What follows belongs to an exercise in optimizing a design on an open flow for small area, a short achievable clock period and few clock cycles per item; a production flow would make more cautious choices. RTL that was checked went through simulation tests only; none was proved equivalent to the original. Some runs may be left out. An edit can pass the tests and still lose a function that they never use. Function not checked in runs 5 and 6: the RTL went through the layout flow alone.

==> design.v <==
module joltage #(parameter int LENGTH = 100) (
    input logic clk, rst, start, data_valid,
    input logic [4*LENGTH-1:0] line_flat,
    output logic [15:0] joltage1_out,
    output logic [63:0] joltage2_out,
    output logic done
    );
    logic [3:0] line [0:LENGTH-1];
    genvar k;
    generate
        for (k = 0; k < LENGTH; k++) begin : unflatten
            assign line[k] = line_flat[4*k +: 4];
        end
    endgenerate
    parameter IDLE   = 4'b000_0,
              DATA   = 4'b001_0,
              CALC_1 = 4'b010_0,
              CALC_2 = 4'b011_0,
              SUM    = 4'b100_0,
              DONE   = 4'b101_1;
    logic [3:0] state;
    assign done = state[0];
    logic [3:0] buffer [0:LENGTH-1-2];
    logic [3:0] shift_last;
    assign shift_last = buffer[LENGTH-1-2];
    logic [$clog2(LENGTH)-1:0] counter;
    logic [3:0] p1_curr_jolt [0:1];
    logic p1_jolt_en [0:1];
    always_comb begin : p1_comb 
        p1_jolt_en[0] = shift_last >= p1_curr_jolt[0];
        p1_jolt_en[1] = (p1_curr_jolt[0] >= p1_curr_jolt[1]) && p1_jolt_en[0];
    end
    always_ff @(posedge clk) begin : p1_seq
        if (state == DATA) begin
            p1_curr_jolt[0] <= line[LENGTH-2];
            p1_curr_jolt[1] <= line[LENGTH-1];
        end
        else if (state == CALC_1 || state == CALC_2) begin
            p1_curr_jolt[0] <= p1_jolt_en[0] ? shift_last : p1_curr_jolt[0];
            p1_curr_jolt[1] <= p1_jolt_en[1] ? p1_curr_jolt[0] : p1_curr_jolt[1];
        end
        if (state == IDLE)
            joltage1_out <= 16'd0;
        else if (state == SUM)
            joltage1_out <= joltage1_out + p1_curr_jolt[0] * 4'd10 + p1_curr_jolt[1];
    end
    logic [3:0] p2_curr_jolt [0:11];
    logic p2_jolt_en [0:11];
    always_comb begin : p2_comb
        p2_jolt_en[0] = (shift_last >= p2_curr_jolt[0]);
        for (int z = 1; z < 12; z++) begin
            p2_jolt_en[z] = (p2_curr_jolt[z-1] >= p2_curr_jolt[z]) && p2_jolt_en[z-1];
        end
    end
    genvar i;
    generate
        for (i = 0; i < 12; i++) begin
            always_ff @(posedge clk) begin : p2_seq
                if (state == DATA) begin
                    p2_curr_jolt[i] <= line[LENGTH-12+i];
                end
                else if (state == CALC_2) begin
                    if (i == 0)
                        p2_curr_jolt[i] <= p2_jolt_en[i] ? shift_last : p2_curr_jolt[i];
                    else
                        p2_curr_jolt[i] <= p2_jolt_en[i] ? p2_curr_jolt[i-1] : p2_curr_jolt[i];
                end
            end
        end
    endgenerate
    logic [39:0] stage1, stage2, stage3, stage4, stage5, stage6;
    logic [39:0] stage7, stage8, stage9, stage10, stage11, stage12;
    always_comb begin : mult_add  
        stage1  = p2_curr_jolt[0];
        stage2  = (stage1  * 10) + p2_curr_jolt[1];
        stage3  = (stage2  * 10) + p2_curr_jolt[2];
        stage4  = (stage3  * 10) + p2_curr_jolt[3];
        stage5  = (stage4  * 10) + p2_curr_jolt[4];
        stage6  = (stage5  * 10) + p2_curr_jolt[5];
        stage7  = (stage6  * 10) + p2_curr_jolt[6];
        stage8  = (stage7  * 10) + p2_curr_jolt[7];
        stage9  = (stage8  * 10) + p2_curr_jolt[8];
        stage10 = (stage9  * 10) + p2_curr_jolt[9];
        stage11 = (stage10 * 10) + p2_curr_jolt[10];
        stage12 = (stage11 * 10) + p2_curr_jolt[11];
    end
    always_ff @(posedge clk) begin : p2_joltage_sum
        if (state == IDLE)
            joltage2_out <= 64'd0;
        else if (state == SUM) begin
            joltage2_out <= joltage2_out + stage12;
        end
    end
    always_ff @(posedge clk) begin : counter_logic
        if (state == DATA)
            counter <= '0;
        else if (state == CALC_1 || state == CALC_2)
            counter <= counter + 1'b1;
    end
    genvar j;
    generate
        for (j = 0; j < LENGTH-2; j++) begin
            always_ff @(posedge clk) begin : shift_reg
                if ((state == DATA) && data_valid) begin
                    buffer[j] <= line[j];
                end
                if (state == CALC_1 || state == CALC_2) begin
                    buffer[j] <= buffer[j-1];
                    if (j == 0)
                        buffer[j] <= 4'd0;
                end
            end
        end
    endgenerate
    always_ff @(posedge clk) begin : state_transitions
        if (rst) begin
            state <= IDLE;
        end
        else begin
            case (state)
                IDLE: state <= start ? DATA : IDLE;
                DATA: state <= data_valid ? CALC_1 : DATA;
                CALC_1: state <= counter == 4'd9 ? CALC_2 : CALC_1;
                CALC_2: state <= counter == LENGTH - 2'd3 ? SUM : CALC_2;
                SUM: state <= DONE;
                DONE: state <= start ? DATA : DONE;
                default : ;
            endcase
        end
    end
endmodule
==> run.sh <==
#!/bin/bash
# synth_recipe.tcl (not shown) runs the flow's synth.tcl, then flattens the netlist and writes it again
# the make line also repeats each setting of config.mk as NAME=value (left out here)
make -C /OpenROAD-flow-scripts/flow DESIGN_CONFIG=/design/flow/config.mk WORK_HOME=/design/flow/orfs CLKGATE_MAP_FILE= SYNTH_SCRIPT=/design/flow/synth_recipe.tcl finish
==> config.mk <==
export PLATFORM = sky130hd
export DESIGN_NAME = joltage
export DESIGN_NICKNAME = joltage
export VERILOG_FILES = /design/flow/design.v
export SDC_FILE = /design/flow/constraint.sdc
export NUM_CORES = 4
export LEC_CHECK = 0
export CAP_MARGIN = 20
export CORE_MARGIN = 2
export CORE_UTILIZATION = 40
export SLEW_MARGIN = 20
==> constraint.sdc <==
create_clock -name core_clock -period 25.0 [get_ports {clk}]
set_input_delay 5.0000 -clock core_clock [delete_from_list [all_inputs] [get_ports {clk}]]
set_output_delay 5.0000 -clock core_clock [all_outputs]
set_load 0.01 [all_outputs]
==> metrics.cfg, run 1 <==
[worst_hold_path]
hold_path_depth = 2
min_from = buffer[90][3]$_DFFE_PP_
hp-class = register to register
hold_end = buffer[91][3]$_DFFE_PP_

[final_layout]
seq_area_um2 = 15200
syn2layout_area_growth_pct = 19.6
fillers = 11811
final_common_cell = nand2_1
comb.multi_input.count = 4899
stdcell_area_um2 = 58700
buffers = 538
diodes = 16
clkCellAreaFrac = 0.0335
multi_input_area_um2 = 33200
multi_input_area_share = 0.565
layout-drive-gt1-share = 0.0590
instances_no_fill = 7996
clock_buffers = 79
nNetsFinal = 7389
seq_share = 0.259
largest_class = multi-input combinational cells
seq_cells = 539
utilization = 0.482
buf_share = 0.0900
mostFrequentLayoutCells = nand2_1 (1,535), ha_1 (638), clkdlybuf4s50_1 (484), edfxtp_1 (444), a21oi_1 (306)
nonClockInverterCount = 263

[clock_tree]
cts-htree-levels = 2
cts_root_buf = clkbuf_16
numCtsBuffers = 61
cts_hold_buf = 0
clkTransAtPathRegs_ns = 0.06
cts_tree = done
insertion_delay_ns = 0.68
clkSinkCount = 539
clock_path_buffers = 3

[setup_path]
crit_buf_inv = 6
rrSetupSlack_ns = 1.30
crit_cells = 104
startpoint_type = register
cp-endpoint = joltage2_out[60]$_SDFFE_PP0P_
cp-end-kind = register
arrival_ns = 24.22
crit_required_ns = 25.52
cp_common_cell = ha_1
setup.worst_path.start = p2_curr_jolt[0][2]$_DFFE_PP_
critical_path_class = register to register
slowest_stage = or3b_2
rr_endpoint = joltage2_out[60]$_SDFFE_PP0P_
worstReg2RegStart = p2_curr_jolt[0][2]$_DFFE_PP_
slowest_delay_ns = 0.53
crit_family = adder cells
ff2ff_path_depth = 104
worst-path-max-fanout = 8

[logic_synthesis]
synth_enable_flop_cells = 444
synth.most_common_cell = nand2_1
seq_area_frac_synth = 0.310
yosysUniqueCellTypes = 104
netlist.area_leader.share = 0.271
synthArstFlopShare = 0
synth-main-ff-cell = edfxtp_1
synth_top_area_cell = edfxtp_1
yosysWarnings = 7
syn_avg_cell_area_um2 = 8.37
syn_inst = 5869
ys_seq_elements = 539
ys_top_cells_by_count = nand2_1 (1,538), ha_1 (655), edfxtp_1 (444)
synth_area_um2 = 49100
synth.area.top_cells = edfxtp_1 (27%), ha_1 (17%), nand2_1 (12%)

[grt]
gr-usage-met1 = 0.251
grt_overflow = 0
busiest_layer = met2
antenna_found_initial = 52
grt_pass1_vias = 40802
grtUsageMet3 = 0.0521
grt_max_degree = 234
grt_usage = 0.201
grt_util_met2 = 0.346
grt_pass1_wl_um = 209000

[detailed_routing]
maxUsedRoutingLayer = met5
wl_met1_um = 56900
route.met2.wl_um = 61900
drc = 0
wl_met3_um = 8630
first_pass_iters = 5
drt-vias-per-instance = 5.27
final_antenna_net_count = 0
drt_wl_total_um = 130000
drt_iter0_drc = 2452
detail_route.wl_per_cell_um = 16.3
num_vias = 42138

[timing]
fin_ws_ns = 1.30
fin_worst_skew_ns = 0.0605
slew_viol_final = 0
finalSetupViolCount = 0
whs_ns = 0.458
maxSlewHeadroom = 0.200
worst_slew_pin_slew_ns = 1.20
max_freq_mhz = 42.2
fin_crit_sh = 0.948
final-hold-violation-count = 0

[place]
gp_congestion = 0.854
dp_cells = 7837
placed_area_um2 = 55600
numPortBuffers = 484
dp_slack_ns = -0.0578
post-dp-hpwl_um = 102000

[floorplan]
start_util = 0.403
die_area_um2 = 126000
chipHeight_um = 354
die-width_um = 354
rows = 128
core-area_um2 = 122000
tap_cells = 1625
ios = 485

[job]
cap_violations = 0

[outcome]
status = no timing/DRC/antenna violations

Testbench counts for the RTL of run 1, summed over its fixed seeds: cycles 24,248, lines 240.
## run 1: flip-flops by register name, summed over array words and instances, names as in the netlist
| signal | count |
|---|---|
| buffer | 392 |
| joltage2_out | 64 |
| p2_curr_jolt | 48 |
| joltage1_out | 16 |
| p1_curr_jolt | 8 |
| counter | 7 |
| state | 4 |
## run 1: cell families after synthesis
logic type,Yosys count,synth area share
adders and majority gates,683,0.178
DFF,539,0.310
xor gates and xnor gates,517,0.0933
AOI/OAI and AO/OA,1108,0.146
other,1,0.0000763
muxes,19,0.00392
and+or+nand+nor,2567,0.234
buffers and inverters,435,0.0338
## run 1: what timing repair did
action	CTS	global route
cloned	0	0
resized for setup	2	188
pin swaps	0	35
endpoints found under the hold margin	0	0
setup endpoints to repair	5	31
buffers inserted	0	27
### The worst timing path, run 1

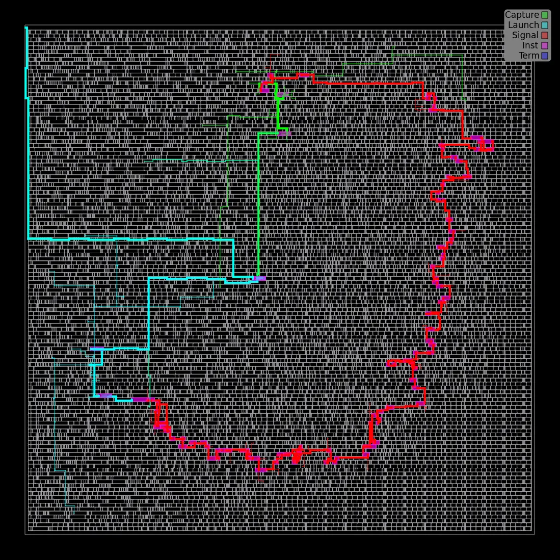
Post-Route Setup TNS: 0 ns
Tmin final: 23.70 ns

### Nets reached from selected ports, run 1

Bar = 100 µm.
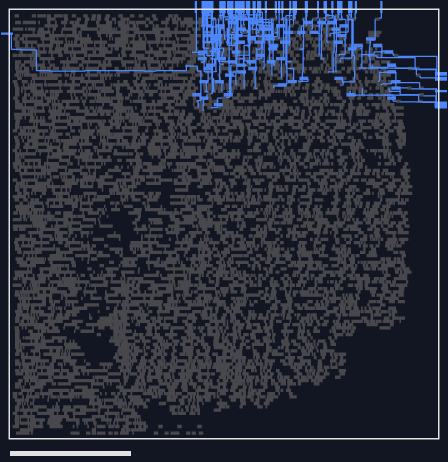
`joltage2_out` -> blue  # direction output, end cells 64, buffers 64, wire 3,990 µm

### Routed clock nets over the placement, run 1

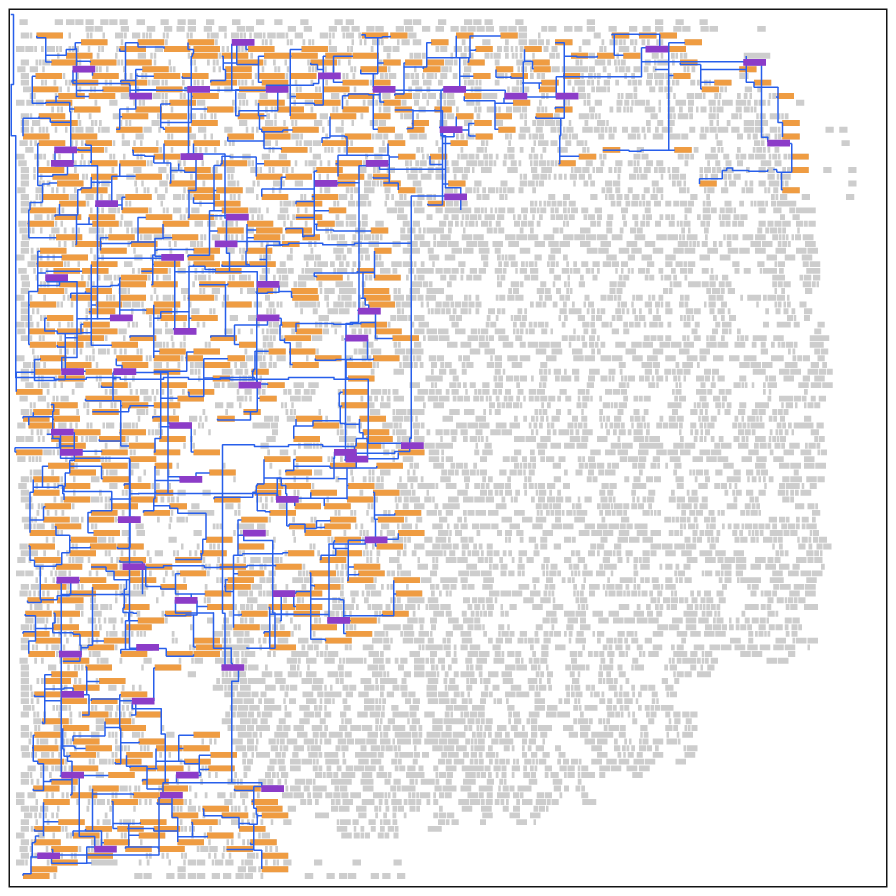
flip-flops -> orange  # count 539
clock wires -> blue  # length 8,050 µm
cells driving clock nets -> purple  # count 61
routed clock nets = 62

### Clock tree branches, run 1

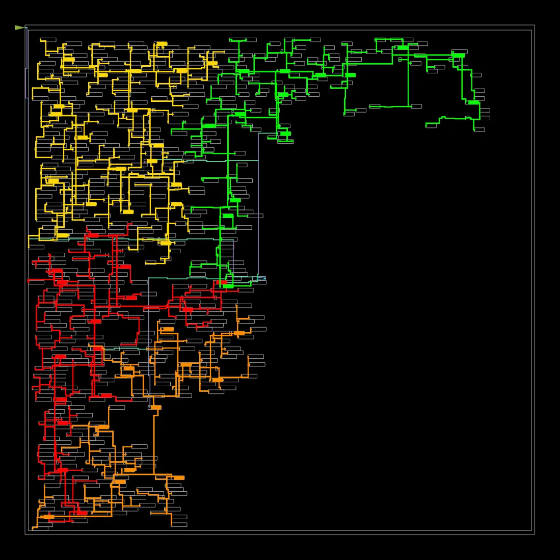

--- run 2 (diff from run 1) ---
==> design.v (replaced) <==
module joltage #(parameter int LENGTH = 100) (
    input logic clk, rst, start, data_valid,
    input logic [4*LENGTH-1:0] line_flat,
    output logic [15:0] joltage1_out,
    output logic [63:0] joltage2_out,
    output logic done
    );
    localparam int K    = 12;                
    localparam int HEAD = LENGTH - K + 1;    
    localparam int TL   = K - 1;             
    logic [3:0] line [0:LENGTH-1];
    genvar k;
    generate
        for (k = 0; k < LENGTH; k++) begin : unflatten
            assign line[k] = line_flat[4*k +: 4];
        end
    endgenerate
    function automatic logic ge4(input logic [3:0] a, input logic [3:0] b);
        logic r;
        r = a[0] | ~b[0];
        for (int i = 1; i < 4; i++) r = (a[i] & ~b[i]) | (~(~a[i] & b[i]) & r);
        ge4 = r;
    endfunction
    function automatic logic ge8(input logic [7:0] a, input logic [7:0] b);
        logic r;
        r = a[0] | ~b[0];
        for (int i = 1; i < 8; i++) r = (a[i] & ~b[i]) | (~(~a[i] & b[i]) & r);
        ge8 = r;
    endfunction
    logic [3:0] ln [0:LENGTH-1];
    always_ff @(posedge clk) begin : line_reg
        if (data_valid)
            for (int i = 0; i < LENGTH; i++) ln[i] <= line[i];
    end
    logic [LENGTH-1:0] pl [0:3];
    always_comb begin
        for (int b = 0; b < 4; b++)
            for (int i = 0; i < LENGTH; i++) pl[b][i] = ln[i][b];
    end
    logic waitd, sel, fin;
    logic [3:0] j;
    always_ff @(posedge clk) begin : control
        if (rst) begin
            waitd <= 1'b0;
            sel   <= 1'b0;
            fin   <= 1'b0;
            done  <= 1'b0;
            j     <= '0;
        end else begin
            fin <= 1'b0;
            if (start) begin
                waitd <= 1'b1;
                done  <= 1'b0;
            end
            if (waitd && data_valid) begin
                waitd <= 1'b0;
                sel   <= 1'b1;
                j     <= '0;
            end
            if (sel) begin
                j <= j + 1'b1;
                if (j == 4'(K - 1)) begin
                    sel <= 1'b0;
                    fin <= 1'b1;
                end
            end
            if (fin)
                done <= 1'b1;
        end
    end
    logic first;                    
    logic [LENGTH-1:0] act;         
    logic [TL-1:0] hiok;            
    logic [LENGTH-1:0] cand [0:4];
    logic [3:0] mx;
    logic [LENGTH-1:0] nxt;
    always_comb begin : select
        cand[4] = {act[LENGTH-1:HEAD] & hiok & {TL{~first}}, act[HEAD-1:0] | {HEAD{first}}};
        for (int b = 3; b >= 0; b--) begin
            mx[b] = |(cand[b+1] & pl[b]);
            cand[b] = cand[b+1] & (pl[b] | {LENGTH{~mx[b]}});
        end
        nxt[0] = 1'b0;
        for (int i = 1; i < LENGTH; i++) nxt[i] = nxt[i-1] | cand[0][i-1];
    end
    always_ff @(posedge clk) begin : select_seq
        first <= waitd && data_valid;
        act   <= nxt;
        hiok  <= first ? {{(TL-1){1'b0}}, 1'b1} : {hiok[TL-2:0], 1'b1};
    end
    logic [3:0] mreg, m0, m1;
    logic [39:0] v;
    always_ff @(posedge clk) begin : horner
        mreg <= mx;
        if (sel && j == 4'd0) m0 <= mx;
        if (sel && j == 4'd1) m1 <= mx;
        if (j == 4'd0)
            v <= 40'd0;
        else
            v <= (v << 3) + (v << 1) + 40'(mreg);
    end
    logic [3:0] td;
    always_comb begin : tail_digit
        td = 4'd0;
        for (int t = 0; t < TL; t++)
            if (j == 4'(t)) td = td | ln[HEAD+t];
    end
    logic [3:0] pm, rt;
    logic [7:0] t2;
    logic [6:0] p1v;
    always_ff @(posedge clk) begin : part1
        logic [7:0] ca, p;
        if (j == 4'd0) begin
            pm <= td;
        end else if (sel && j < 4'(TL)) begin
            if (j == 4'd1 || !ge8(t2, {pm, td})) t2 <= {pm, td};
            if (!ge4(pm, td)) pm <= td;
            if (j == 4'd1 || !ge4(rt, td)) rt <= td;
        end
        ca = {m0, ge4(m1, rt) ? m1 : rt};
        p = ge8(ca, t2) ? ca : t2;
        p1v <= 7'(p[7:4] * 4'd10) + 7'(p[3:0]);
    end
    always_ff @(posedge clk) begin : totals
        if (rst) begin
            joltage1_out <= 16'd0;
            joltage2_out <= 64'd0;
        end else if (fin) begin
            joltage1_out <= joltage1_out + 16'(p1v);
            joltage2_out <= joltage2_out + (64'(v) << 3) + (64'(v) << 1) + 64'(mreg);
        end
    end
endmodule
### Clock tree branches, run 2

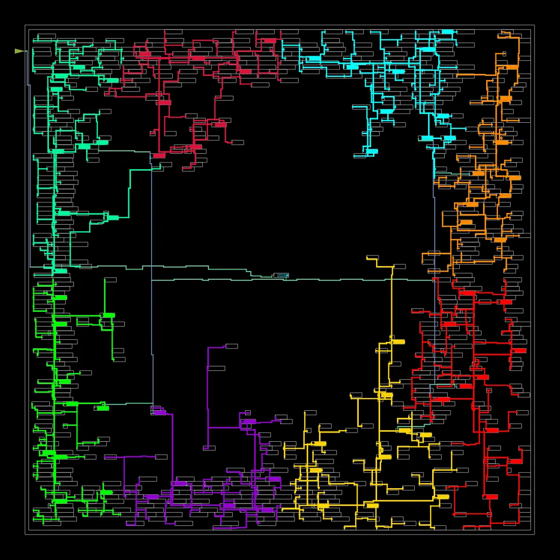
Seq Cell Count: 673
CTS Buf Count: 75

### Routed clock nets over the placement, run 2

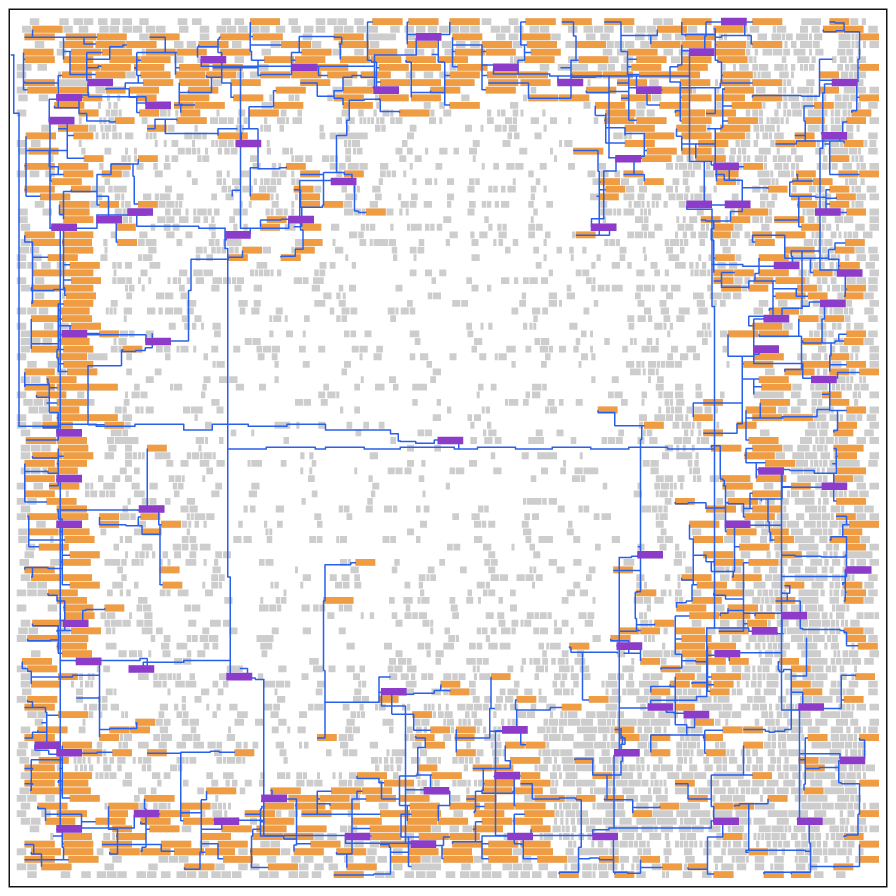
clock wires -> blue  # length 8,820 µm
flip-flops -> orange  # count 673
cells driving clock nets -> purple  # count 75
flops lie = all over the die

### The worst timing path, run 2

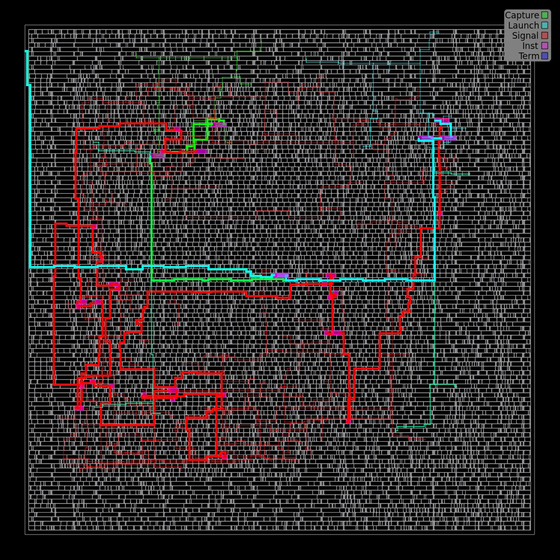
Tmin final: 11.49 ns
final std cells w/o fill: 5,484
Setup WS post-layout: 13.51 ns
Final Util: 0.495

### Gate families picked out, run 2

Bar = 100 µm.
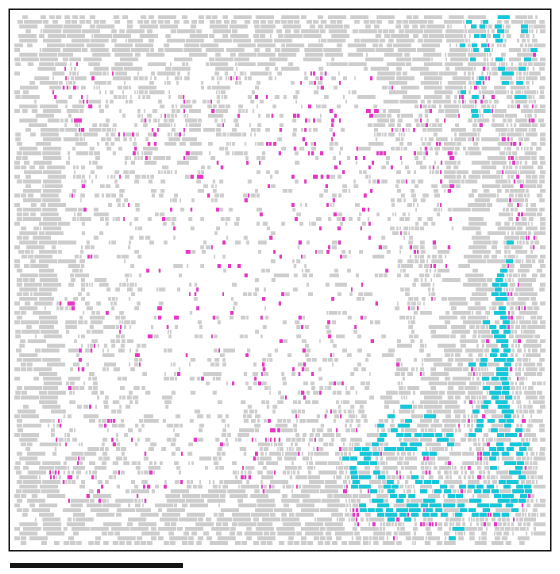
NAND gates -> magenta  # cells 446, where all over the die
adder and majority cells -> cyan  # cells 241, where a vertical strip on the right
most common cell after layout, fill and taps aside: clkdlybuf4s50_1
multi-input combinational area share: 0.406

==> metrics.cfg, run 2 <==
[logic_synthesis]
seq_area_frac_synth = 0.464  ; was 0.310
synth_area_um2 = 38200  ; was 49,100 µm²
synth_compound_area_frac = 0.229  ; was 0.146
ys_top_cells_by_count = edfxtp_1 (424), nor2_1 (321), dfxtp_1 (249)  ; was nand2_1 (1,538), ha_1 (655), edfxtp_1 (444)
yosysWarnings = 5  ; was 7
synthMuxAreaShare = 0.0103  ; was 0.00392
syn_avg_cell_area_um2 = 10.4  ; was 8.37 µm²
synth_simple_gate_area_frac = 0.152  ; was 0.234
synth_enable_flop_cells = 424  ; was 444
synth_top_area_cell = edfxtp_1  ; unchanged
syn_inst = 3669  ; was 5,869
synth-main-ff-cell = edfxtp_1  ; unchanged
netlist.area_leader.share = 0.334  ; was 0.271
synth.most_common_cell = edfxtp_1  ; was nand2_1
synth-xor-area-share = 0.0193  ; was 0.0933
synth-adder-area-share = 0.0873  ; was 0.178
synth.area.top_cells = edfxtp_1 (33%), dfxtp_1 (13%), ha_1 (5.9%)  ; was edfxtp_1 (27%), ha_1 (17%), nand2_1 (12%)
synthArstFlopShare = 0  ; unchanged
synth_top_family_by_area = compound AO/OA/AOI/OAI gates  ; was simple AND/OR/NAND/NOR gates
ys_seq_elements = 673  ; was 539
yosysUniqueCellTypes = 105  ; was 104

[setup_path]
cp-endpoint = act[86]$_DFF_P_  ; was joltage2_out[60]$_SDFFE_PP0P_
critical_path_class = register to register  ; unchanged
crit_family = simple AND/OR/NAND/NOR gates  ; was adder cells
slowest_delay_ns = 1.01  ; was 0.53 ns
slowest_stage = nor3_2  ; was or3b_2
cp_common_cell = buf_4  ; was ha_1
crit_required_ns = 25.48  ; was 25.52 ns
worstReg2RegStart = first$_DFF_P_  ; was p2_curr_jolt[0][2]$_DFFE_PP_
setup.worst_path.start = first$_DFF_P_  ; was p2_curr_jolt[0][2]$_DFFE_PP_
rrSetupSlack_ns = 13.51  ; was 1.30 ns
startpoint_type = register  ; unchanged
crit_cells = 27  ; was 104
ff2ff_path_depth = 27  ; was 104
crit_buf_inv = 7  ; was 6
worst-path-max-fanout = 67  ; was 8
cp-end-kind = register  ; unchanged
arrival_ns = 11.97  ; was 24.22 ns
rr_endpoint = act[86]$_DFF_P_  ; was joltage2_out[60]$_SDFFE_PP0P_

[final_layout]
largest-register = ln  ; was buffer
largest_register_ffs = 400  ; was 392
fillers = 8639  ; was 11.8k
seq_area_um2 = 17700  ; was 15,200 µm²
layout-drive-gt1-share = 0.0718  ; was 0.0590
nNetsFinal = 4768  ; was 7,389
stdcell_area_um2 = 46900  ; was 58,700 µm²
mostFrequentLayoutCells = clkdlybuf4s50_1 (482), edfxtp_1 (424), nor2_1 (321), dfxtp_1 (247), nand2_1 (191)  ; was nand2_1 (1,535), ha_1 (638), clkdlybuf4s50_1 (484), edfxtp_1 (444), a21oi_1 (306)
syn2layout_area_growth_pct = 22.9  ; was 19.6%
reg_top3 = ln (400), act (99), joltage2_out (64)  ; was buffer (392), joltage2_out (64), p2_curr_jolt (48)
multi_input_area_um2 = 19000  ; was 33,200 µm²

[worst_hold_path]
hp-class = register to register  ; unchanged
hold_end = hiok[3]$_SDFF_PP0_  ; was buffer[91][3]$_DFFE_PP_
min_from = hiok[2]$_SDFF_PP0_  ; was buffer[90][3]$_DFFE_PP_
hold_path_depth = 1  ; was 2

[clock_tree]
postCtsSetupBuffers = 0  ; unchanged
ctsResizeCount = 0  ; was 2
cts_hold_buf = 0  ; unchanged
clock_path_buffers = 3  ; unchanged
cts-htree-levels = 3  ; was 2
cts_tree = done  ; unchanged
clkTransAtPathRegs_ns = 0.07  ; was 0.06 ns
clkSinkCount = 673  ; was 539
insertion_delay_ns = 0.66  ; was 0.68 ns
cts_root_buf = clkbuf_16  ; unchanged

[detailed_routing]
final_antenna_net_count = 0  ; unchanged
first_pass_iters = 7  ; was 5
drt_wl_total_um = 236000  ; was 130,000 µm
detail_route.wl_per_cell_um = 43.1  ; was 16.3 µm
drt-vias-per-instance = 6.97  ; was 5.27
drt_iter0_drc = 6451  ; was 2,452
drc = 0  ; unchanged
num_vias = 38200  ; was 42.1k

[place]
post-dp-hpwl_um = 186000  ; was 102,000 µm
gp_congestion = 1.16  ; was 0.854
dp_slack_ns = 14.24  ; was -0.0578 ns
placed_area_um2 = 44300  ; was 55,600 µm²
numPortBuffers = 484  ; unchanged

[timing]
finalSetupViolCount = 0  ; unchanged
fin_crit_sh = 0.460  ; was 0.948
worst_slew_pin_slew_ns = 1.38  ; was 1.20 ns
maxSlewHeadroom = 0.0720  ; was 0.200
rsz0062_at_grt = false
fin_worst_skew_ns = 0.0249  ; was 0.0605 ns
max_freq_mhz = 87.0  ; was 42.2 MHz
final-hold-violation-count = 0  ; unchanged
setup_tns_ns = 0  ; unchanged
slew_viol_final = 0  ; unchanged

[outcome]
status = no timing/DRC/antenna violations  ; unchanged

[grt]
grt_util_met2 = 0.685  ; was 0.346
grt_pass1_vias = 35924  ; was 40.8k
grt_pass1_wl_um = 311000  ; was 209,000 µm
grt_max_degree = 166  ; was 234
grtUsageMet3 = 0.198  ; was 0.0521
busiest_layer = met2  ; unchanged
grt_usage = 0.470  ; was 0.201
antenna_found_initial = 31  ; was 52
grt_overflow = 0  ; unchanged
gr-usage-met1 = 0.549  ; was 0.251

[floorplan]
start_util = 0.403  ; about the same
rows = 113  ; was 128
ios = 485  ; unchanged
chipHeight_um = 313  ; was 354 µm
die-width_um = 313  ; was 354 µm
core-area_um2 = 94700  ; was 122,000 µm²
die_area_um2 = 97900  ; was 126,000 µm²

[job]
cap_violations = 0  ; unchanged

Testbench counts for the RTL of run 2, summed over its fixed seeds: cycles 3,608, lines 240.
[run 2: cell type report]
type | instances | area share
Sequential cell | 673 | 0.378
Clock inverter | 48 | 0.0116
Tap cell | 1265 | 0.0338
Timing Repair Buffer | 545 | 0.114
Inverter | 177 | 0.0142
Antenna cell | 24 | 0.00128
Multi-Input combinational cell | 2666 | 0.406
Clock buffer | 86 | 0.0418
[run 2: per-stage QoR]
| stage | std cells | hold WS (ns) |
|---|---|---|
| 2_1_floorplan | 3669 | 0.430 |
| 3_3_place_gp | 5324 | 0.440 |
| 3_5_place_dp | 5324 | 0.450 |
| 4_1_cts | 5458 | 0.462 |
| 5_1_grt | 5464 | 0.476 |
| 6_report | 5484 | 0.463 |
[run 2: worst register-to-register path: cells and delay by family, from the launching register on]
kind / cells / cell delay (ns)
compound gates: 8 / 2.83
buf+inv: 7 / 3.77
flops: 1 / 0.76
simple gates: 12 / 3.96
[run 2: routing by layer]
layer  wire length (µm)  share of wire  up-vias
met5                195        0.00083        -
met4              21800          0.092       24
met3              30100           0.13      944
met2              98700           0.42     3260
met1              85300           0.36    18553
li1                   -              -    15419
### Nets reached from selected ports, run 2

Bar = 100 µm.
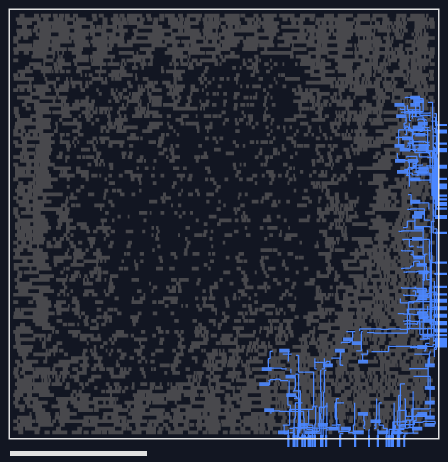

--- run 3 (diff from run 2) ---
--- a/design.v
+++ b/design.v
@@ -27,9 +27,10 @@
         for (int i = 1; i < 8; i++) r = (a[i] & ~b[i]) | (~(~a[i] & b[i]) & r);
         ge8 = r;
     endfunction
+    logic waitd;
     logic [3:0] ln [0:LENGTH-1];
     always_ff @(posedge clk) begin : line_reg
-        if (data_valid)
+        if (waitd)
             for (int i = 0; i < LENGTH; i++) ln[i] <= line[i];
     end
     logic [LENGTH-1:0] pl [0:3];
@@ -37,7 +38,7 @@
         for (int b = 0; b < 4; b++)
             for (int i = 0; i < LENGTH; i++) pl[b][i] = ln[i][b];
     end
-    logic waitd, sel, fin;
+    logic sel, fin;
     logic [3:0] j;
     always_ff @(posedge clk) begin : control
         if (rst) begin
@@ -90,6 +91,8 @@
     end
     logic [3:0] mreg, m0, m1;
     logic [39:0] v;
+    logic [63:0] sum;
+    assign sum = (fin ? joltage2_out : 64'd0) + (64'(v) << 3) + (64'(v) << 1) + 64'(mreg);
     always_ff @(posedge clk) begin : horner
         mreg <= mx;
         if (sel && j == 4'd0) m0 <= mx;
@@ -97,7 +100,7 @@
         if (j == 4'd0)
             v <= 40'd0;
         else
-            v <= (v << 3) + (v << 1) + 40'(mreg);
+            v <= sum[39:0];
     end
     logic [3:0] td;
     always_comb begin : tail_digit
@@ -121,13 +124,15 @@
         p = ge8(ca, t2) ? ca : t2;
         p1v <= 7'(p[7:4] * 4'd10) + 7'(p[3:0]);
     end
+    logic rst_q;
+    always_ff @(posedge clk) rst_q <= rst;
     always_ff @(posedge clk) begin : totals
-        if (rst) begin
+        if (rst_q) begin
             joltage1_out <= 16'd0;
             joltage2_out <= 64'd0;
         end else if (fin) begin
             joltage1_out <= joltage1_out + 16'(p1v);
-            joltage2_out <= joltage2_out + (64'(v) << 3) + (64'(v) << 1) + 64'(mreg);
+            joltage2_out <= sum;
         end
     end
 endmodule
### Nets reached from selected ports, run 3

Bar = 100 µm.
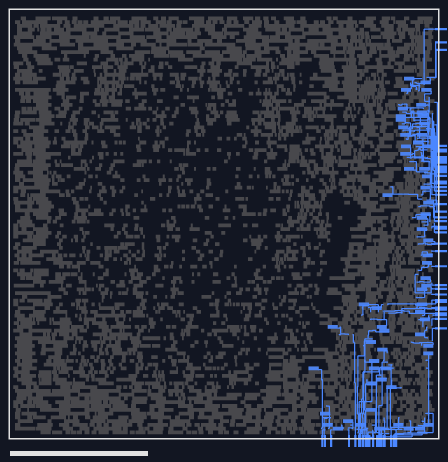
`joltage2_out` -> blue  # direction output, end cells 64, buffers 64, wire 2,870 µm

### Gate families picked out, run 3

Bar = 100 µm.
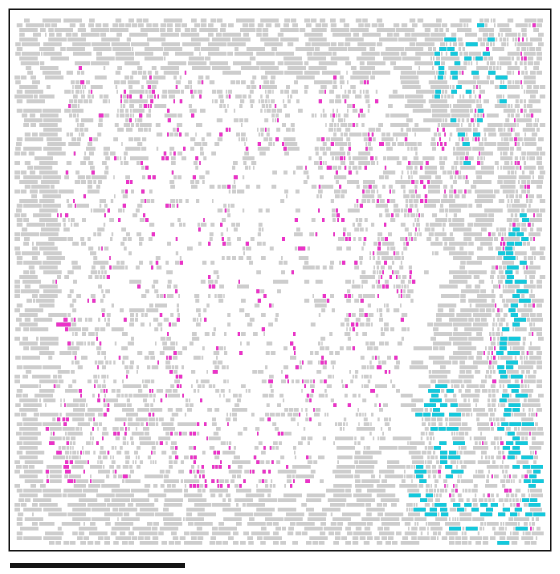
adder and majority cells -> cyan  # cells 165, where a vertical strip on the right
NAND gates -> magenta  # cells 500, where all over the die

==> metrics.cfg, run 3 <==
[timing]
fin_worst_skew_ns = 0.0632  ; was 0.0249 ns
finalSetupViolCount = 0  ; unchanged
rsz0062_at_grt = false  ; unchanged
final-hold-violation-count = 0  ; unchanged
slew_viol_final = 0  ; unchanged
period_minus_slack_ns = 11.64  ; was 11.49 ns
maxSlewHeadroom = 0.190  ; was 0.0720
setup_tns_ns = 0  ; unchanged
fin_ws_ns = 13.36  ; was 13.51 ns
fin_crit_sh = 0.466  ; was 0.460
worst_slew_pin_slew_ns = 1.20  ; was 1.38 ns
whs_ns = 0.466  ; was 0.463 ns
max_freq_mhz = 85.9  ; was 87.0 MHz

[grt]
grtUsageMet3 = 0.230  ; was 0.198
grt_util_met2 = 0.677  ; was 0.685
grt_overflow = 0  ; unchanged
grt_pass1_vias = 36143  ; was 35.9k
busiest_layer = met2  ; unchanged
gr-usage-met1 = 0.541  ; was 0.549
grt_max_degree = 151  ; was 166
grt_usage = 0.479  ; was 0.470
antenna_found_initial = 38  ; was 31

[detailed_routing]
detail_route.wl_per_cell_um = 43.2  ; was 43.1 µm
first_pass_iters = 12  ; was 7
drt-vias-per-instance = 7.09  ; was 6.97
wl_met1_um = 81100  ; was 85,300 µm
route.met2.wl_um = 94800  ; was 98,700 µm
num_vias = 38375  ; was 38.2k
drt_wl_total_um = 234000  ; was 236,000 µm
final_antenna_net_count = 0  ; unchanged
maxUsedRoutingLayer = met5  ; unchanged
drt_iter0_drc = 7041  ; was 6,451
wl_met3_um = 33100  ; was 30,100 µm
drc = 0  ; unchanged

[final_layout]
nonClockInverterCount = 172  ; was 177
largest_register_ffs = 400  ; unchanged
clkCellAreaFrac = 0.0583  ; was 0.0534
syn2layout_area_growth_pct = 24.2  ; was 22.9%
largest-register = ln  ; unchanged
seq_area_um2 = 17700  ; about the same
stdcell_area_um2 = 46300  ; was 46,900 µm²
multi_input_area_share = 0.391  ; was 0.406
clock_buffers = 108  ; was 86
nNetsFinal = 4638  ; was 4,768
fillers = 8417  ; was 8,639
comb.multi_input.count = 2595  ; was 2,666
multi_input_area_um2 = 18100  ; was 19,000 µm²
buf_share = 0.118  ; was 0.114
utilization = 0.503  ; was 0.495
buffers = 564  ; was 545
reg_top3 = ln (400), act (99), joltage2_out (64)  ; unchanged
largest_class = multi-input combinational cells  ; unchanged
seq_share = 0.383  ; was 0.378
layout-drive-gt1-share = 0.0822  ; was 0.0718

[logic_synthesis]
synth.most_common_cell = edfxtp_1  ; unchanged
yosysUniqueCellTypes = 97  ; was 105
seq_area_frac_synth = 0.476  ; was 0.464
synth_top_area_cell = edfxtp_1  ; unchanged
syn_avg_cell_area_um2 = 10.3  ; was 10.4 µm²
netlist.area_leader.share = 0.342  ; was 0.334
synthArstFlopShare = 0  ; unchanged
synth_area_um2 = 37300  ; was 38,200 µm²
yosysWarnings = 5  ; unchanged
synth.area.top_cells = edfxtp_1 (34%), dfxtp_1 (13%), ha_1 (3.5%)  ; was edfxtp_1 (33%), dfxtp_1 (13%), ha_1 (5.9%)
synth-main-ff-cell = edfxtp_1  ; unchanged
synth_enable_flop_cells = 424  ; unchanged
ys_seq_elements = 674  ; was 673
syn_inst = 3620  ; was 3,669

[setup_path]
worstReg2RegStart = first$_DFF_P_  ; unchanged
critical_path_class = register to register  ; unchanged
crit_required_ns = 25.53  ; was 25.48 ns
ff2ff_path_depth = 27  ; unchanged
startpoint_type = register  ; unchanged
arrival_ns = 12.18  ; was 11.97 ns
worst-path-max-fanout = 150  ; was 67
cp-end-kind = register  ; unchanged

[clock_tree]
clock_path_buffers = 3  ; unchanged
ctsResizeCount = 0  ; unchanged
clkTransAtPathRegs_ns = 0.07  ; about the same
insertion_delay_ns = 0.72  ; was 0.66 ns
cts_tree = done  ; unchanged
postCtsSetupBuffers = 0  ; unchanged

[place]
post-dp-hpwl_um = 181000  ; was 186,000 µm
dp_slack_ns = 14.12  ; was 14.24 ns
numPortBuffers = 484  ; unchanged
dp_cells = 5243  ; was 5,324
placed_area_um2 = 43400  ; was 44,300 µm²
gp_congestion = 1.17  ; was 1.16

[floorplan]
rows = 111  ; was 113
start_util = 0.405  ; was 0.403
ios = 485  ; unchanged
tap_cells = 1243  ; was 1,265
die_area_um2 = 95600  ; was 97,900 µm²
core-area_um2 = 91900  ; was 94,700 µm²
die-width_um = 309  ; was 313 µm
chipHeight_um = 309  ; was 313 µm

[worst_hold_path]
hold_end = hiok[10]$_SDFF_PP0_  ; was hiok[3]$_SDFF_PP0_
hp-class = register to register  ; unchanged
hold_path_depth = 1  ; unchanged
min_from = hiok[9]$_SDFF_PP0_  ; was hiok[2]$_SDFF_PP0_

[outcome]
status = no timing/DRC/antenna violations  ; unchanged

[job]
cap_violations = 0  ; unchanged

Testbench counts for the RTL of run 3, summed over its fixed seeds: cycles 3,608, lines 240.
### I/O pins on the die edge, run 3

Pins as bars across the die edge, other pins in grey.
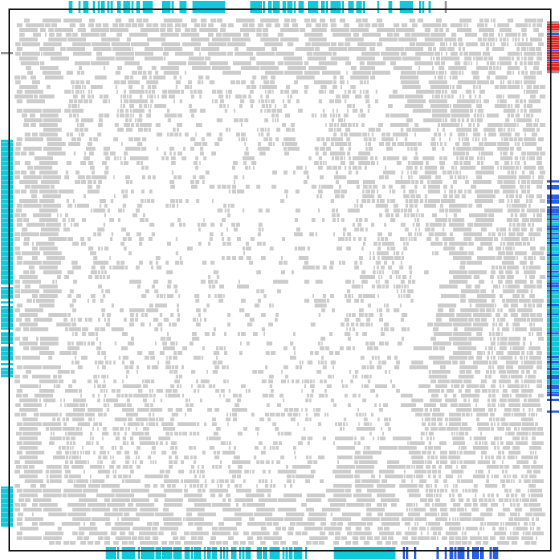
`joltage2_out` -> blue  # pins 64, direction output, edge 41 right, 23 bottom
`joltage1_out` -> red  # pins 16, direction output, edge right
`line_flat` -> cyan  # pins 400, direction input, edge 122 bottom, 117 top, 110 left, 51 right
all pins by edge = 145 bottom, 118 top, 111 left, 111 right

### Clock tree branches, run 3

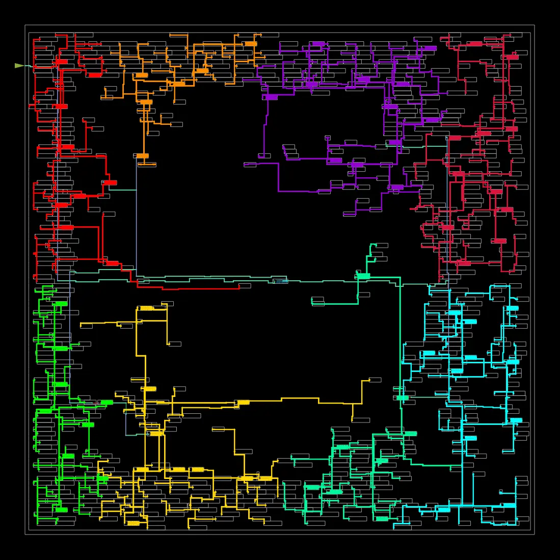
Max H-tree Level: 3
CTS Buf Count: 77
clock root cell: clkbuf_16
Seq Cell Count: 674
# clock sinks: 674

run 3: cells by family (layout without fill, tap and decap cells):
logic type,count (synthesis),after routing,synth area share
adder cells (fa/ha/maj),165,165,0.0634
multiplexers,29,29,0.00806
buffers and inverters,351,880,0.0416
other,0,19,0
XOR/XNOR,63,63,0.0148
AND/OR/NAND/NOR,1195,1195,0.167
AO/OA/AOI/OAI,1143,1143,0.229
flip-flops,674,674,0.476
run 3: worst max-delay path, cell delays in order, from the launching register on:
cell and delay (ns):
dfxtp_4 0.60, buf_4 0.74, and3b_1 0.32, a2111o_1 0.45
nor3_1 0.23, nand4_2 0.55, nor3_4 0.43, buf_12 0.47
o22ai_1 0.34, o2111ai_1 0.48, nor4_2 0.09, buf_4 0.22
and3_4 0.37, buf_4 0.38, a211oi_1 0.45, and2_4 0.45
buf_4 0.57, buf_4 0.62, o221ai_1 0.25, o2111a_1 0.34
nand4_1 0.34, nor2_4 0.25, buf_4 0.37, o21ai_0 0.36
o21a_1 0.18, buf_4 0.38, and4_1 0.54, nand4_1 0.16
### The worst timing path, run 3

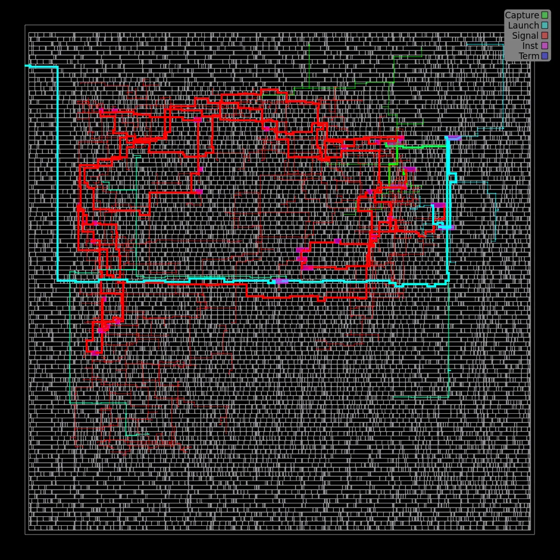

--- run 4 (diff from run 3) ---
--- a/design.v
+++ b/design.v
@@ -28,6 +28,14 @@
         ge8 = r;
     endfunction
     logic waitd;
+    function automatic logic [LENGTH-1:0] pfx_or(input logic [LENGTH-1:0] x);
+        logic [LENGTH-1:0] p;
+        p = x;
+        for (int l = 0; (1 << l) < LENGTH; l++)
+            for (int i = 0; i < LENGTH; i++)
+                if ((i >> l) & 1) p[i] = p[i] | p[((i >> l) << l) - 1];
+        pfx_or = {p[LENGTH-2:0], 1'b0};
+    endfunction
     logic [3:0] ln [0:LENGTH-1];
     always_ff @(posedge clk) begin : line_reg
         if (waitd)
@@ -69,25 +77,32 @@
                 done <= 1'b1;
         end
     end
-    logic first;                    
     logic [LENGTH-1:0] act;         
     logic [TL-1:0] hiok;            
-    logic [LENGTH-1:0] cand [0:4];
+    logic [LENGTH-1:0] cand [1:4];
     logic [3:0] mx;
     logic [LENGTH-1:0] nxt;
     always_comb begin : select
-        cand[4] = {act[LENGTH-1:HEAD] & hiok & {TL{~first}}, act[HEAD-1:0] | {HEAD{first}}};
-        for (int b = 3; b >= 0; b--) begin
+        logic [LENGTH-1:0] t0, p0, p1;
+        cand[4] = act & {hiok, {HEAD{1'b1}}};
+        for (int b = 3; b >= 1; b--) begin
             mx[b] = |(cand[b+1] & pl[b]);
             cand[b] = cand[b+1] & (pl[b] | {LENGTH{~mx[b]}});
         end
-        nxt[0] = 1'b0;
-        for (int i = 1; i < LENGTH; i++) nxt[i] = nxt[i-1] | cand[0][i-1];
+        t0 = cand[1] & pl[0];
+        mx[0] = |t0;
+        p0 = pfx_or(t0);
+        p1 = pfx_or(cand[1]);
+        nxt = mx[0] ? p0 : p1;
     end
     always_ff @(posedge clk) begin : select_seq
-        first <= waitd && data_valid;
-        act   <= nxt;
-        hiok  <= first ? {{(TL-1){1'b0}}, 1'b1} : {hiok[TL-2:0], 1'b1};
+        if (waitd) begin
+            act  <= '1;
+            hiok <= '0;
+        end else begin
+            act  <= nxt;
+            hiok <= {hiok[TL-2:0], 1'b1};
+        end
     end
     logic [3:0] mreg, m0, m1;
     logic [39:0] v;
==> flow/run.sh (new file) <==
#!/bin/bash
# Standard layout, with repair_timing asked to leave a setup margin so that it
# sizes and buffers the design for the period it can reach, not just 25 ns.
# The SDC (clock period and I/O delays) is the design's, unchanged.
set -euo pipefail
export SETUP_SLACK_MARGIN=18
bash standard.sh > standard.log 2>&1
==> standard.sh (new file) <==
#!/bin/bash
# synth_recipe.tcl (not shown) runs the flow's synth.tcl, then flattens the netlist and writes it again
# the make line also repeats each setting of config.mk as NAME=value (left out here)
make -C /OpenROAD-flow-scripts/flow DESIGN_CONFIG=/design/flow/config.mk WORK_HOME=/design/flow/orfs CLKGATE_MAP_FILE= SYNTH_SCRIPT=/design/flow/synth_recipe.tcl "${@:-finish}"
removed: run.sh
### The worst timing path, run 4

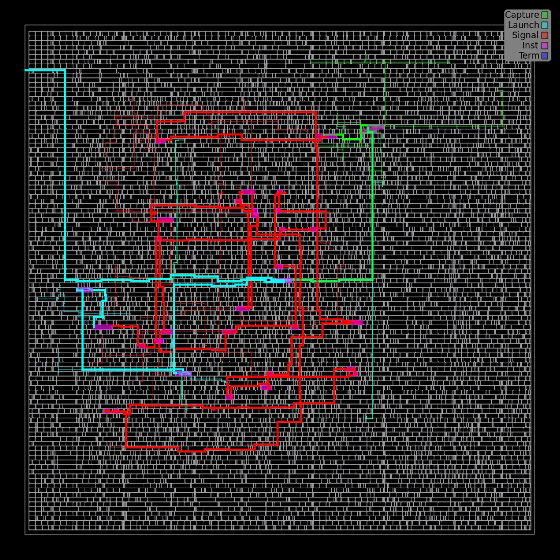
Setup WS post-layout: 17.72 ns
Final Util: 0.529
Tmin final: 7.28 ns
final std cells w/o fill: 4,958

### Gate families picked out, run 4

Bar = 100 µm.
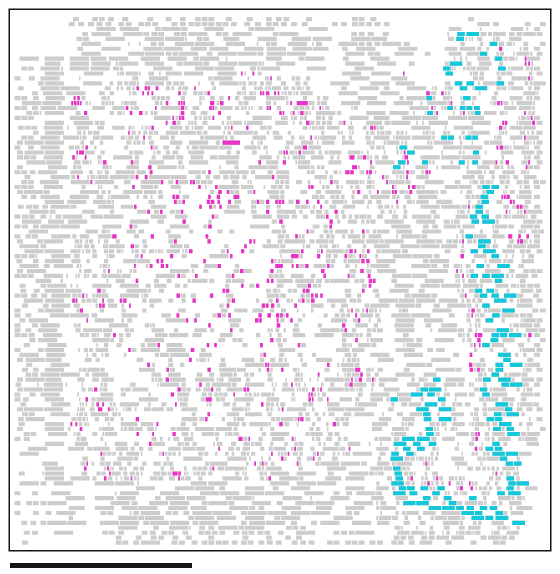
adder and majority cells -> cyan  # cells 165, where a vertical strip on the right
NAND gates -> magenta  # cells 450

==> metrics.cfg, run 4 <==
[outcome]
status = no timing/DRC/antenna violations  ; unchanged

[detailed_routing]
drt_wl_total_um = 156000  ; was 234,000 µm
route.met2.wl_um = 67400  ; was 94,800 µm
first_pass_iters = 9  ; was 12
drt_iter0_drc = 4201  ; was 7,041
drc = 0  ; unchanged
final_antenna_net_count = 0  ; unchanged

[final_layout]
seq_cells = 675  ; was 674
final_common_cell = clkdlybuf4s50_1  ; unchanged
reg_top3 = ln (400), act (100), joltage2_out (64)  ; was ln (400), act (99), joltage2_out (64)
largest_register_ffs = 400  ; unchanged
largest_class = flip-flops and latches  ; was multi-input combinational cells
seq_area_um2 = 17800  ; was 17,700 µm²
buffers = 623  ; was 564
diodes = 6  ; was 19
syn2layout_area_growth_pct = 30.9  ; was 24.2%
multi_input_area_share = 0.362  ; was 0.391
stdcell_area_um2 = 45100  ; was 46,300 µm²
multi_input_area_um2 = 16300  ; was 18,100 µm²
fillers = 7612  ; was 8,417
comb.multi_input.count = 2224  ; was 2,595

[grt]
grtUsageMet3 = 0.0852  ; was 0.230
antenna_found_initial = 8  ; was 38
grt_util_met2 = 0.517  ; was 0.677
busiest_layer = met2  ; unchanged
grt_overflow = 0  ; unchanged
gr-usage-met1 = 0.432  ; was 0.541
grt_pass1_wl_um = 216000  ; was 307,000 µm
grt_pass1_vias = 30198  ; was 36.1k
grt_max_degree = 167  ; was 151

[place]
dp_slack_ns = 14.53  ; was 14.12 ns
gp_congestion = 1.04  ; was 1.17
post-dp-hpwl_um = 116000  ; was 181,000 µm
numPortBuffers = 484  ; unchanged
placed_area_um2 = 40400  ; was 43,400 µm²
dp_cells = 4693  ; was 5,243

[logic_synthesis]
synth.area.top_cells = edfxtp_1 (37%), dfxtp_1 (15%), ha_1 (3.8%)  ; was edfxtp_1 (34%), dfxtp_1 (13%), ha_1 (3.5%)
netlist.area_leader.share = 0.370  ; was 0.342
synth-xor-area-share = 0.0170  ; was 0.0148
synth_top_family_by_area = compound AO/OA/AOI/OAI gates  ; unchanged
synth-adder-area-share = 0.0687  ; was 0.0634
synth-main-ff-cell = edfxtp_1  ; unchanged
ys_top_cells_by_count = edfxtp_1 (424), dfxtp_1 (251), nor2_1 (241)  ; was edfxtp_1 (424), nor2_1 (299), dfxtp_1 (250)
synth_compound_area_frac = 0.202  ; was 0.229
synth_simple_gate_area_frac = 0.149  ; was 0.167
ys_seq_elements = 675  ; was 674
synthMuxAreaShare = 0.0163  ; was 0.00806
syn_avg_cell_area_um2 = 10.9  ; was 10.3 µm²

[floorplan]
core-area_um2 = 85300  ; was 91,900 µm²
tap_cells = 1144  ; was 1,243
die_area_um2 = 88500  ; was 95,600 µm²
chipHeight_um = 297  ; was 309 µm
ios = 485  ; unchanged
rows = 107  ; was 111

[job]
cap_violations = 0  ; unchanged

[worst_hold_path]
hold_path_depth = 1  ; unchanged
min_from = hiok[0]$_DFF_P_  ; was hiok[9]$_SDFF_PP0_
hold_end = hiok[1]$_SDFF_PP0_  ; was hiok[10]$_SDFF_PP0_

[timing]
max_freq_mhz = 137  ; was 85.9 MHz
final-hold-violation-count = 0  ; unchanged
fin_crit_sh = 0.291  ; was 0.466
setup_tns_ns = 0  ; unchanged
slew_viol_final = 0  ; unchanged
fin_worst_skew_ns = 0.0225  ; was 0.0632 ns

[setup_path]
rr_endpoint = act[94]$_SDFF_PP1_  ; was act[94]$_DFF_P_
worstReg2RegStart = ln[31][3]$_DFFE_PP_  ; was first$_DFF_P_
slowest_stage = or4b_1  ; was buf_4
arrival_ns = 7.80  ; was 12.18 ns
crit_required_ns = 25.52  ; was 25.53 ns
crit_family = simple AND/OR/NAND/NOR gates  ; was buffers and inverters
critical_path_class = register to register  ; unchanged
slowest_delay_ns = 0.57  ; was 0.74 ns
startpoint_type = register  ; unchanged
cp-end-kind = register  ; unchanged
ff2ff_path_depth = 28  ; was 27

[clock_tree]
cts_root_buf = clkbuf_16  ; unchanged
cts-htree-levels = 3  ; unchanged
cts_hold_buf = 0  ; unchanged
clkTransAtPathRegs_ns = 0.06  ; was 0.07 ns
clock_path_buffers = 3  ; unchanged
cts_tree = done  ; unchanged
postCtsSetupBuffers = 64  ; was 0

Testbench counts for the RTL of run 4, summed over its fixed seeds: cycles 3,608, lines 240.
### Clock tree branches, run 4

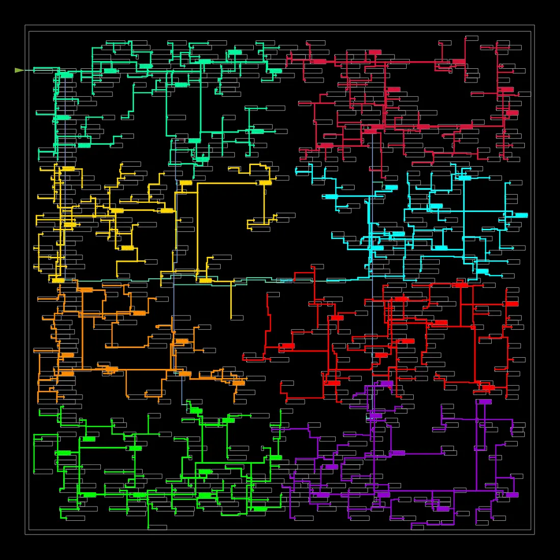
CTS Buf Count: 80
# clock sinks: 675

### Nets reached from selected ports, run 4

Bar = 100 µm.
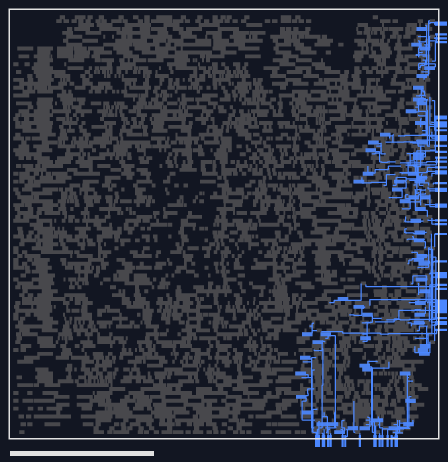
`joltage2_out` -> blue  # direction output, end cells 64, buffers 64, wire 2,900 µm

-- run 4: worst max path at each step --
| stage | from | endpoint | slack, ns | cells past startpoint |
|---|---|---|---|---|
| after floorplan | waitd$_SDFFE_PP0P_ | act[19]$_SDFF_PP1_ | 18.61 | 4 |
| after global placement | ln[31][3]$_DFFE_PP_ | act[66]$_SDFF_PP1_ | 14.41 | 25 |
| after detailed placement | ln[31][3]$_DFFE_PP_ | act[66]$_SDFF_PP1_ | 14.53 | 25 |
| after CTS | ln[13][2]$_DFFE_PP_ | act[20]$_SDFF_PP1_ | 17.99 | 25 |
| after global routing | ln[47][2]$_DFFE_PP_ | act[20]$_SDFF_PP1_ | 17.88 | 27 |
| final | ln[31][3]$_DFFE_PP_ | act[94]$_SDFF_PP1_ | 17.72 | 28 |
-- run 4: cells by family after synthesis --
family,Yosys count
AOI/OAI and AO/OA,937
xor gates and xnor gates,67
adders and majority gates,165
buffers and inverters,253
DFF,675
muxes,56
and+or+nand+nor,995
### Routed clock nets over the placement, run 4

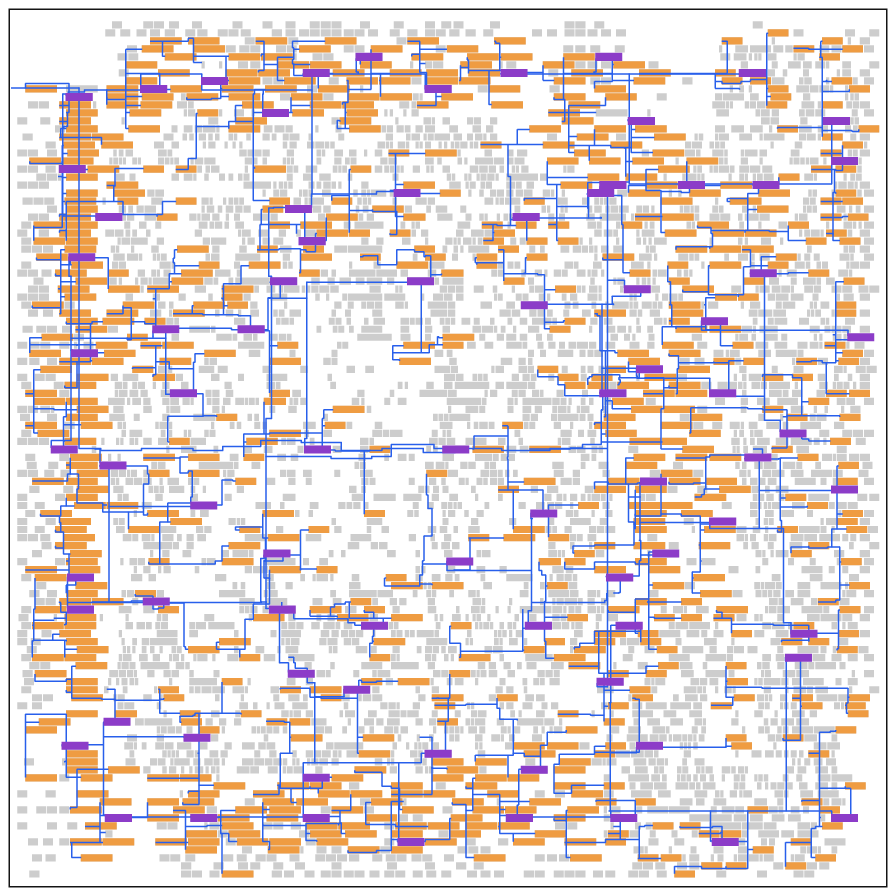

--- run 5 (diff from run 4) ---
--- a/design.v
+++ b/design.v
@@ -79,20 +79,24 @@
     end
     logic [LENGTH-1:0] act;         
     logic [TL-1:0] hiok;            
-    logic [LENGTH-1:0] cand [1:4];
+    logic [LENGTH-1:0] c4, c2, c1;    
     logic [3:0] mx;
     logic [LENGTH-1:0] nxt;
     always_comb begin : select
         logic [LENGTH-1:0] t0, p0, p1;
-        cand[4] = act & {hiok, {HEAD{1'b1}}};
-        for (int b = 3; b >= 1; b--) begin
-            mx[b] = |(cand[b+1] & pl[b]);
-            cand[b] = cand[b+1] & (pl[b] | {LENGTH{~mx[b]}});
-        end
-        t0 = cand[1] & pl[0];
+        logic h8, h4;
+        c4 = act & {hiok, {HEAD{1'b1}}};
+        h8 = |(c4 & pl[3]);
+        h4 = |(c4 & pl[2]);
+        mx[3] = h8;
+        mx[2] = ~h8 & h4;
+        c2 = c4 & (h8 ? pl[3] : (pl[2] | {LENGTH{~h4}}));
+        mx[1] = |(c2 & pl[1]);
+        c1 = c2 & (pl[1] | {LENGTH{~mx[1]}});
+        t0 = c1 & pl[0];
         mx[0] = |t0;
         p0 = pfx_or(t0);
-        p1 = pfx_or(cand[1]);
+        p1 = pfx_or(c1);
         nxt = mx[0] ? p0 : p1;
     end
     always_ff @(posedge clk) begin : select_seq
--- a/flow/run.sh
+++ b/flow/run.sh
@@ -3,5 +3,5 @@
 # sizes and buffers the design for the period it can reach, not just 25 ns.
 # The SDC (clock period and I/O delays) is the design's, unchanged.
 set -euo pipefail
-export SETUP_SLACK_MARGIN=18
+export SETUP_SLACK_MARGIN=19
 bash standard.sh > standard.log 2>&1
### Routed clock nets over the placement, run 5

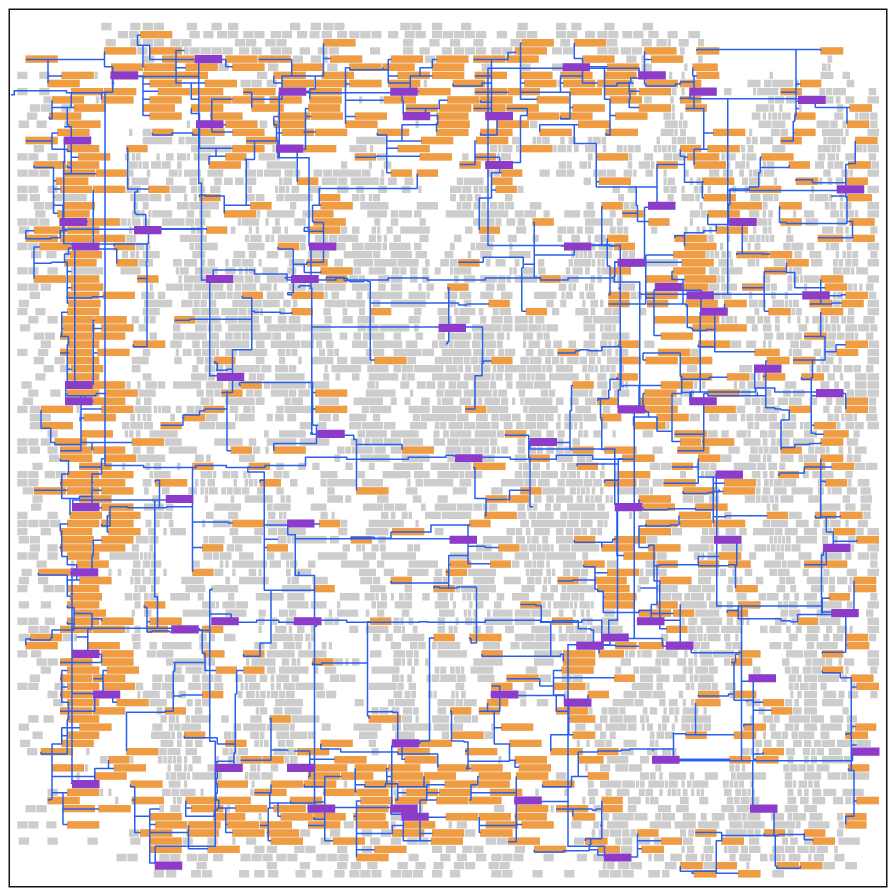
flip-flops -> orange  # count 675
cells driving clock nets -> purple  # count 75
clock wires -> blue  # length 9,510 µm
routed clock nets = 76

### Nets reached from selected ports, run 5

Bar = 100 µm.
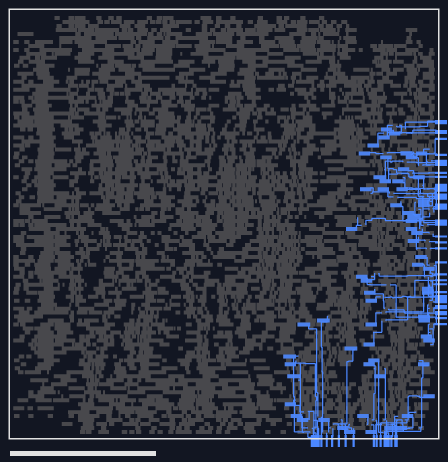
`joltage2_out` -> blue  # direction output, end cells 64, buffers 64, wire 2,460 µm
total I/O pin count: 485
PortBufs: 484

==> metrics.cfg, run 5 <==
[outcome]
status = no timing/DRC/antenna violations  ; unchanged

[logic_synthesis]
synth_area_um2 = 33300  ; was 34,400 µm²
netlist.area_leader.share = 0.383  ; was 0.370
syn_inst = 2967  ; was 3,148
synth-adder-area-share = 0.0707  ; was 0.0687
ys_seq_elements = 675  ; unchanged
synth_simple_gate_area_frac = 0.133  ; was 0.149
seq_area_frac_synth = 0.533  ; was 0.516
synth-main-ff-cell = edfxtp_1  ; unchanged
synth.area.top_cells = edfxtp_1 (38%), dfxtp_1 (15%), ha_1 (3.9%)  ; was edfxtp_1 (37%), dfxtp_1 (15%), ha_1 (3.8%)
synth_top_family_by_area = compound AO/OA/AOI/OAI gates  ; unchanged
yosysUniqueCellTypes = 104  ; was 96
syn_avg_cell_area_um2 = 11.2  ; was 10.9 µm²

[floorplan]
core-area_um2 = 82200  ; was 85,300 µm²
start_util = 0.405  ; was 0.404
rows = 105  ; was 107

[grt]
grt_usage = 0.377  ; was 0.340
grt_pass1_vias = 30991  ; was 30.2k
antenna_found_initial = 17  ; was 8

[final_layout]
largest_class = flip-flops and latches  ; unchanged
nonClockInverterCount = 165  ; was 136
nNetsFinal = 4358  ; was 4,294
multi_input_area_um2 = 17800  ; was 16,300 µm²
seq_cells = 675  ; unchanged
reg_top3 = ln (400), act (100), joltage2_out (64)  ; unchanged
largest_register_ffs = 400  ; unchanged
comb.multi_input.count = 2007  ; was 2,224
mostFrequentLayoutCells = edfxtp_1 (424), clkdlybuf4s50_1 (403), buf_4 (258), nor2_1 (221), dfxtp_1 (167)  ; was clkdlybuf4s50_1 (484), edfxtp_1 (424), dfxtp_1 (242), nor2_1 (239), nand3_1 (171)
clock_buffers = 99  ; was 101
multi_input_area_share = 0.357  ; was 0.362
buffers = 880  ; was 623

[setup_path]
crit_buf_inv = 9  ; unchanged
critical_path_class = register to register  ; unchanged
crit_cells = 25  ; was 28
slowest_stage = or4_4  ; was or4b_1
arrival_ns = 7.55  ; was 7.80 ns
crit_family = simple AND/OR/NAND/NOR gates  ; unchanged
slowest_delay_ns = 0.79  ; was 0.57 ns
worst-path-max-fanout = 11  ; was 21
rr_endpoint = act[31]$_SDFF_PP1_  ; was act[94]$_SDFF_PP1_

[detailed_routing]
drt_wl_total_um = 166000  ; was 156,000 µm
first_pass_iters = 7  ; was 9
wl_met3_um = 19900  ; was 16,100 µm
detail_route.wl_per_cell_um = 33.5  ; was 31.5 µm
wl_met1_um = 58800  ; was 60,900 µm

[place]
post-dp-hpwl_um = 110000  ; was 116,000 µm
dp_cells = 4431  ; was 4,693
gp_congestion = 1.02  ; was 1.04

[job]
cap_violations = 0  ; unchanged

[timing]
worst_slew_pin_slew_ns = 1.04  ; was 1.07 ns
fin_worst_skew_ns = 0.0312  ; was 0.0225 ns
max_freq_mhz = 143  ; was 137 MHz
rsz0062_at_grt = true  ; unchanged
finalSetupViolCount = 0  ; unchanged
slew_viol_final = 0  ; unchanged

[worst_hold_path]
hp-class = register to register  ; unchanged
min_from = hiok[4]$_SDFF_PP0_  ; was hiok[0]$_DFF_P_

[clock_tree]
clkTransAtPathRegs_ns = 0.06  ; about the same
cts-htree-levels = 3  ; unchanged
cts_root_buf = clkbuf_16  ; unchanged
insertion_delay_ns = 0.65  ; about the same
clkSinkCount = 675  ; unchanged

### I/O pins on the die edge, run 5

Pins as bars across the die edge, other pins in grey.
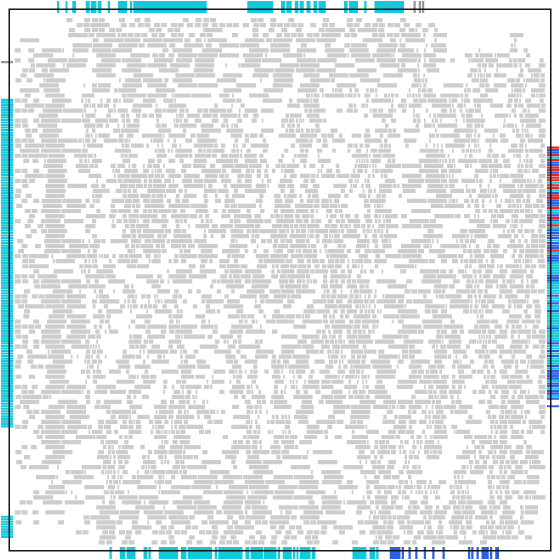
`joltage2_out` -> blue  # pins 64, direction output, edge 42 right, 22 bottom
`joltage1_out` -> red  # pins 16, direction output, edge right
`line_flat` -> cyan  # pins 400, direction input, edge 140 left, 117 top, 99 bottom, 44 right
Die Wd: 292 µm
Die Span Y: 292 µm

### The worst timing path, run 5

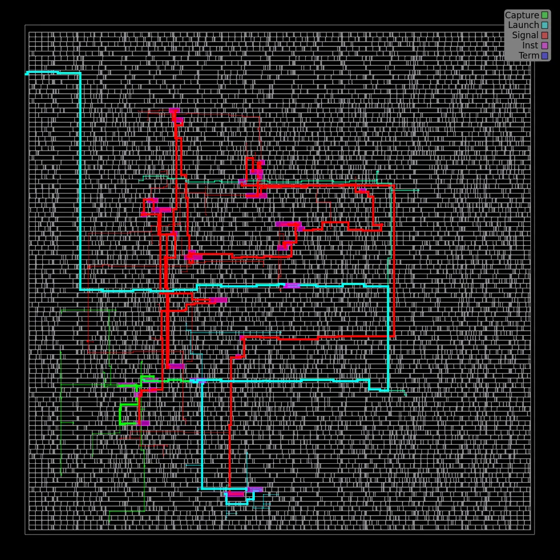
Tmin final: 7.01 ns
final std cells w/o fill: 4,940
Setup WS post-layout: 17.99 ns
Final Util: 0.605

run 5: cell types whose count changed after synthesis, sizes merged, moves of 28 or more:
cell and change:
nand3 -120, o311ai +70, o21ai -52, o21bai +48, o21a -40, a21oi +38, nand4 -36, nand2 -35
o211ai -30, inv +28
run 5: timing repair:
action / 4_1_cts / 5_1_grt
gates resized for setup: 1105 / 210
endpoints found under the hold margin: 0 / 0
buffers inserted: 236 / 83
endpoints found under the setup margin: 215 / 207
pin swaps: 123 / 106
cloned: 43 / 3
run 5: through the flow:
stage	setup slack [ns]	utilization
after CTS	18.38	0.583
after global placement	14.42	0.476
final	17.99	0.605
after floorplan	19.03	-
after detailed placement	14.38	0.476
after global routing	18.08	0.605
run 5: kinds of logic (layout without fill, tap and decap cells):
group | Yosys count | after routing
AO/OA/AOI/OAI | 877 | 877
AND/OR/NAND/NOR | 848 | 851
flip-flops | 675 | 675
buffers and inverters | 288 | 1180
adder cells (fa/ha/maj) | 164 | 164
XOR/XNOR | 67 | 67
multiplexers | 48 | 48
other | 0 | 8
run 5: layer usage:
metal / vias up / global-route usage
li1: 13094 / -
met1: 15358 / 0.451
met2: 2330 / 0.583
met3: 810 / 0.132
met4: 20 / 0.233
met5: - / 0
### Gate families picked out, run 5

Bar = 100 µm.
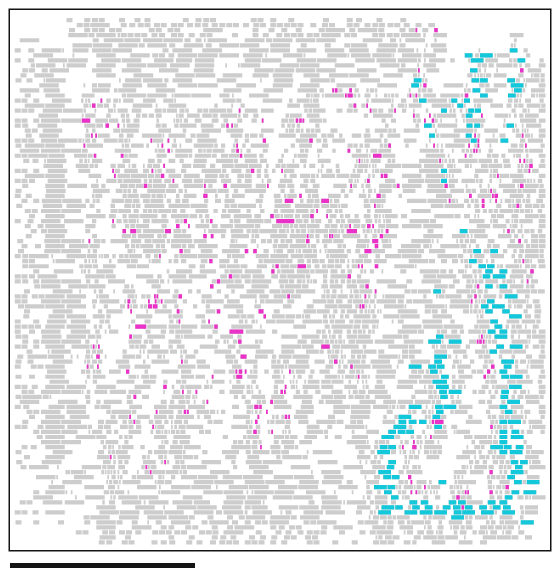

--- run 6 (diff from run 5) ---
--- a/design.v
+++ b/design.v
@@ -79,25 +79,26 @@
     end
     logic [LENGTH-1:0] act;         
     logic [TL-1:0] hiok;            
-    logic [LENGTH-1:0] c4, c2, c1;    
+    logic [LENGTH-1:0] c4, c2, c0;    
     logic [3:0] mx;
     logic [LENGTH-1:0] nxt;
     always_comb begin : select
-        logic [LENGTH-1:0] t0, p0, p1;
-        logic h8, h4;
+        logic h8, h4, l3, l2, l1;
+        logic [LENGTH-1:0] e3, e2, e1, e0;
         c4 = act & {hiok, {HEAD{1'b1}}};
         h8 = |(c4 & pl[3]);
         h4 = |(c4 & pl[2]);
-        mx[3] = h8;
-        mx[2] = ~h8 & h4;
         c2 = c4 & (h8 ? pl[3] : (pl[2] | {LENGTH{~h4}}));
-        mx[1] = |(c2 & pl[1]);
-        c1 = c2 & (pl[1] | {LENGTH{~mx[1]}});
-        t0 = c1 & pl[0];
-        mx[0] = |t0;
-        p0 = pfx_or(t0);
-        p1 = pfx_or(c1);
-        nxt = mx[0] ? p0 : p1;
+        e3 = pl[1] & pl[0];
+        e2 = pl[1] & ~pl[0];
+        e1 = ~pl[1] & pl[0];
+        e0 = ~pl[1] & ~pl[0];
+        l3 = |(c2 & e3);
+        l2 = |(c2 & e2);
+        l1 = |(c2 & e1);
+        c0 = c2 & (l3 ? e3 : l2 ? e2 : l1 ? e1 : e0);
+        mx = {h8, ~h8 & h4, l3 | l2, l3 | (~l2 & l1)};
+        nxt = pfx_or(c0);
     end
     always_ff @(posedge clk) begin : select_seq
         if (waitd) begin
==> flow/run.sh (replaced) <==
#!/bin/bash
# Standard layout with three changes to how it is made (the SDC, clock period
# and I/O delays are the design's, unchanged):
# - repair_timing is asked for a setup margin, so that it sizes and buffers
#   the design for the period it can reach rather than just 25 ns;
# - the port buffers are buf_1 cells instead of the default choice;

set -euo pipefail
export SETUP_SLACK_MARGIN=18.5
export BUFFER_PORTS_ARGS="-buffer_cell sky130_fd_sc_hd__buf_1"
bash standard.sh > standard.log 2>&1
--- a/config.mk
+++ b/config.mk
@@ -7,5 +7,5 @@
 export LEC_CHECK = 0
 export CAP_MARGIN = 20
 export CORE_MARGIN = 2
-export CORE_UTILIZATION = 40
+export CORE_UTILIZATION = 45
 export SLEW_MARGIN = 20
### Gate families picked out, run 6

Bar = 100 µm.
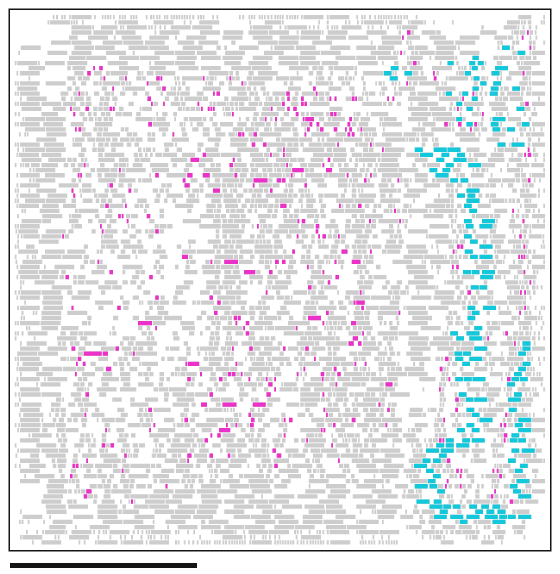
NAND gates -> magenta  # cells 361, where all over the die
adder and majority cells -> cyan  # cells 166, where a vertical strip on the right

### The worst timing path, run 6

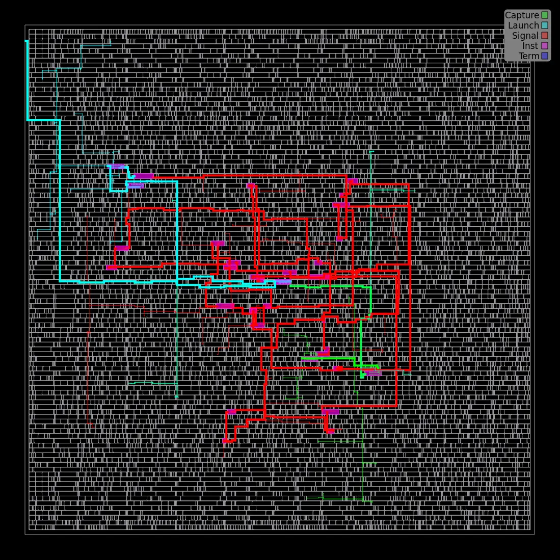
Setup WS post-layout: 17.50 ns
Tmin final: 7.50 ns
Final Util: 0.606
final std cells w/o fill: 5,201

### Clock tree branches, run 6

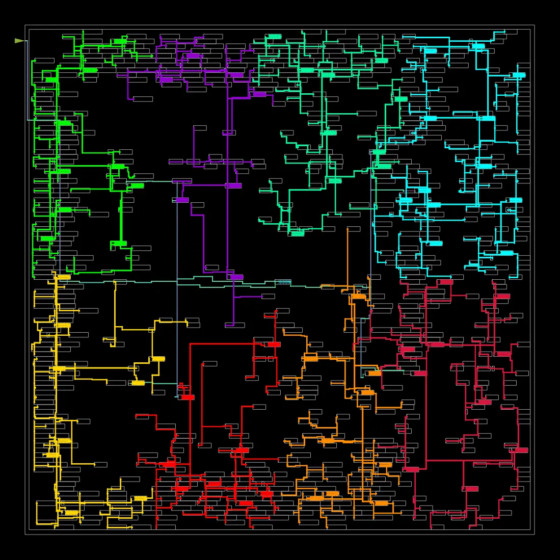
Seq Cell Count: 675
CTS Buf Count: 76

### I/O pins on the die edge, run 6

Pins as bars across the die edge, other pins in grey.
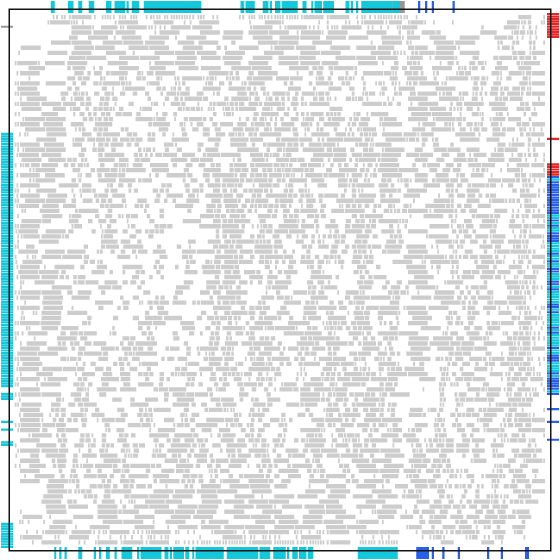
`joltage2_out` -> blue  # pins 64, direction output, edge 46 right, 14 bottom, 4 top
`line_flat` -> cyan  # pins 400, direction input, edge 122 bottom, 118 top, 117 left, 43 right
`joltage1_out` -> red  # pins 16, direction output, edge right

==> metrics.cfg, run 6 <==
[detailed_routing]
drt_wl_total_um = 193000  ; was 166,000 µm
final_antenna_net_count = 0  ; unchanged
wl_met3_um = 26500  ; was 19,900 µm
drt-vias-per-instance = 6.86  ; was 6.40
num_vias = 35695  ; was 31.6k
wl_met1_um = 67100  ; was 58,800 µm
maxUsedRoutingLayer = met5  ; unchanged
drc = 0  ; unchanged
route.met2.wl_um = 80500  ; was 72,300 µm
drt_iter0_drc = 5382  ; was 3,887

[clock_tree]
postCtsSetupBuffers = 188  ; was 236
clock_path_buffers = 3  ; unchanged
cts_hold_buf = 0  ; unchanged
cts-htree-levels = 3  ; unchanged
insertion_delay_ns = 0.67  ; was 0.65 ns
clkTransAtPathRegs_ns = 0.07  ; was 0.06 ns
clkSinkCount = 675  ; unchanged
cts_tree = done  ; unchanged
ctsResizeCount = 544  ; was 1,105

[logic_synthesis]
synth.most_common_cell = edfxtp_1  ; unchanged
yosysWarnings = 4  ; unchanged
synthArstFlopShare = 0  ; unchanged
syn_avg_cell_area_um2 = 11.0  ; was 11.2 µm²
synth_area_um2 = 36300  ; was 33,300 µm²
synth_top_area_cell = edfxtp_1  ; unchanged
synth.area.top_cells = edfxtp_1 (35%), dfxtp_1 (14%), o2111ai_1 (5.4%)  ; was edfxtp_1 (38%), dfxtp_1 (15%), ha_1 (3.9%)
syn_inst = 3312  ; was 2,967
seq_area_frac_synth = 0.489  ; was 0.533
ys_seq_elements = 675  ; unchanged
ys_top_cells_by_count = edfxtp_1 (424), dfxtp_1 (251), o2111ai_1 (222)  ; was edfxtp_1 (424), dfxtp_1 (251), nor2_1 (246)
netlist.area_leader.share = 0.351  ; was 0.383
synth_enable_flop_cells = 424  ; unchanged

[setup_path]
crit_buf_inv = 8  ; was 9
critical_path_class = register to register  ; unchanged
cp-end-kind = register  ; unchanged
setup.worst_path.start = ln[81][2]$_DFFE_PP_  ; was ln[16][3]$_DFFE_PP_
startpoint_type = register  ; unchanged
crit_cells = 26  ; was 25
cp-endpoint = act[72]$_SDFF_PP1_  ; was act[31]$_SDFF_PP1_
cp_common_cell = buf_12  ; was buf_6
rr_endpoint = act[72]$_SDFF_PP1_  ; was act[31]$_SDFF_PP1_
ff2ff_path_depth = 26  ; was 25
slowest_stage = or4_4  ; unchanged

[grt]
antenna_found_initial = 15  ; was 17
grt_util_met2 = 0.666  ; was 0.583
grt_overflow = 0  ; unchanged
gr-usage-met1 = 0.522  ; was 0.451
grt_max_degree = 87  ; was 89
busiest_layer = met2  ; unchanged
grtUsageMet3 = 0.174  ; was 0.132
grt_pass1_wl_um = 255000  ; was 228,000 µm
grt_pass1_vias = 33351  ; was 31.0k

[timing]
slew_viol_final = 0  ; unchanged
rsz0062_at_grt = true  ; unchanged
fin_crit_sh = 0.300  ; was 0.281
max_freq_mhz = 133  ; was 143 MHz
maxSlewHeadroom = 0.336  ; was 0.305
setup_tns_ns = 0  ; unchanged
final-hold-violation-count = 0  ; unchanged
finalSetupViolCount = 0  ; unchanged
fin_worst_skew_ns = 0.0244  ; was 0.0312 ns

[floorplan]
core-area_um2 = 80200  ; was 82,200 µm²
start_util = 0.453  ; was 0.405
die-width_um = 288  ; was 292 µm
ios = 485  ; unchanged
die_area_um2 = 83000  ; was 85,500 µm²
chipHeight_um = 288  ; was 292 µm

[place]
post-dp-hpwl_um = 131000  ; was 110,000 µm
placed_area_um2 = 38900  ; was 39,200 µm²
numPortBuffers = 484  ; unchanged

[final_layout]
final_common_cell = buf_1  ; was edfxtp_1
syn2layout_area_growth_pct = 33.8  ; was 49.6%
stdcell_area_um2 = 48600  ; was 49,800 µm²
mostFrequentLayoutCells = buf_1 (484), edfxtp_1 (424), dfxtp_1 (242), buf_4 (208), nor2_1 (196)  ; was edfxtp_1 (424), clkdlybuf4s50_1 (403), buf_4 (258), nor2_1 (221), dfxtp_1 (167)
nNetsFinal = 4624  ; was 4,358
largest-register = ln  ; unchanged

[worst_hold_path]
hold_path_depth = 0  ; was 1
min_from = pm[1]$_DFFE_PP_  ; was hiok[4]$_SDFF_PP0_

[job]
cap_violations = 0  ; unchanged

[outcome]
status = no timing/DRC/antenna violations  ; unchanged

[run 6: changes by cell type after synthesis, moves of 48 or more]
cell	delta
o2111ai_1	+204
a21o_1	+53
xnor2_1	+54
o311ai_0	-48
o21bai_1	-62
nand2_1	+63
a21oi_1	-76
nor2b_1	+55
[run 6: cells by family after synthesis]
group	count (synthesis)	synth area share
AOI/OAI and AO/OA	985	0.208
xor gates and xnor gates	134	0.0323
adders and majority gates	166	0.0654
buffers and inverters	281	0.0397
DFF	675	0.489
muxes	62	0.0173
and+or+nand+nor	1009	0.148
[run 6: final cells by class]
cell class	count	area, µm²
timing repair buffer	819	5930
clock inverter	37	459
sequential	675	17800
antenna	9	22.5
clock buffer	103	2090
fill	6722	31600
inverter	137	519
multi-input combinational	2361	20500
tap	1060	1330
[run 6: through the flow]
stage	hold slack, ns	std cells
2_1_floorplan	0.426	3312
3_3_place_gp	0.432	4755
3_5_place_dp	0.432	4755
4_1_cts	0.446	5117
5_1_grt	0.466	5194
6_report	0.448	5201
### Routed clock nets over the placement, run 6

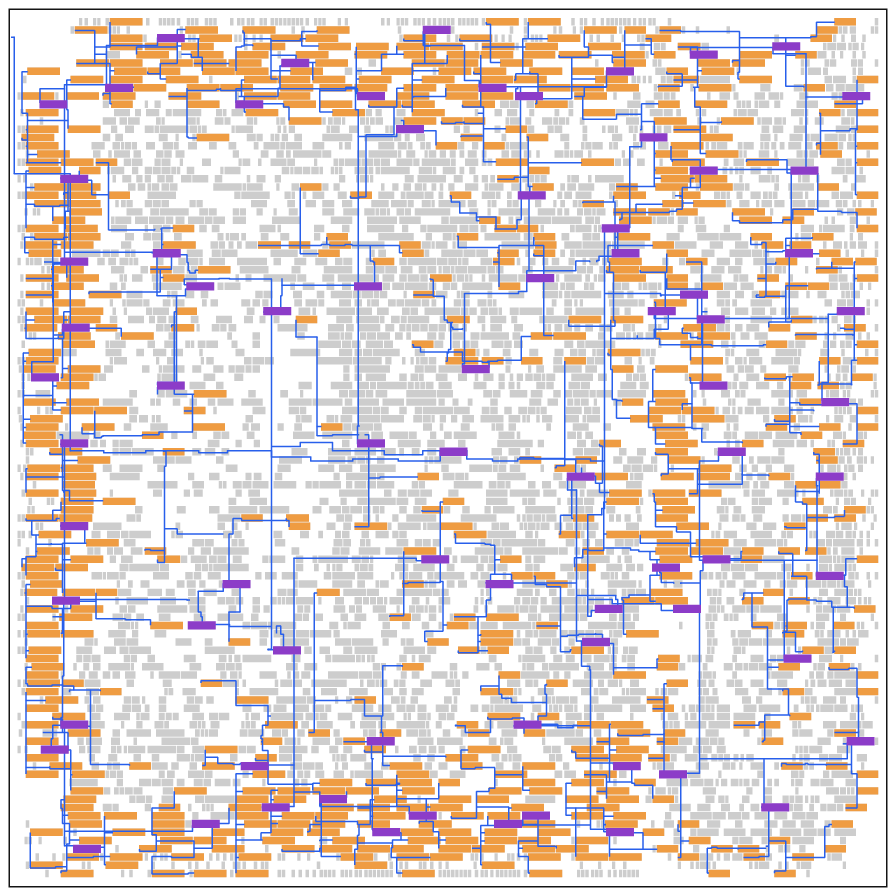

--- run 7 (diff from run 6) ---
--- a/design.v
+++ b/design.v
@@ -79,26 +79,21 @@
     end
     logic [LENGTH-1:0] act;         
     logic [TL-1:0] hiok;            
-    logic [LENGTH-1:0] c4, c2, c0;    
+    logic [LENGTH-1:0] cand [1:4];
     logic [3:0] mx;
     logic [LENGTH-1:0] nxt;
     always_comb begin : select
-        logic h8, h4, l3, l2, l1;
-        logic [LENGTH-1:0] e3, e2, e1, e0;
-        c4 = act & {hiok, {HEAD{1'b1}}};
-        h8 = |(c4 & pl[3]);
-        h4 = |(c4 & pl[2]);
-        c2 = c4 & (h8 ? pl[3] : (pl[2] | {LENGTH{~h4}}));
-        e3 = pl[1] & pl[0];
-        e2 = pl[1] & ~pl[0];
-        e1 = ~pl[1] & pl[0];
-        e0 = ~pl[1] & ~pl[0];
-        l3 = |(c2 & e3);
-        l2 = |(c2 & e2);
-        l1 = |(c2 & e1);
-        c0 = c2 & (l3 ? e3 : l2 ? e2 : l1 ? e1 : e0);
-        mx = {h8, ~h8 & h4, l3 | l2, l3 | (~l2 & l1)};
-        nxt = pfx_or(c0);
+        logic [LENGTH-1:0] t0, p0, p1;
+        cand[4] = act & {hiok, {HEAD{1'b1}}};
+        for (int b = 3; b >= 1; b--) begin
+            mx[b] = |(cand[b+1] & pl[b]);
+            cand[b] = cand[b+1] & (pl[b] | {LENGTH{~mx[b]}});
+        end
+        t0 = cand[1] & pl[0];
+        mx[0] = |t0;
+        p0 = pfx_or(t0);
+        p1 = pfx_or(cand[1]);
+        nxt = mx[0] ? p0 : p1;
     end
     always_ff @(posedge clk) begin : select_seq
         if (waitd) begin
==> flow/run.sh (replaced) <==
#!/bin/bash
# Standard layout with two changes to how it is made (the SDC, clock period
# and I/O delays are the design's, unchanged):
# - repair_timing is asked for a setup margin, so that it sizes and buffers
#   the design for the period it can reach rather than just 25 ns;
# - the port buffers are buf_1 cells instead of the default choice.
set -euo pipefail
export SETUP_SLACK_MARGIN=18.5
export BUFFER_PORTS_ARGS="-buffer_cell sky130_fd_sc_hd__buf_1"
bash standard.sh > standard.log 2>&1
--- a/config.mk
+++ b/config.mk
@@ -5,7 +5,8 @@
 export SDC_FILE = /design/flow/constraint.sdc
 export NUM_CORES = 4
 export LEC_CHECK = 0
+export ABC_AREA = 1
 export CAP_MARGIN = 20
 export CORE_MARGIN = 2
-export CORE_UTILIZATION = 45
+export CORE_UTILIZATION = 40
 export SLEW_MARGIN = 20
### Routed clock nets over the placement, run 7

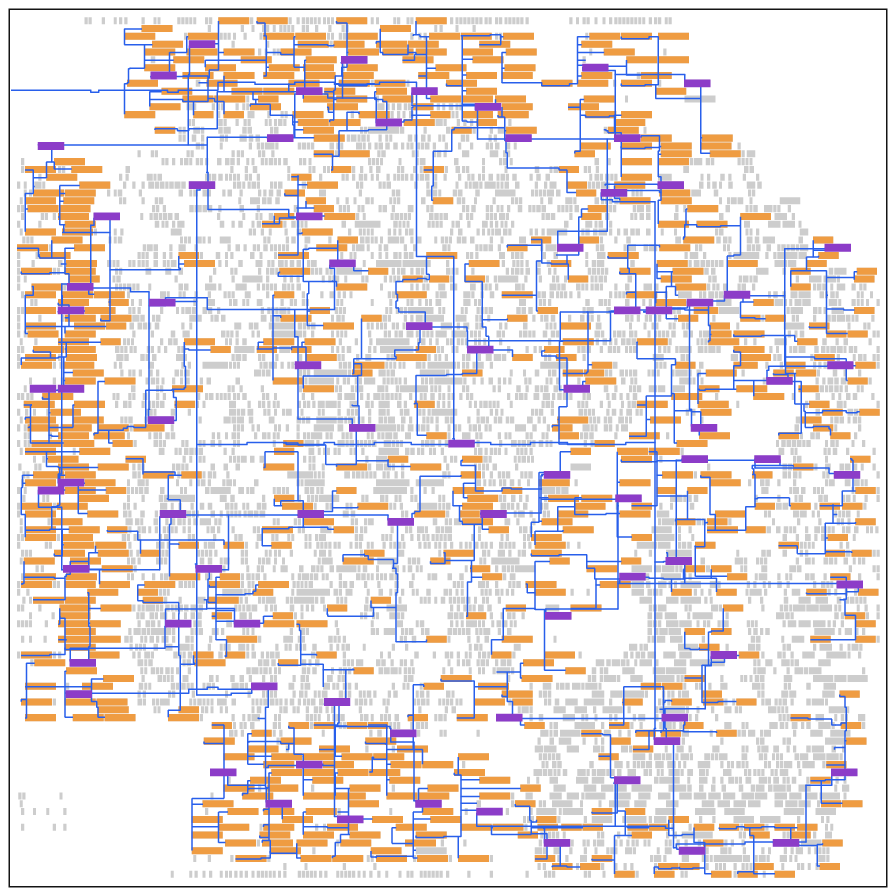
cells driving clock nets -> purple  # count 79
flip-flops -> orange  # count 675
clock wires -> blue  # length 9,780 µm
routed clock nets = 80

### Clock tree branches, run 7

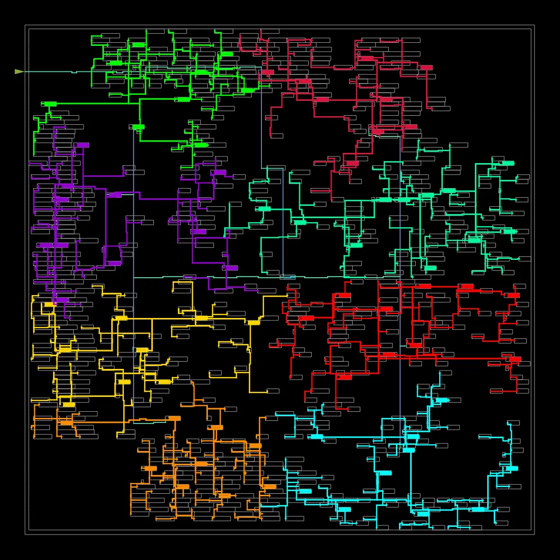
CTS Buf Count: 79

==> metrics.cfg, run 7 <==
[grt]
grt_pass1_vias = 30933  ; was 33.4k
antenna_found_initial = 12  ; was 15
grt_usage = 0.293  ; was 0.447
grt_pass1_wl_um = 200000  ; was 255,000 µm
grt_max_degree = 140  ; was 87

[detailed_routing]
num_vias = 33401  ; was 35.7k
final_antenna_net_count = 0  ; unchanged
detail_route.wl_per_cell_um = 22.5  ; was 37.2 µm
drc = 0  ; unchanged
drt_wl_total_um = 142000  ; was 193,000 µm
first_pass_iters = 9  ; was 10
drt-vias-per-instance = 5.28  ; was 6.86

[logic_synthesis]
syn_inst = 4544  ; was 3,312
seq_area_frac_synth = 0.492  ; was 0.489
synth_area_um2 = 36100  ; was 36,300 µm²
synth_top_family_by_area = simple AND/OR/NAND/NOR gates  ; was compound AO/OA/AOI/OAI gates
netlist.area_leader.share = 0.353  ; was 0.351
synth_compound_area_frac = 0.0560  ; was 0.208
synth.area.top_cells = edfxtp_1 (35%), nand2_1 (15%), dfxtp_1 (14%)  ; was edfxtp_1 (35%), dfxtp_1 (14%), o2111ai_1 (5.4%)
ys_seq_elements = 675  ; unchanged
yosysUniqueCellTypes = 44  ; was 102
synth_enable_flop_cells = 424  ; unchanged
synth_simple_gate_area_frac = 0.290  ; was 0.148
yosysWarnings = 5  ; was 4
synthMuxAreaShare = 0  ; was 0.0173
synth-adder-area-share = 0.0617  ; was 0.0654
synth_top_area_cell = edfxtp_1  ; unchanged
synth-xor-area-share = 0.0119  ; was 0.0323
syn_avg_cell_area_um2 = 7.94  ; was 11.0 µm²
synthArstFlopShare = 0  ; unchanged

[setup_path]
crit_family = simple AND/OR/NAND/NOR gates  ; unchanged
startpoint_type = register  ; unchanged
slowest_delay_ns = 0.43  ; was 0.70 ns
worstReg2RegStart = ln[93][3]$_DFFE_PP_  ; was ln[81][2]$_DFFE_PP_
cp_common_cell = nand2_1  ; was buf_12
slowest_stage = edfxtp_1  ; was or4_4
setup.worst_path.start = ln[93][3]$_DFFE_PP_  ; was ln[81][2]$_DFFE_PP_
cp-endpoint = act[66]$_SDFF_PP1_  ; was act[72]$_SDFF_PP1_
rrSetupSlack_ns = 18.54  ; was 17.50 ns
critical_path_class = register to register  ; unchanged
rr_endpoint = act[66]$_SDFF_PP1_  ; was act[72]$_SDFF_PP1_
arrival_ns = 6.99  ; was 8.02 ns
worst-path-max-fanout = 18  ; was 21

[floorplan]
rows = 110  ; was 104
chipHeight_um = 304  ; was 288 µm
tap_cells = 1176  ; was 1,060
die-width_um = 304  ; was 288 µm
start_util = 0.402  ; was 0.453
die_area_um2 = 92600  ; was 83,000 µm²

[final_layout]
clock_buffers = 106  ; was 103
stdcell_area_um2 = 43100  ; was 48,600 µm²
final_common_cell = nand2_1  ; was buf_1
reg_top3 = ln (400), act (100), joltage2_out (64)  ; unchanged
seq_area_um2 = 17800  ; about the same
syn2layout_area_growth_pct = 19.6  ; was 33.8%
clkCellAreaFrac = 0.0601  ; was 0.0524
buf_share = 0.0723  ; was 0.122
buffers = 571  ; was 819
layout-drive-gt1-share = 0.0598  ; was 0.214
seq_cells = 675  ; unchanged
multi_input_area_share = 0.362  ; was 0.421
comb.multi_input.count = 3083  ; was 2,361
diodes = 3  ; was 9

[timing]
finalSetupViolCount = 0  ; unchanged
fin_crit_sh = 0.258  ; was 0.300
whs_ns = 0.429  ; was 0.448 ns
fin_ws_ns = 18.54  ; was 17.50 ns
max_freq_mhz = 155  ; was 133 MHz
rsz0062_at_grt = false  ; was true
worst_slew_pin_slew_ns = 1.12  ; was 0.996 ns
slew_viol_final = 0  ; unchanged
fin_worst_skew_ns = 0.0392  ; was 0.0244 ns
maxSlewHeadroom = 0.253  ; was 0.336

[outcome]
status = no timing/DRC/antenna violations  ; unchanged

[worst_hold_path]
hp-class = register to register  ; unchanged
hold_path_depth = 2  ; was 0

[job]
cap_violations = 0  ; unchanged

[clock_tree]
cts_root_buf = clkbuf_16  ; unchanged
clkSinkCount = 675  ; unchanged
clkTransAtPathRegs_ns = 0.06  ; was 0.07 ns
cts_tree = done  ; unchanged
clock_path_buffers = 3  ; unchanged
insertion_delay_ns = 0.67  ; about the same

[place]
dp_slack_ns = 14.86  ; was 14.02 ns
gp_congestion = 0.975  ; was 1.08

Testbench counts for the RTL of run 7, summed over its fixed seeds: cycles 3,608, lines 240.
### Nets reached from selected ports, run 7

Bar = 100 µm.
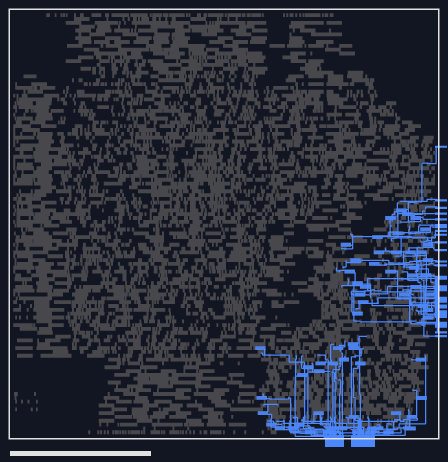
`joltage2_out` -> blue  # direction output, end cells 64, buffers 64, wire 3,780 µm

### The worst timing path, run 7

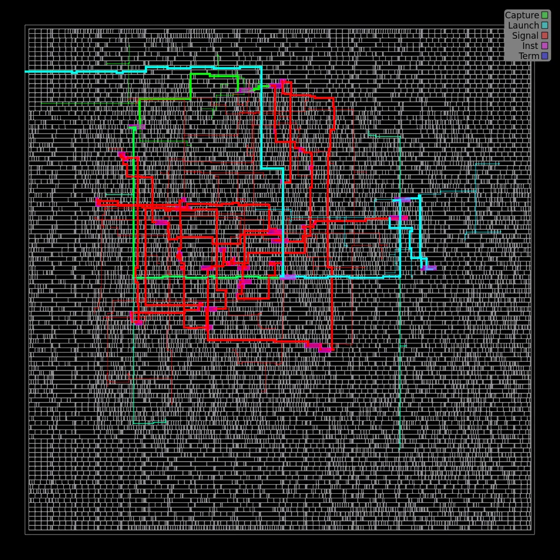
Final Util: 0.481
final std cells w/o fill: 6,330
Tmin final: 6.46 ns

-- run 7: changes by cell type in the layout (fill, tap and decap cells not counted), sizes merged, moves of 46 or more --
cell / change
nand2: +1246
inv: +533
nand3: +408
nor2: +260
buf: -240
o2111ai: -222
and2: -129
a21o: -92
nor2b: -87
xnor2: -74
a22oi: -65
mux2i: -57
a21oi: +48
nand2b: -46
-- run 7: cells by family after synthesis --
logic type / after synthesis
buf+inv: 795
xor+xnor: 49
flops: 675
fa+ha+maj: 151
compound gates: 357
simple gates: 2517
-- run 7: what timing repair did --
action,4_1_cts,5_1_grt
endpoints found under the hold margin,0,0
cloned,15,13
buffers inserted,21,26
setup endpoints to repair,113,118
pin swaps,13,14
gates resized for setup,83,63
hold buffers,0,0
-- run 7: tightest hold or removal path, stage by stage, from the launching register on --
cell	delay, ns
dfxtp_1	0.31
inv_1	0.05
nor2_1	0.03
-- run 7: routing by layer --
metal,GRT usage,share of wire
met1,0.382,0.40
met2,0.459,0.44
met3,0.0618,0.10
met4,0.152,0.058
met5,0,0.00034
### Gate families picked out, run 7

Bar = 100 µm.
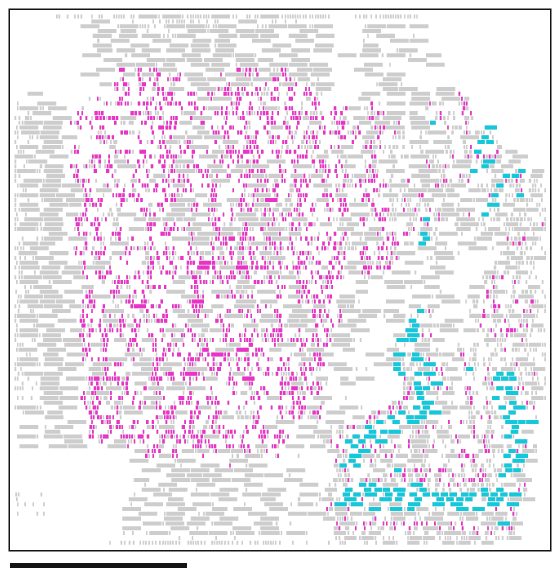

==> run 8: a larger rewrite; changed files in full <==
==> design.v <==
module joltage #(parameter int LENGTH = 100) (
    input logic clk, rst, start, data_valid,
    input logic [4*LENGTH-1:0] line_flat,
    output logic [15:0] joltage1_out,
    output logic [63:0] joltage2_out,
    output logic done
    );
    localparam int K    = 12;                
    localparam int HEAD = LENGTH - K + 1;    
    localparam int TL   = K - 1;             
    logic [3:0] line [0:LENGTH-1];
    genvar k;
    generate
        for (k = 0; k < LENGTH; k++) begin : unflatten
            assign line[k] = line_flat[4*k +: 4];
        end
    endgenerate
    function automatic logic ge4(input logic [3:0] a, input logic [3:0] b);
        logic r;
        r = a[0] | ~b[0];
        for (int i = 1; i < 4; i++) r = (a[i] & ~b[i]) | (~(~a[i] & b[i]) & r);
        ge4 = r;
    endfunction
    function automatic logic ge8(input logic [7:0] a, input logic [7:0] b);
        logic r;
        r = a[0] | ~b[0];
        for (int i = 1; i < 8; i++) r = (a[i] & ~b[i]) | (~(~a[i] & b[i]) & r);
        ge8 = r;
    endfunction
    function automatic logic [2*LENGTH-1:0] pfx2(input logic [LENGTH-1:0] x);
        logic [LENGTH-1:0] p1, p2;
        p1 = x;
        p2 = '0;
        for (int l = 0; (1 << l) < LENGTH; l++)
            for (int i = 0; i < LENGTH; i++)
                if ((i >> l) & 1) begin
                    p2[i] = p2[i] | p2[((i >> l) << l) - 1] | (p1[i] & p1[((i >> l) << l) - 1]);
                    p1[i] = p1[i] | p1[((i >> l) << l) - 1];
                end
        pfx2 = {p2[LENGTH-2:0], 1'b0, p1[LENGTH-2:0], 1'b0};
    endfunction
    function automatic logic two_ones(input logic [LENGTH-1:0] x);
        logic [LENGTH-1:0] p1, p2;
        int n;
        p1 = x;
        p2 = '0;
        for (n = LENGTH; n > 1; n = (n + 1) / 2)
            for (int i = 0; i < n / 2; i++) begin
                p2[i] = p2[2*i] | p2[2*i+1] | (p1[2*i] & p1[2*i+1]);
                p1[i] = p1[2*i] | p1[2*i+1];
                if (i == n / 2 - 1 && n % 2 == 1) begin
                    p2[i+1] = p2[n-1];
                    p1[i+1] = p1[n-1];
                end
            end
        two_ones = p2[0];
    endfunction
    function automatic logic [4+11-1:0] max11(input logic [43:0] d, input logic [10:0] c);
        logic [10:0] p [0:3];
        logic [10:0] m;
        logic h8, h4, h1, h0;
        for (int b = 0; b < 4; b++)
            for (int i = 0; i < 11; i++) p[b][i] = d[4*i+b];
        h8 = |(c & p[3]);
        h4 = |(c & p[2]);
        m = c & (h8 ? p[3] : (p[2] | {11{~h4}}));
        h1 = |(m & p[1]);
        m = m & (p[1] | {11{~h1}});
        h0 = |(m & p[0]);
        m = m & (p[0] | {11{~h0}});
        max11 = {h8, ~h8 & h4, h1, h0, m};
    endfunction
    logic waitd, sel, fin, first;
    logic [3:0] j;                   
    logic take2;                     
    always_ff @(posedge clk) begin : control
        if (rst) begin
            waitd <= 1'b0;
            sel   <= 1'b0;
            fin   <= 1'b0;
            done  <= 1'b0;
            first <= 1'b0;
            j     <= '0;
        end else begin
            fin   <= 1'b0;
            first <= 1'b0;
            if (start) begin
                waitd <= 1'b1;
                done  <= 1'b0;
            end
            if (waitd && data_valid) begin
                waitd <= 1'b0;
                sel   <= 1'b1;
                first <= 1'b1;
                j     <= '0;
            end
            if (sel) begin
                j <= j + 4'd1 + 4'(take2);
                if (j + 4'd1 + 4'(take2) == 4'(K)) begin
                    sel <= 1'b0;
                    fin <= 1'b1;
                end
            end
            if (fin)
                done <= 1'b1;
        end
    end
    logic [3:0] ln [0:LENGTH-1];
    always_ff @(posedge clk) begin : line_reg
        if (waitd)
            for (int i = 0; i < LENGTH; i++) ln[i] <= line[i];
    end
    logic [LENGTH-1:0] pl [0:3];
    always_comb begin
        for (int b = 0; b < 4; b++)
            for (int i = 0; i < LENGTH; i++) pl[b][i] = ln[i][b];
    end
    logic [3:0] nd;
    always_comb begin : next_digit
        nd = 4'd0;
        for (int t = 0; t < TL; t++)
            if (j == 4'(t)) nd = nd | ln[HEAD+t];
    end
    logic [LENGTH-1:0] act;          
    logic [TL+1:0] hiok;             
    logic [LENGTH-1:0] c4, c2, c1, c0, a1, a2;
    logic [3:0] mx;
    always_comb begin : select
        logic h8, h4;
        c4 = act & {hiok[TL-1:0], {HEAD{1'b1}}};
        h8 = |(c4 & pl[3]);
        h4 = |(c4 & pl[2]);
        mx[3] = h8;
        mx[2] = ~h8 & h4;
        c2 = c4 & (h8 ? pl[3] : (pl[2] | {LENGTH{~h4}}));
        mx[1] = |(c2 & pl[1]);
        c1 = c2 & (pl[1] | {LENGTH{~mx[1]}});
        mx[0] = |(c1 & pl[0]);
        c0 = c1 & (pl[0] | {LENGTH{~mx[0]}});
        {a2, a1} = pfx2(c0);
        take2 = (mx[0] ? two_ones(c1 & pl[0]) : two_ones(c1)) && ge4(mx, nd) && j != 4'(K - 1);
    end
    always_ff @(posedge clk) begin : select_seq
        if (waitd) begin
            act  <= '1;
            hiok <= '0;
        end else begin
            act  <= take2 ? a2 : a1;
            hiok <= take2 ? {hiok[TL-1:0], 2'b11} : {hiok[TL:0], 1'b1};
        end
    end
    logic [3:0] mreg, m0, m1, pd;
    logic two;                       
    logic pend;                      
    logic upd;                       
    logic [6:0] dd;                  
    logic [39:0] v;
    logic [63:0] sum;
    always_comb begin : horner_add
        upd = pend | two;
        dd = pend ? 7'(pd * 4'd10) + 7'(mreg) : 7'(mreg * 4'd11);
        sum = (fin ? joltage2_out : 64'd0) + (64'(v) << 6) + (64'(v) << 5) + (64'(v) << 2) + 64'(dd);
    end
    always_ff @(posedge clk) begin : horner
        mreg <= mx;
        two  <= take2;
        if (sel && j == 4'd0) begin
            m0 <= mx;
            if (take2) m1 <= mx;
        end
        if (sel && j == 4'd1) m1 <= mx;
        if (first) begin
            v    <= 40'd0;
            pend <= 1'b0;
        end else begin
            if (upd) v <= sum[39:0];
            if (pend == two) pd <= mreg;
            pend <= pend ^ ~two;
        end
    end
    logic [43:0] tdig;
    always_comb
        for (int t = 0; t < TL; t++) tdig[4*t +: 4] = ln[HEAD+t];
    logic [3:0] pm, rt, y;
    logic [10:0] pmm, aft;
    always_comb begin : tail
        {pm, pmm} = max11(tdig, 11'b01111111111);
        aft = 11'(pfx2(100'(pmm)));
        {y, aft} = {max11(tdig, aft)};
        rt = 4'(max11(tdig, 11'b11111111110) >> 11);
    end
    logic [7:0] t2r;
    logic [3:0] rtr;
    logic [6:0] p1v;
    always_ff @(posedge clk) begin : part1
        logic [7:0] ca, p;
        t2r <= {pm, y};
        rtr <= rt;
        ca = {m0, ge4(m1, rtr) ? m1 : rtr};
        p = ge8(ca, t2r) ? ca : t2r;
        p1v <= 7'(p[7:4] * 4'd10) + 7'(p[3:0]);
    end
    logic rst_q;
    always_ff @(posedge clk) rst_q <= rst;
    always_ff @(posedge clk) begin : totals
        if (rst_q) begin
            joltage1_out <= 16'd0;
            joltage2_out <= 64'd0;
        end else if (fin) begin
            joltage1_out <= joltage1_out + 16'(p1v);
            joltage2_out <= sum;
        end
    end
endmodule
==> flow/run.sh <==
#!/bin/bash
# Standard layout with two changes to how it is made (the SDC, clock period
# and I/O delays are the design's, unchanged):
# - repair_timing is asked for a setup margin, so that it sizes and buffers
#   the design for the period it can reach rather than just 25 ns;
# - the port buffers are buf_1 cells instead of the default choice.
set -euo pipefail
export SETUP_SLACK_MARGIN=17
export BUFFER_PORTS_ARGS="-buffer_cell sky130_fd_sc_hd__buf_1"
bash standard.sh > standard.log 2>&1
### Gate families picked out, run 8

Bar = 100 µm.
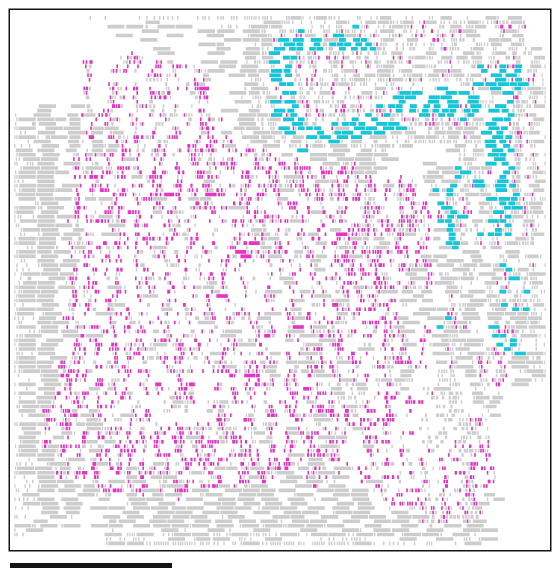
adder and majority cells -> cyan  # cells 224, where upper right
NAND gates -> magenta  # cells 2,311
most common cell after layout, fill and taps aside: nand2_1
multi-input combinational area share: 0.439
final std cells w/o fill: 7,837

### Routed clock nets over the placement, run 8

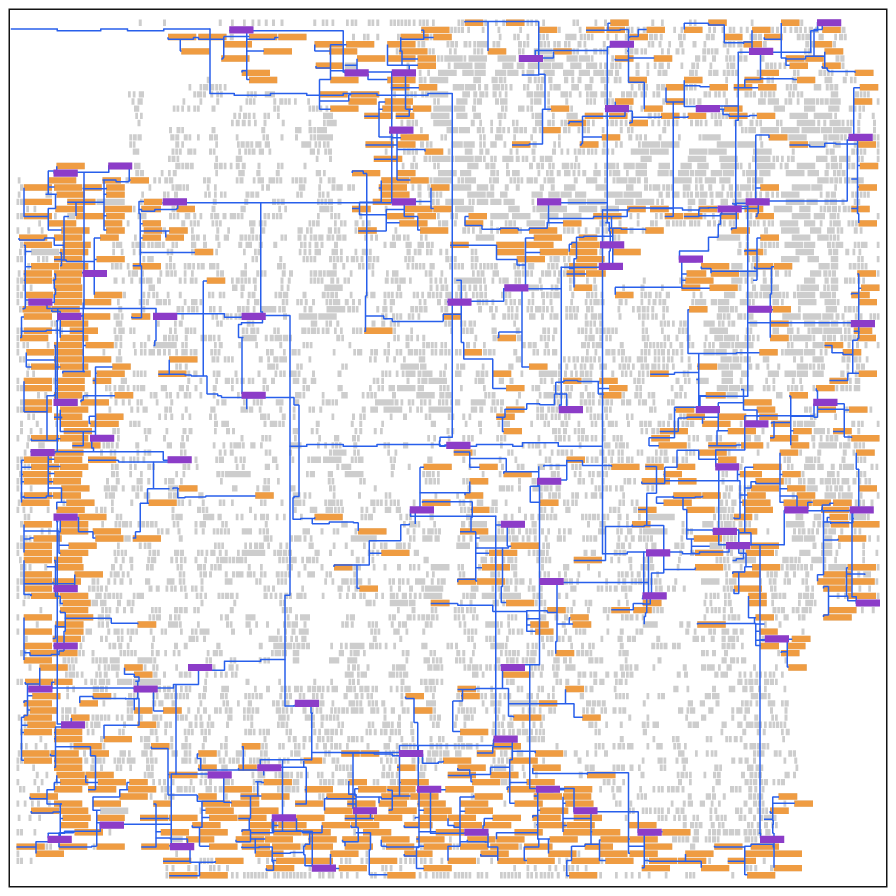
flip-flops -> orange  # count 678
cells driving clock nets -> purple  # count 78
clock wires -> blue  # length 9,890 µm
routed clock nets = 79

==> metrics.cfg, run 8 <==
[final_layout]
reg_top3 = ln (400), act (100), joltage2_out (64)  ; unchanged
seq_cells = 678  ; was 675
largest_register_ffs = 400  ; unchanged
syn2layout_area_growth_pct = 15.6  ; was 19.6%
layout-drive-gt1-share = 0.0560  ; was 0.0598
diodes = 4  ; was 3
seq_area_um2 = 17700  ; was 17,800 µm²
seq_share = 0.355  ; was 0.412
largest_class = multi-input combinational cells  ; was flip-flops and latches
fillers = 10858  ; was 8,852
largest-register = ln  ; unchanged
multi_input_area_um2 = 21900  ; was 15,600 µm²
utilization = 0.467  ; was 0.481
clock_buffers = 107  ; was 106
comb.multi_input.count = 4188  ; was 3,083
nonClockInverterCount = 874  ; was 677
buf_share = 0.0518  ; was 0.0723

[setup_path]
rr_endpoint = act[80]$_SDFF_PP1_  ; was act[66]$_SDFF_PP1_
rrSetupSlack_ns = 17.05  ; was 18.54 ns
slowest_stage = edfxtp_1  ; unchanged
cp-endpoint = act[80]$_SDFF_PP1_  ; was act[66]$_SDFF_PP1_
cp-end-kind = register  ; unchanged
worstReg2RegStart = ln[62][3]$_DFFE_PP_  ; was ln[93][3]$_DFFE_PP_
arrival_ns = 8.46  ; was 6.99 ns
ff2ff_path_depth = 46  ; unchanged
startpoint_type = register  ; unchanged
crit_buf_inv = 10  ; unchanged
crit_cells = 46  ; unchanged
setup.worst_path.start = ln[62][3]$_DFFE_PP_  ; was ln[93][3]$_DFFE_PP_
critical_path_class = register to register  ; unchanged
worst-path-max-fanout = 39  ; was 18
cp_common_cell = nand2_1  ; unchanged
slowest_delay_ns = 0.39  ; was 0.43 ns

[place]
post-dp-hpwl_um = 155000  ; was 103,000 µm
dp_slack_ns = 14.61  ; was 14.86 ns
placed_area_um2 = 46300  ; was 38,900 µm²
numPortBuffers = 484  ; unchanged
dp_cells = 7651  ; was 6,107

[logic_synthesis]
ys_top_cells_by_count = nand2_1 (1,714), inv_1 (852), nor2_1 (745)  ; was nand2_1 (1,422), inv_1 (670), nand3_1 (478)
synth_enable_flop_cells = 412  ; was 424
synth-xor-area-share = 0.0120  ; was 0.0119
synth_top_area_cell = edfxtp_1  ; unchanged
syn_avg_cell_area_um2 = 7.35  ; was 7.94 µm²
yosysWarnings = 7  ; was 5
netlist.area_leader.share = 0.286  ; was 0.353
yosysUniqueCellTypes = 58  ; was 44
synth.most_common_cell = nand2_1  ; unchanged
synth_area_um2 = 43200  ; was 36,100 µm²
synth_top_family_by_area = simple AND/OR/NAND/NOR gates  ; unchanged
seq_area_frac_synth = 0.410  ; was 0.492
synth-main-ff-cell = edfxtp_1  ; unchanged
synth.area.top_cells = edfxtp_1 (29%), nand2_1 (15%), dfxtp_1 (12%)  ; was edfxtp_1 (35%), nand2_1 (15%), dfxtp_1 (14%)
syn_inst = 5877  ; was 4,544
synthArstFlopShare = 0  ; unchanged
ys_seq_elements = 678  ; was 675
synth_compound_area_frac = 0.101  ; was 0.0560

[detailed_routing]
drc = 0  ; unchanged
wl_met1_um = 77400  ; was 56,800 µm
drt_wl_total_um = 195000  ; was 142,000 µm
final_antenna_net_count = 0  ; unchanged
drt_iter0_drc = 4925  ; was 3,797
detail_route.wl_per_cell_um = 24.9  ; was 22.5 µm
maxUsedRoutingLayer = met5  ; unchanged
first_pass_iters = 7  ; was 9

[timing]
fin_worst_skew_ns = 0.0422  ; was 0.0392 ns
finalSetupViolCount = 0  ; unchanged
whs_ns = 0.467  ; was 0.429 ns
worst_slew_pin_slew_ns = 1.08  ; was 1.12 ns
max_freq_mhz = 126  ; was 155 MHz
slew_viol_final = 0  ; unchanged
setup_tns_ns = 0  ; unchanged
rsz0062_at_grt = true  ; was false
final-hold-violation-count = 0  ; unchanged

[grt]
grt_overflow = 0  ; unchanged
grt_util_met2 = 0.546  ; was 0.459
grtUsageMet3 = 0.0608  ; was 0.0618
antenna_found_initial = 17  ; was 12
grt_pass1_vias = 40060  ; was 30.9k
gr-usage-met1 = 0.438  ; was 0.382
grt_usage = 0.343  ; was 0.293
busiest_layer = met2  ; unchanged

[clock_tree]
cts-htree-levels = 3  ; unchanged
cts_hold_buf = 0  ; unchanged
numCtsBuffers = 78  ; was 79
ctsResizeCount = 70  ; was 83
postCtsSetupBuffers = 18  ; was 21
cts_tree = done  ; unchanged
clkSinkCount = 678  ; was 675

[floorplan]
die-width_um = 333  ; was 304 µm
tap_cells = 1403  ; was 1,176
die_area_um2 = 111000  ; was 92,600 µm²
core-area_um2 = 107000  ; was 89,700 µm²
start_util = 0.403  ; was 0.402

[outcome]
status = no timing/DRC/antenna violations  ; unchanged

[job]
cap_violations = 0  ; unchanged

[worst_hold_path]
hp-class = register to register  ; unchanged

Testbench counts for the RTL of run 8, summed over its fixed seeds: cycles 2,384, lines 240.
### The worst timing path, run 8

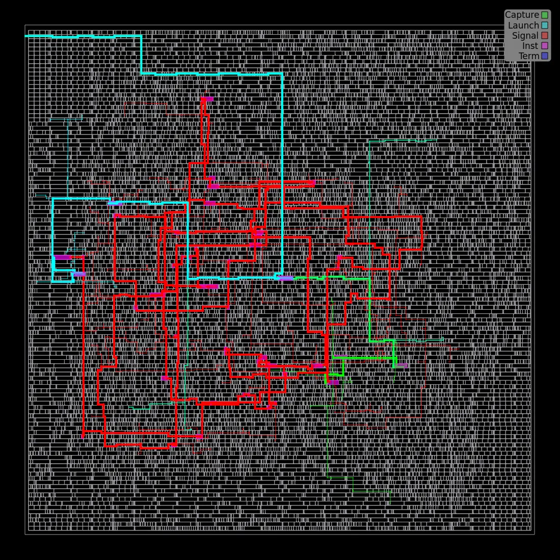
Setup WS post-layout: 17.05 ns
Tmin final: 7.95 ns

### Nets reached from selected ports, run 8

Bar = 100 µm.
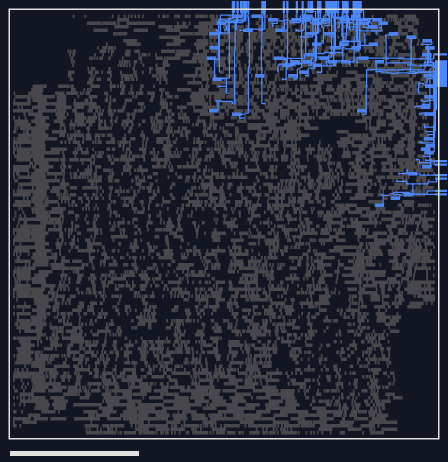
`joltage2_out` -> blue  # direction output, end cells 64, buffers 64, wire 3,090 µm

## run 8: changes by cell type after synthesis, moves of 22 or more
cell / change
a21boi_1: +22
nand3_1: -29
or2_2: +31
fa_1: +43
nand3b_1: +39
nor2_1: +292
nand2_1: +292
ha_1: +31
a21oi_1: +78
a21boi_0: +42
o22ai_1: +53
o21ai_0: +148
inv_1: +182
## run 8: worst min path at each step
| stage | start | slack, ns | endpoint | cells past startpoint |
|---|---|---|---|---|
| 6_report | done$_SDFFE_PP0P_ | 0.47 | done$_SDFFE_PP0P_ | 2 |
| 5_1_grt | done$_SDFFE_PP0P_ | 0.49 | done$_SDFFE_PP0P_ | 2 |
| 3_5_place_dp | joltage2_out[63]$_SDFFE_PP0P_ | 0.45 | joltage2_out[63]$_SDFFE_PP0P_ | 2 |
| 2_1_floorplan | t2r[0]$_DFF_P_ | 0.43 | p1v[0]$_DFF_P_ | 2 |
| 4_1_cts | done$_SDFFE_PP0P_ | 0.47 | done$_SDFFE_PP0P_ | 2 |
| 3_3_place_gp | joltage2_out[63]$_SDFFE_PP0P_ | 0.45 | joltage2_out[63]$_SDFFE_PP0P_ | 2 |
### Clock tree branches, run 8

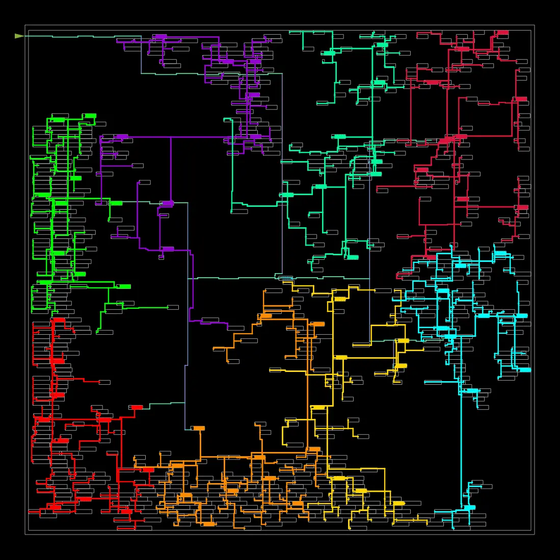

--- run 9 (diff from run 8) ---
==> flow/run.sh (replaced) <==
#!/bin/bash
# Standard layout with three changes to how it is made (the SDC, clock period
# and I/O delays are the design's, unchanged):
# - repair_timing is asked for a setup margin, so that it sizes and buffers
#   the design for the period it can reach rather than just 25 ns;
# - the port buffers are buf_1 cells instead of the default choice;
# - the clock tree uses clkbuf_8 cells (set in config.mk).
set -euo pipefail
export SETUP_SLACK_MARGIN=17
export BUFFER_PORTS_ARGS="-buffer_cell sky130_fd_sc_hd__buf_1"
bash standard.sh > standard.log 2>&1
--- a/config.mk
+++ b/config.mk
@@ -9,4 +9,5 @@
 export CAP_MARGIN = 20
 export CORE_MARGIN = 2
 export CORE_UTILIZATION = 40
+export CTS_BUF_LIST = sky130_fd_sc_hd__clkbuf_8
 export SLEW_MARGIN = 20
### Clock tree branches, run 9

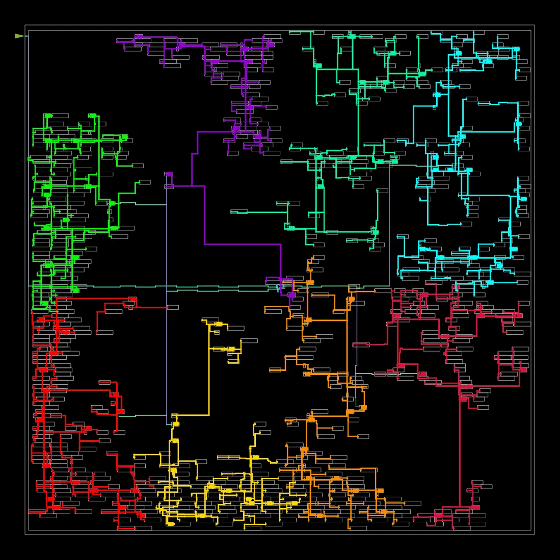
# clock sinks: 678
CTS Buf Count: 117
Seq Cell Count: 678
clock root cell: clkbuf_8

### I/O pins on the die edge, run 9

Pins as bars across the die edge, other pins in grey.
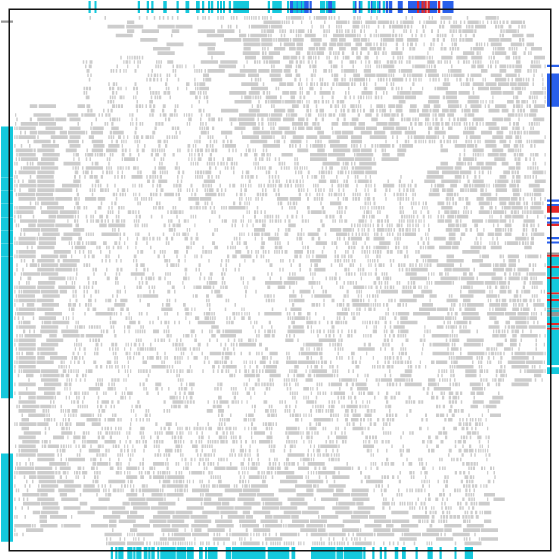
`line_flat` -> cyan  # pins 400, direction input, edge 163 left, 139 bottom, 55 top, 43 right
`joltage2_out` -> blue  # pins 64, direction output, edge 42 top, 22 right
`joltage1_out` -> red  # pins 16, direction output, edge 11 right, 5 top
all pins by edge = 164 left, 139 bottom, 102 top, 80 right
Die Span Y: 333 µm
Die Wd: 333 µm

### Gate families picked out, run 9

Bar = 100 µm.
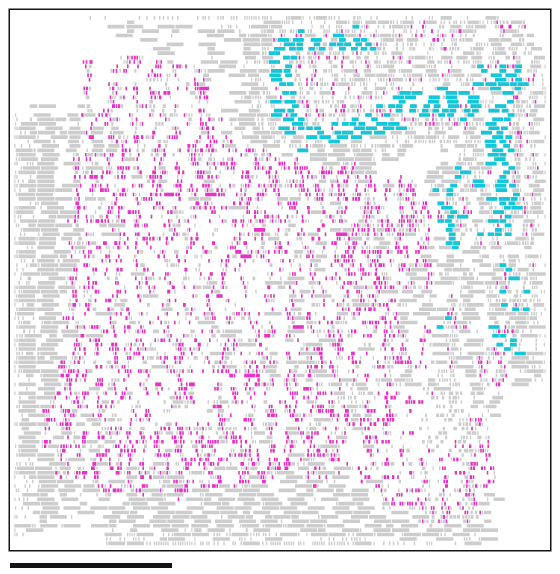
NAND gates -> magenta  # cells 2,310
adder and majority cells -> cyan  # cells 224, where upper right

### Routed clock nets over the placement, run 9

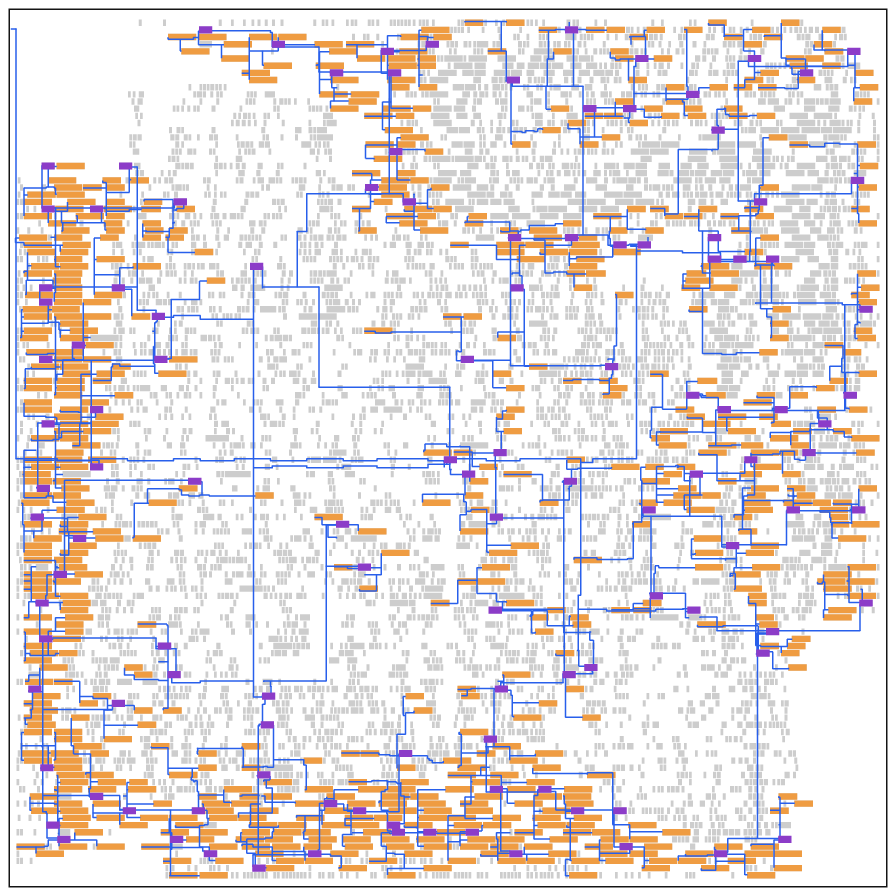
flip-flops -> orange  # count 678
clock wires -> blue  # length 10,400 µm
cells driving clock nets -> purple  # count 117
routed clock nets = 118
flops lie = all over the die

==> metrics.cfg, run 9 <==
[outcome]
status = no timing/DRC/antenna violations  ; unchanged

[logic_synthesis]
synthArstFlopShare = 0  ; unchanged
synth_enable_flop_cells = 412  ; unchanged
synth-xor-area-share = 0.0120  ; unchanged
synth_area_um2 = 43200  ; unchanged
synth_simple_gate_area_frac = 0.304  ; unchanged
synth_top_area_cell = edfxtp_1  ; unchanged
synth_compound_area_frac = 0.101  ; unchanged
synth_top_family_by_area = simple AND/OR/NAND/NOR gates  ; unchanged
synth.area.top_cells = edfxtp_1 (29%), nand2_1 (15%), dfxtp_1 (12%)  ; unchanged

[detailed_routing]
drt-vias-per-instance = 5.40  ; was 5.45
wl_met1_um = 77700  ; was 77,400 µm
drc = 0  ; unchanged
first_pass_iters = 6  ; was 7
num_vias = 42772  ; was 42.7k
final_antenna_net_count = 0  ; unchanged

[floorplan]
core-area_um2 = 107000  ; unchanged
tap_cells = 1403  ; unchanged
ios = 485  ; unchanged

[timing]
worst_slew_pin_slew_ns = 1.10  ; was 1.08 ns
maxSlewHeadroom = 0.264  ; was 0.280
final-hold-violation-count = 0  ; unchanged
fin_crit_sh = 0.316  ; was 0.318

[final_layout]
comb.multi_input.count = 4187  ; was 4,188
nNetsFinal = 7032  ; was 6,998
reg_top3 = ln (400), act (100), joltage2_out (64)  ; unchanged
clkCellAreaFrac = 0.0506  ; was 0.0529
nonClockInverterCount = 874  ; unchanged
clock_buffers = 137  ; was 107
largest-register = ln  ; unchanged
fillers = 10968  ; was 10.9k
utilization = 0.465  ; was 0.467
stdcell_area_um2 = 49700  ; was 49,900 µm²
seq_area_um2 = 17700  ; unchanged
largest_class = multi-input combinational cells  ; unchanged
multi_input_area_share = 0.440  ; was 0.439
diodes = 6  ; was 4

[setup_path]
slowest_delay_ns = 0.39  ; about the same
rr_endpoint = act[49]$_SDFF_PP1_  ; was act[80]$_SDFF_PP1_
arrival_ns = 8.54  ; was 8.46 ns
ff2ff_path_depth = 42  ; was 46
critical_path_class = register to register  ; unchanged
slowest_stage = edfxtp_1  ; unchanged

[clock_tree]
insertion_delay_ns = 0.83  ; was 0.69 ns
clkTransAtPathRegs_ns = 0.07  ; was 0.06 ns
clock_path_buffers = 3  ; unchanged
cts-htree-levels = 3  ; unchanged

[place]
post-dp-hpwl_um = 155000  ; unchanged
placed_area_um2 = 46300  ; unchanged

[grt]
grt_overflow = 0  ; unchanged
grt_pass1_wl_um = 275000  ; was 274,000 µm
gr-usage-met1 = 0.435  ; was 0.438

[job]
cap_violations = 0  ; unchanged

run 9: cell count changes in the layout (fill, tap and decap cells not counted), sizes merged:
cell	change
clkbuf	+30
clkinv	+28
inv	+22
buf	-4
clkinvlp	+4
diode	+2
bufinv	-1
nand2	-1
run 9: worst reg2reg max path, delay by kind of cell (launching register included):
family | cells | cell delay [ns]
DFF | 1 | 0.39
and+or+nand+nor | 32 | 5.27
AOI/OAI and AO/OA | 1 | 0.27
buffers and inverters | 9 | 1.80
run 9: worst max path at each step:
stage	startpoint	to	slack (ns)	depth (start not counted)
after floorplan	mreg[2]$_DFF_P_	joltage2_out[60]$_SDFFE_PP0P_	18.30	38
after global placement	ln[62][3]$_DFFE_PP_	act[82]$_SDFF_PP1_	14.68	43
after detailed placement	ln[32][3]$_DFFE_PP_	act[82]$_SDFF_PP1_	14.61	43
after CTS	mreg[3]$_DFF_P_	joltage2_out[63]$_SDFFE_PP0P_	17.00	45
after global routing	mreg[2]$_DFF_P_	joltage2_out[63]$_SDFFE_PP0P_	16.93	44
final	ln[62][3]$_DFFE_PP_	act[49]$_SDFF_PP1_	17.09	42

[what the ideal ports hide]
Ports are ideal in the flow. The routed layouts listed here were re-timed in OpenROAD. Step 1, drivers: a clkbuf_16 drives clk and a buf_2 each remaining input, both assumed. Step 2 adds t to the input delays and takes it off the output delays; t is the mean of the earliest and latest rising clock arrival at the registers after step 1. Input paths then give back, and output paths get back, about the clock's delay inside the block. Slacks: no drivers / after step 1 / after step 2; pairs: no drivers / after step 1.
run | shift t [ns] | setup slack, ns | worst setup path at the end | latest minus earliest clock arrival (ns)
run 1 | 0.730 | 1.297 / 1.297 / 1.297 | register to register | 0.063 / 0.063
run 2 | 0.732 | 13.511 / 13.511 / 13.511 | register to register | 0.026 / 0.026
run 3 | 0.765 | 13.357 / 13.357 / 13.357 | register to register | 0.063 / 0.064
run 4 | 0.711 | 17.721 / 17.721 / 17.721 | register to register | 0.023 / 0.024
run 5 | 0.718 | 17.987 / 17.987 / 17.987 | register to register | 0.031 / 0.031
run 6 | 0.731 | 17.500 / 17.500 / 17.500 | register to register | 0.024 / 0.024
run 7 | 0.728 | 18.543 / 18.543 / 18.543 | register to register | 0.039 / 0.040
run 8 | 0.742 | 17.050 / 17.050 / 17.050 | register to register | 0.043 / 0.044
run 9 | 0.895 | 17.088 / 17.088 / 17.088 | register to register | 0.037 / 0.037
After both steps every run listed still meets setup and hold.
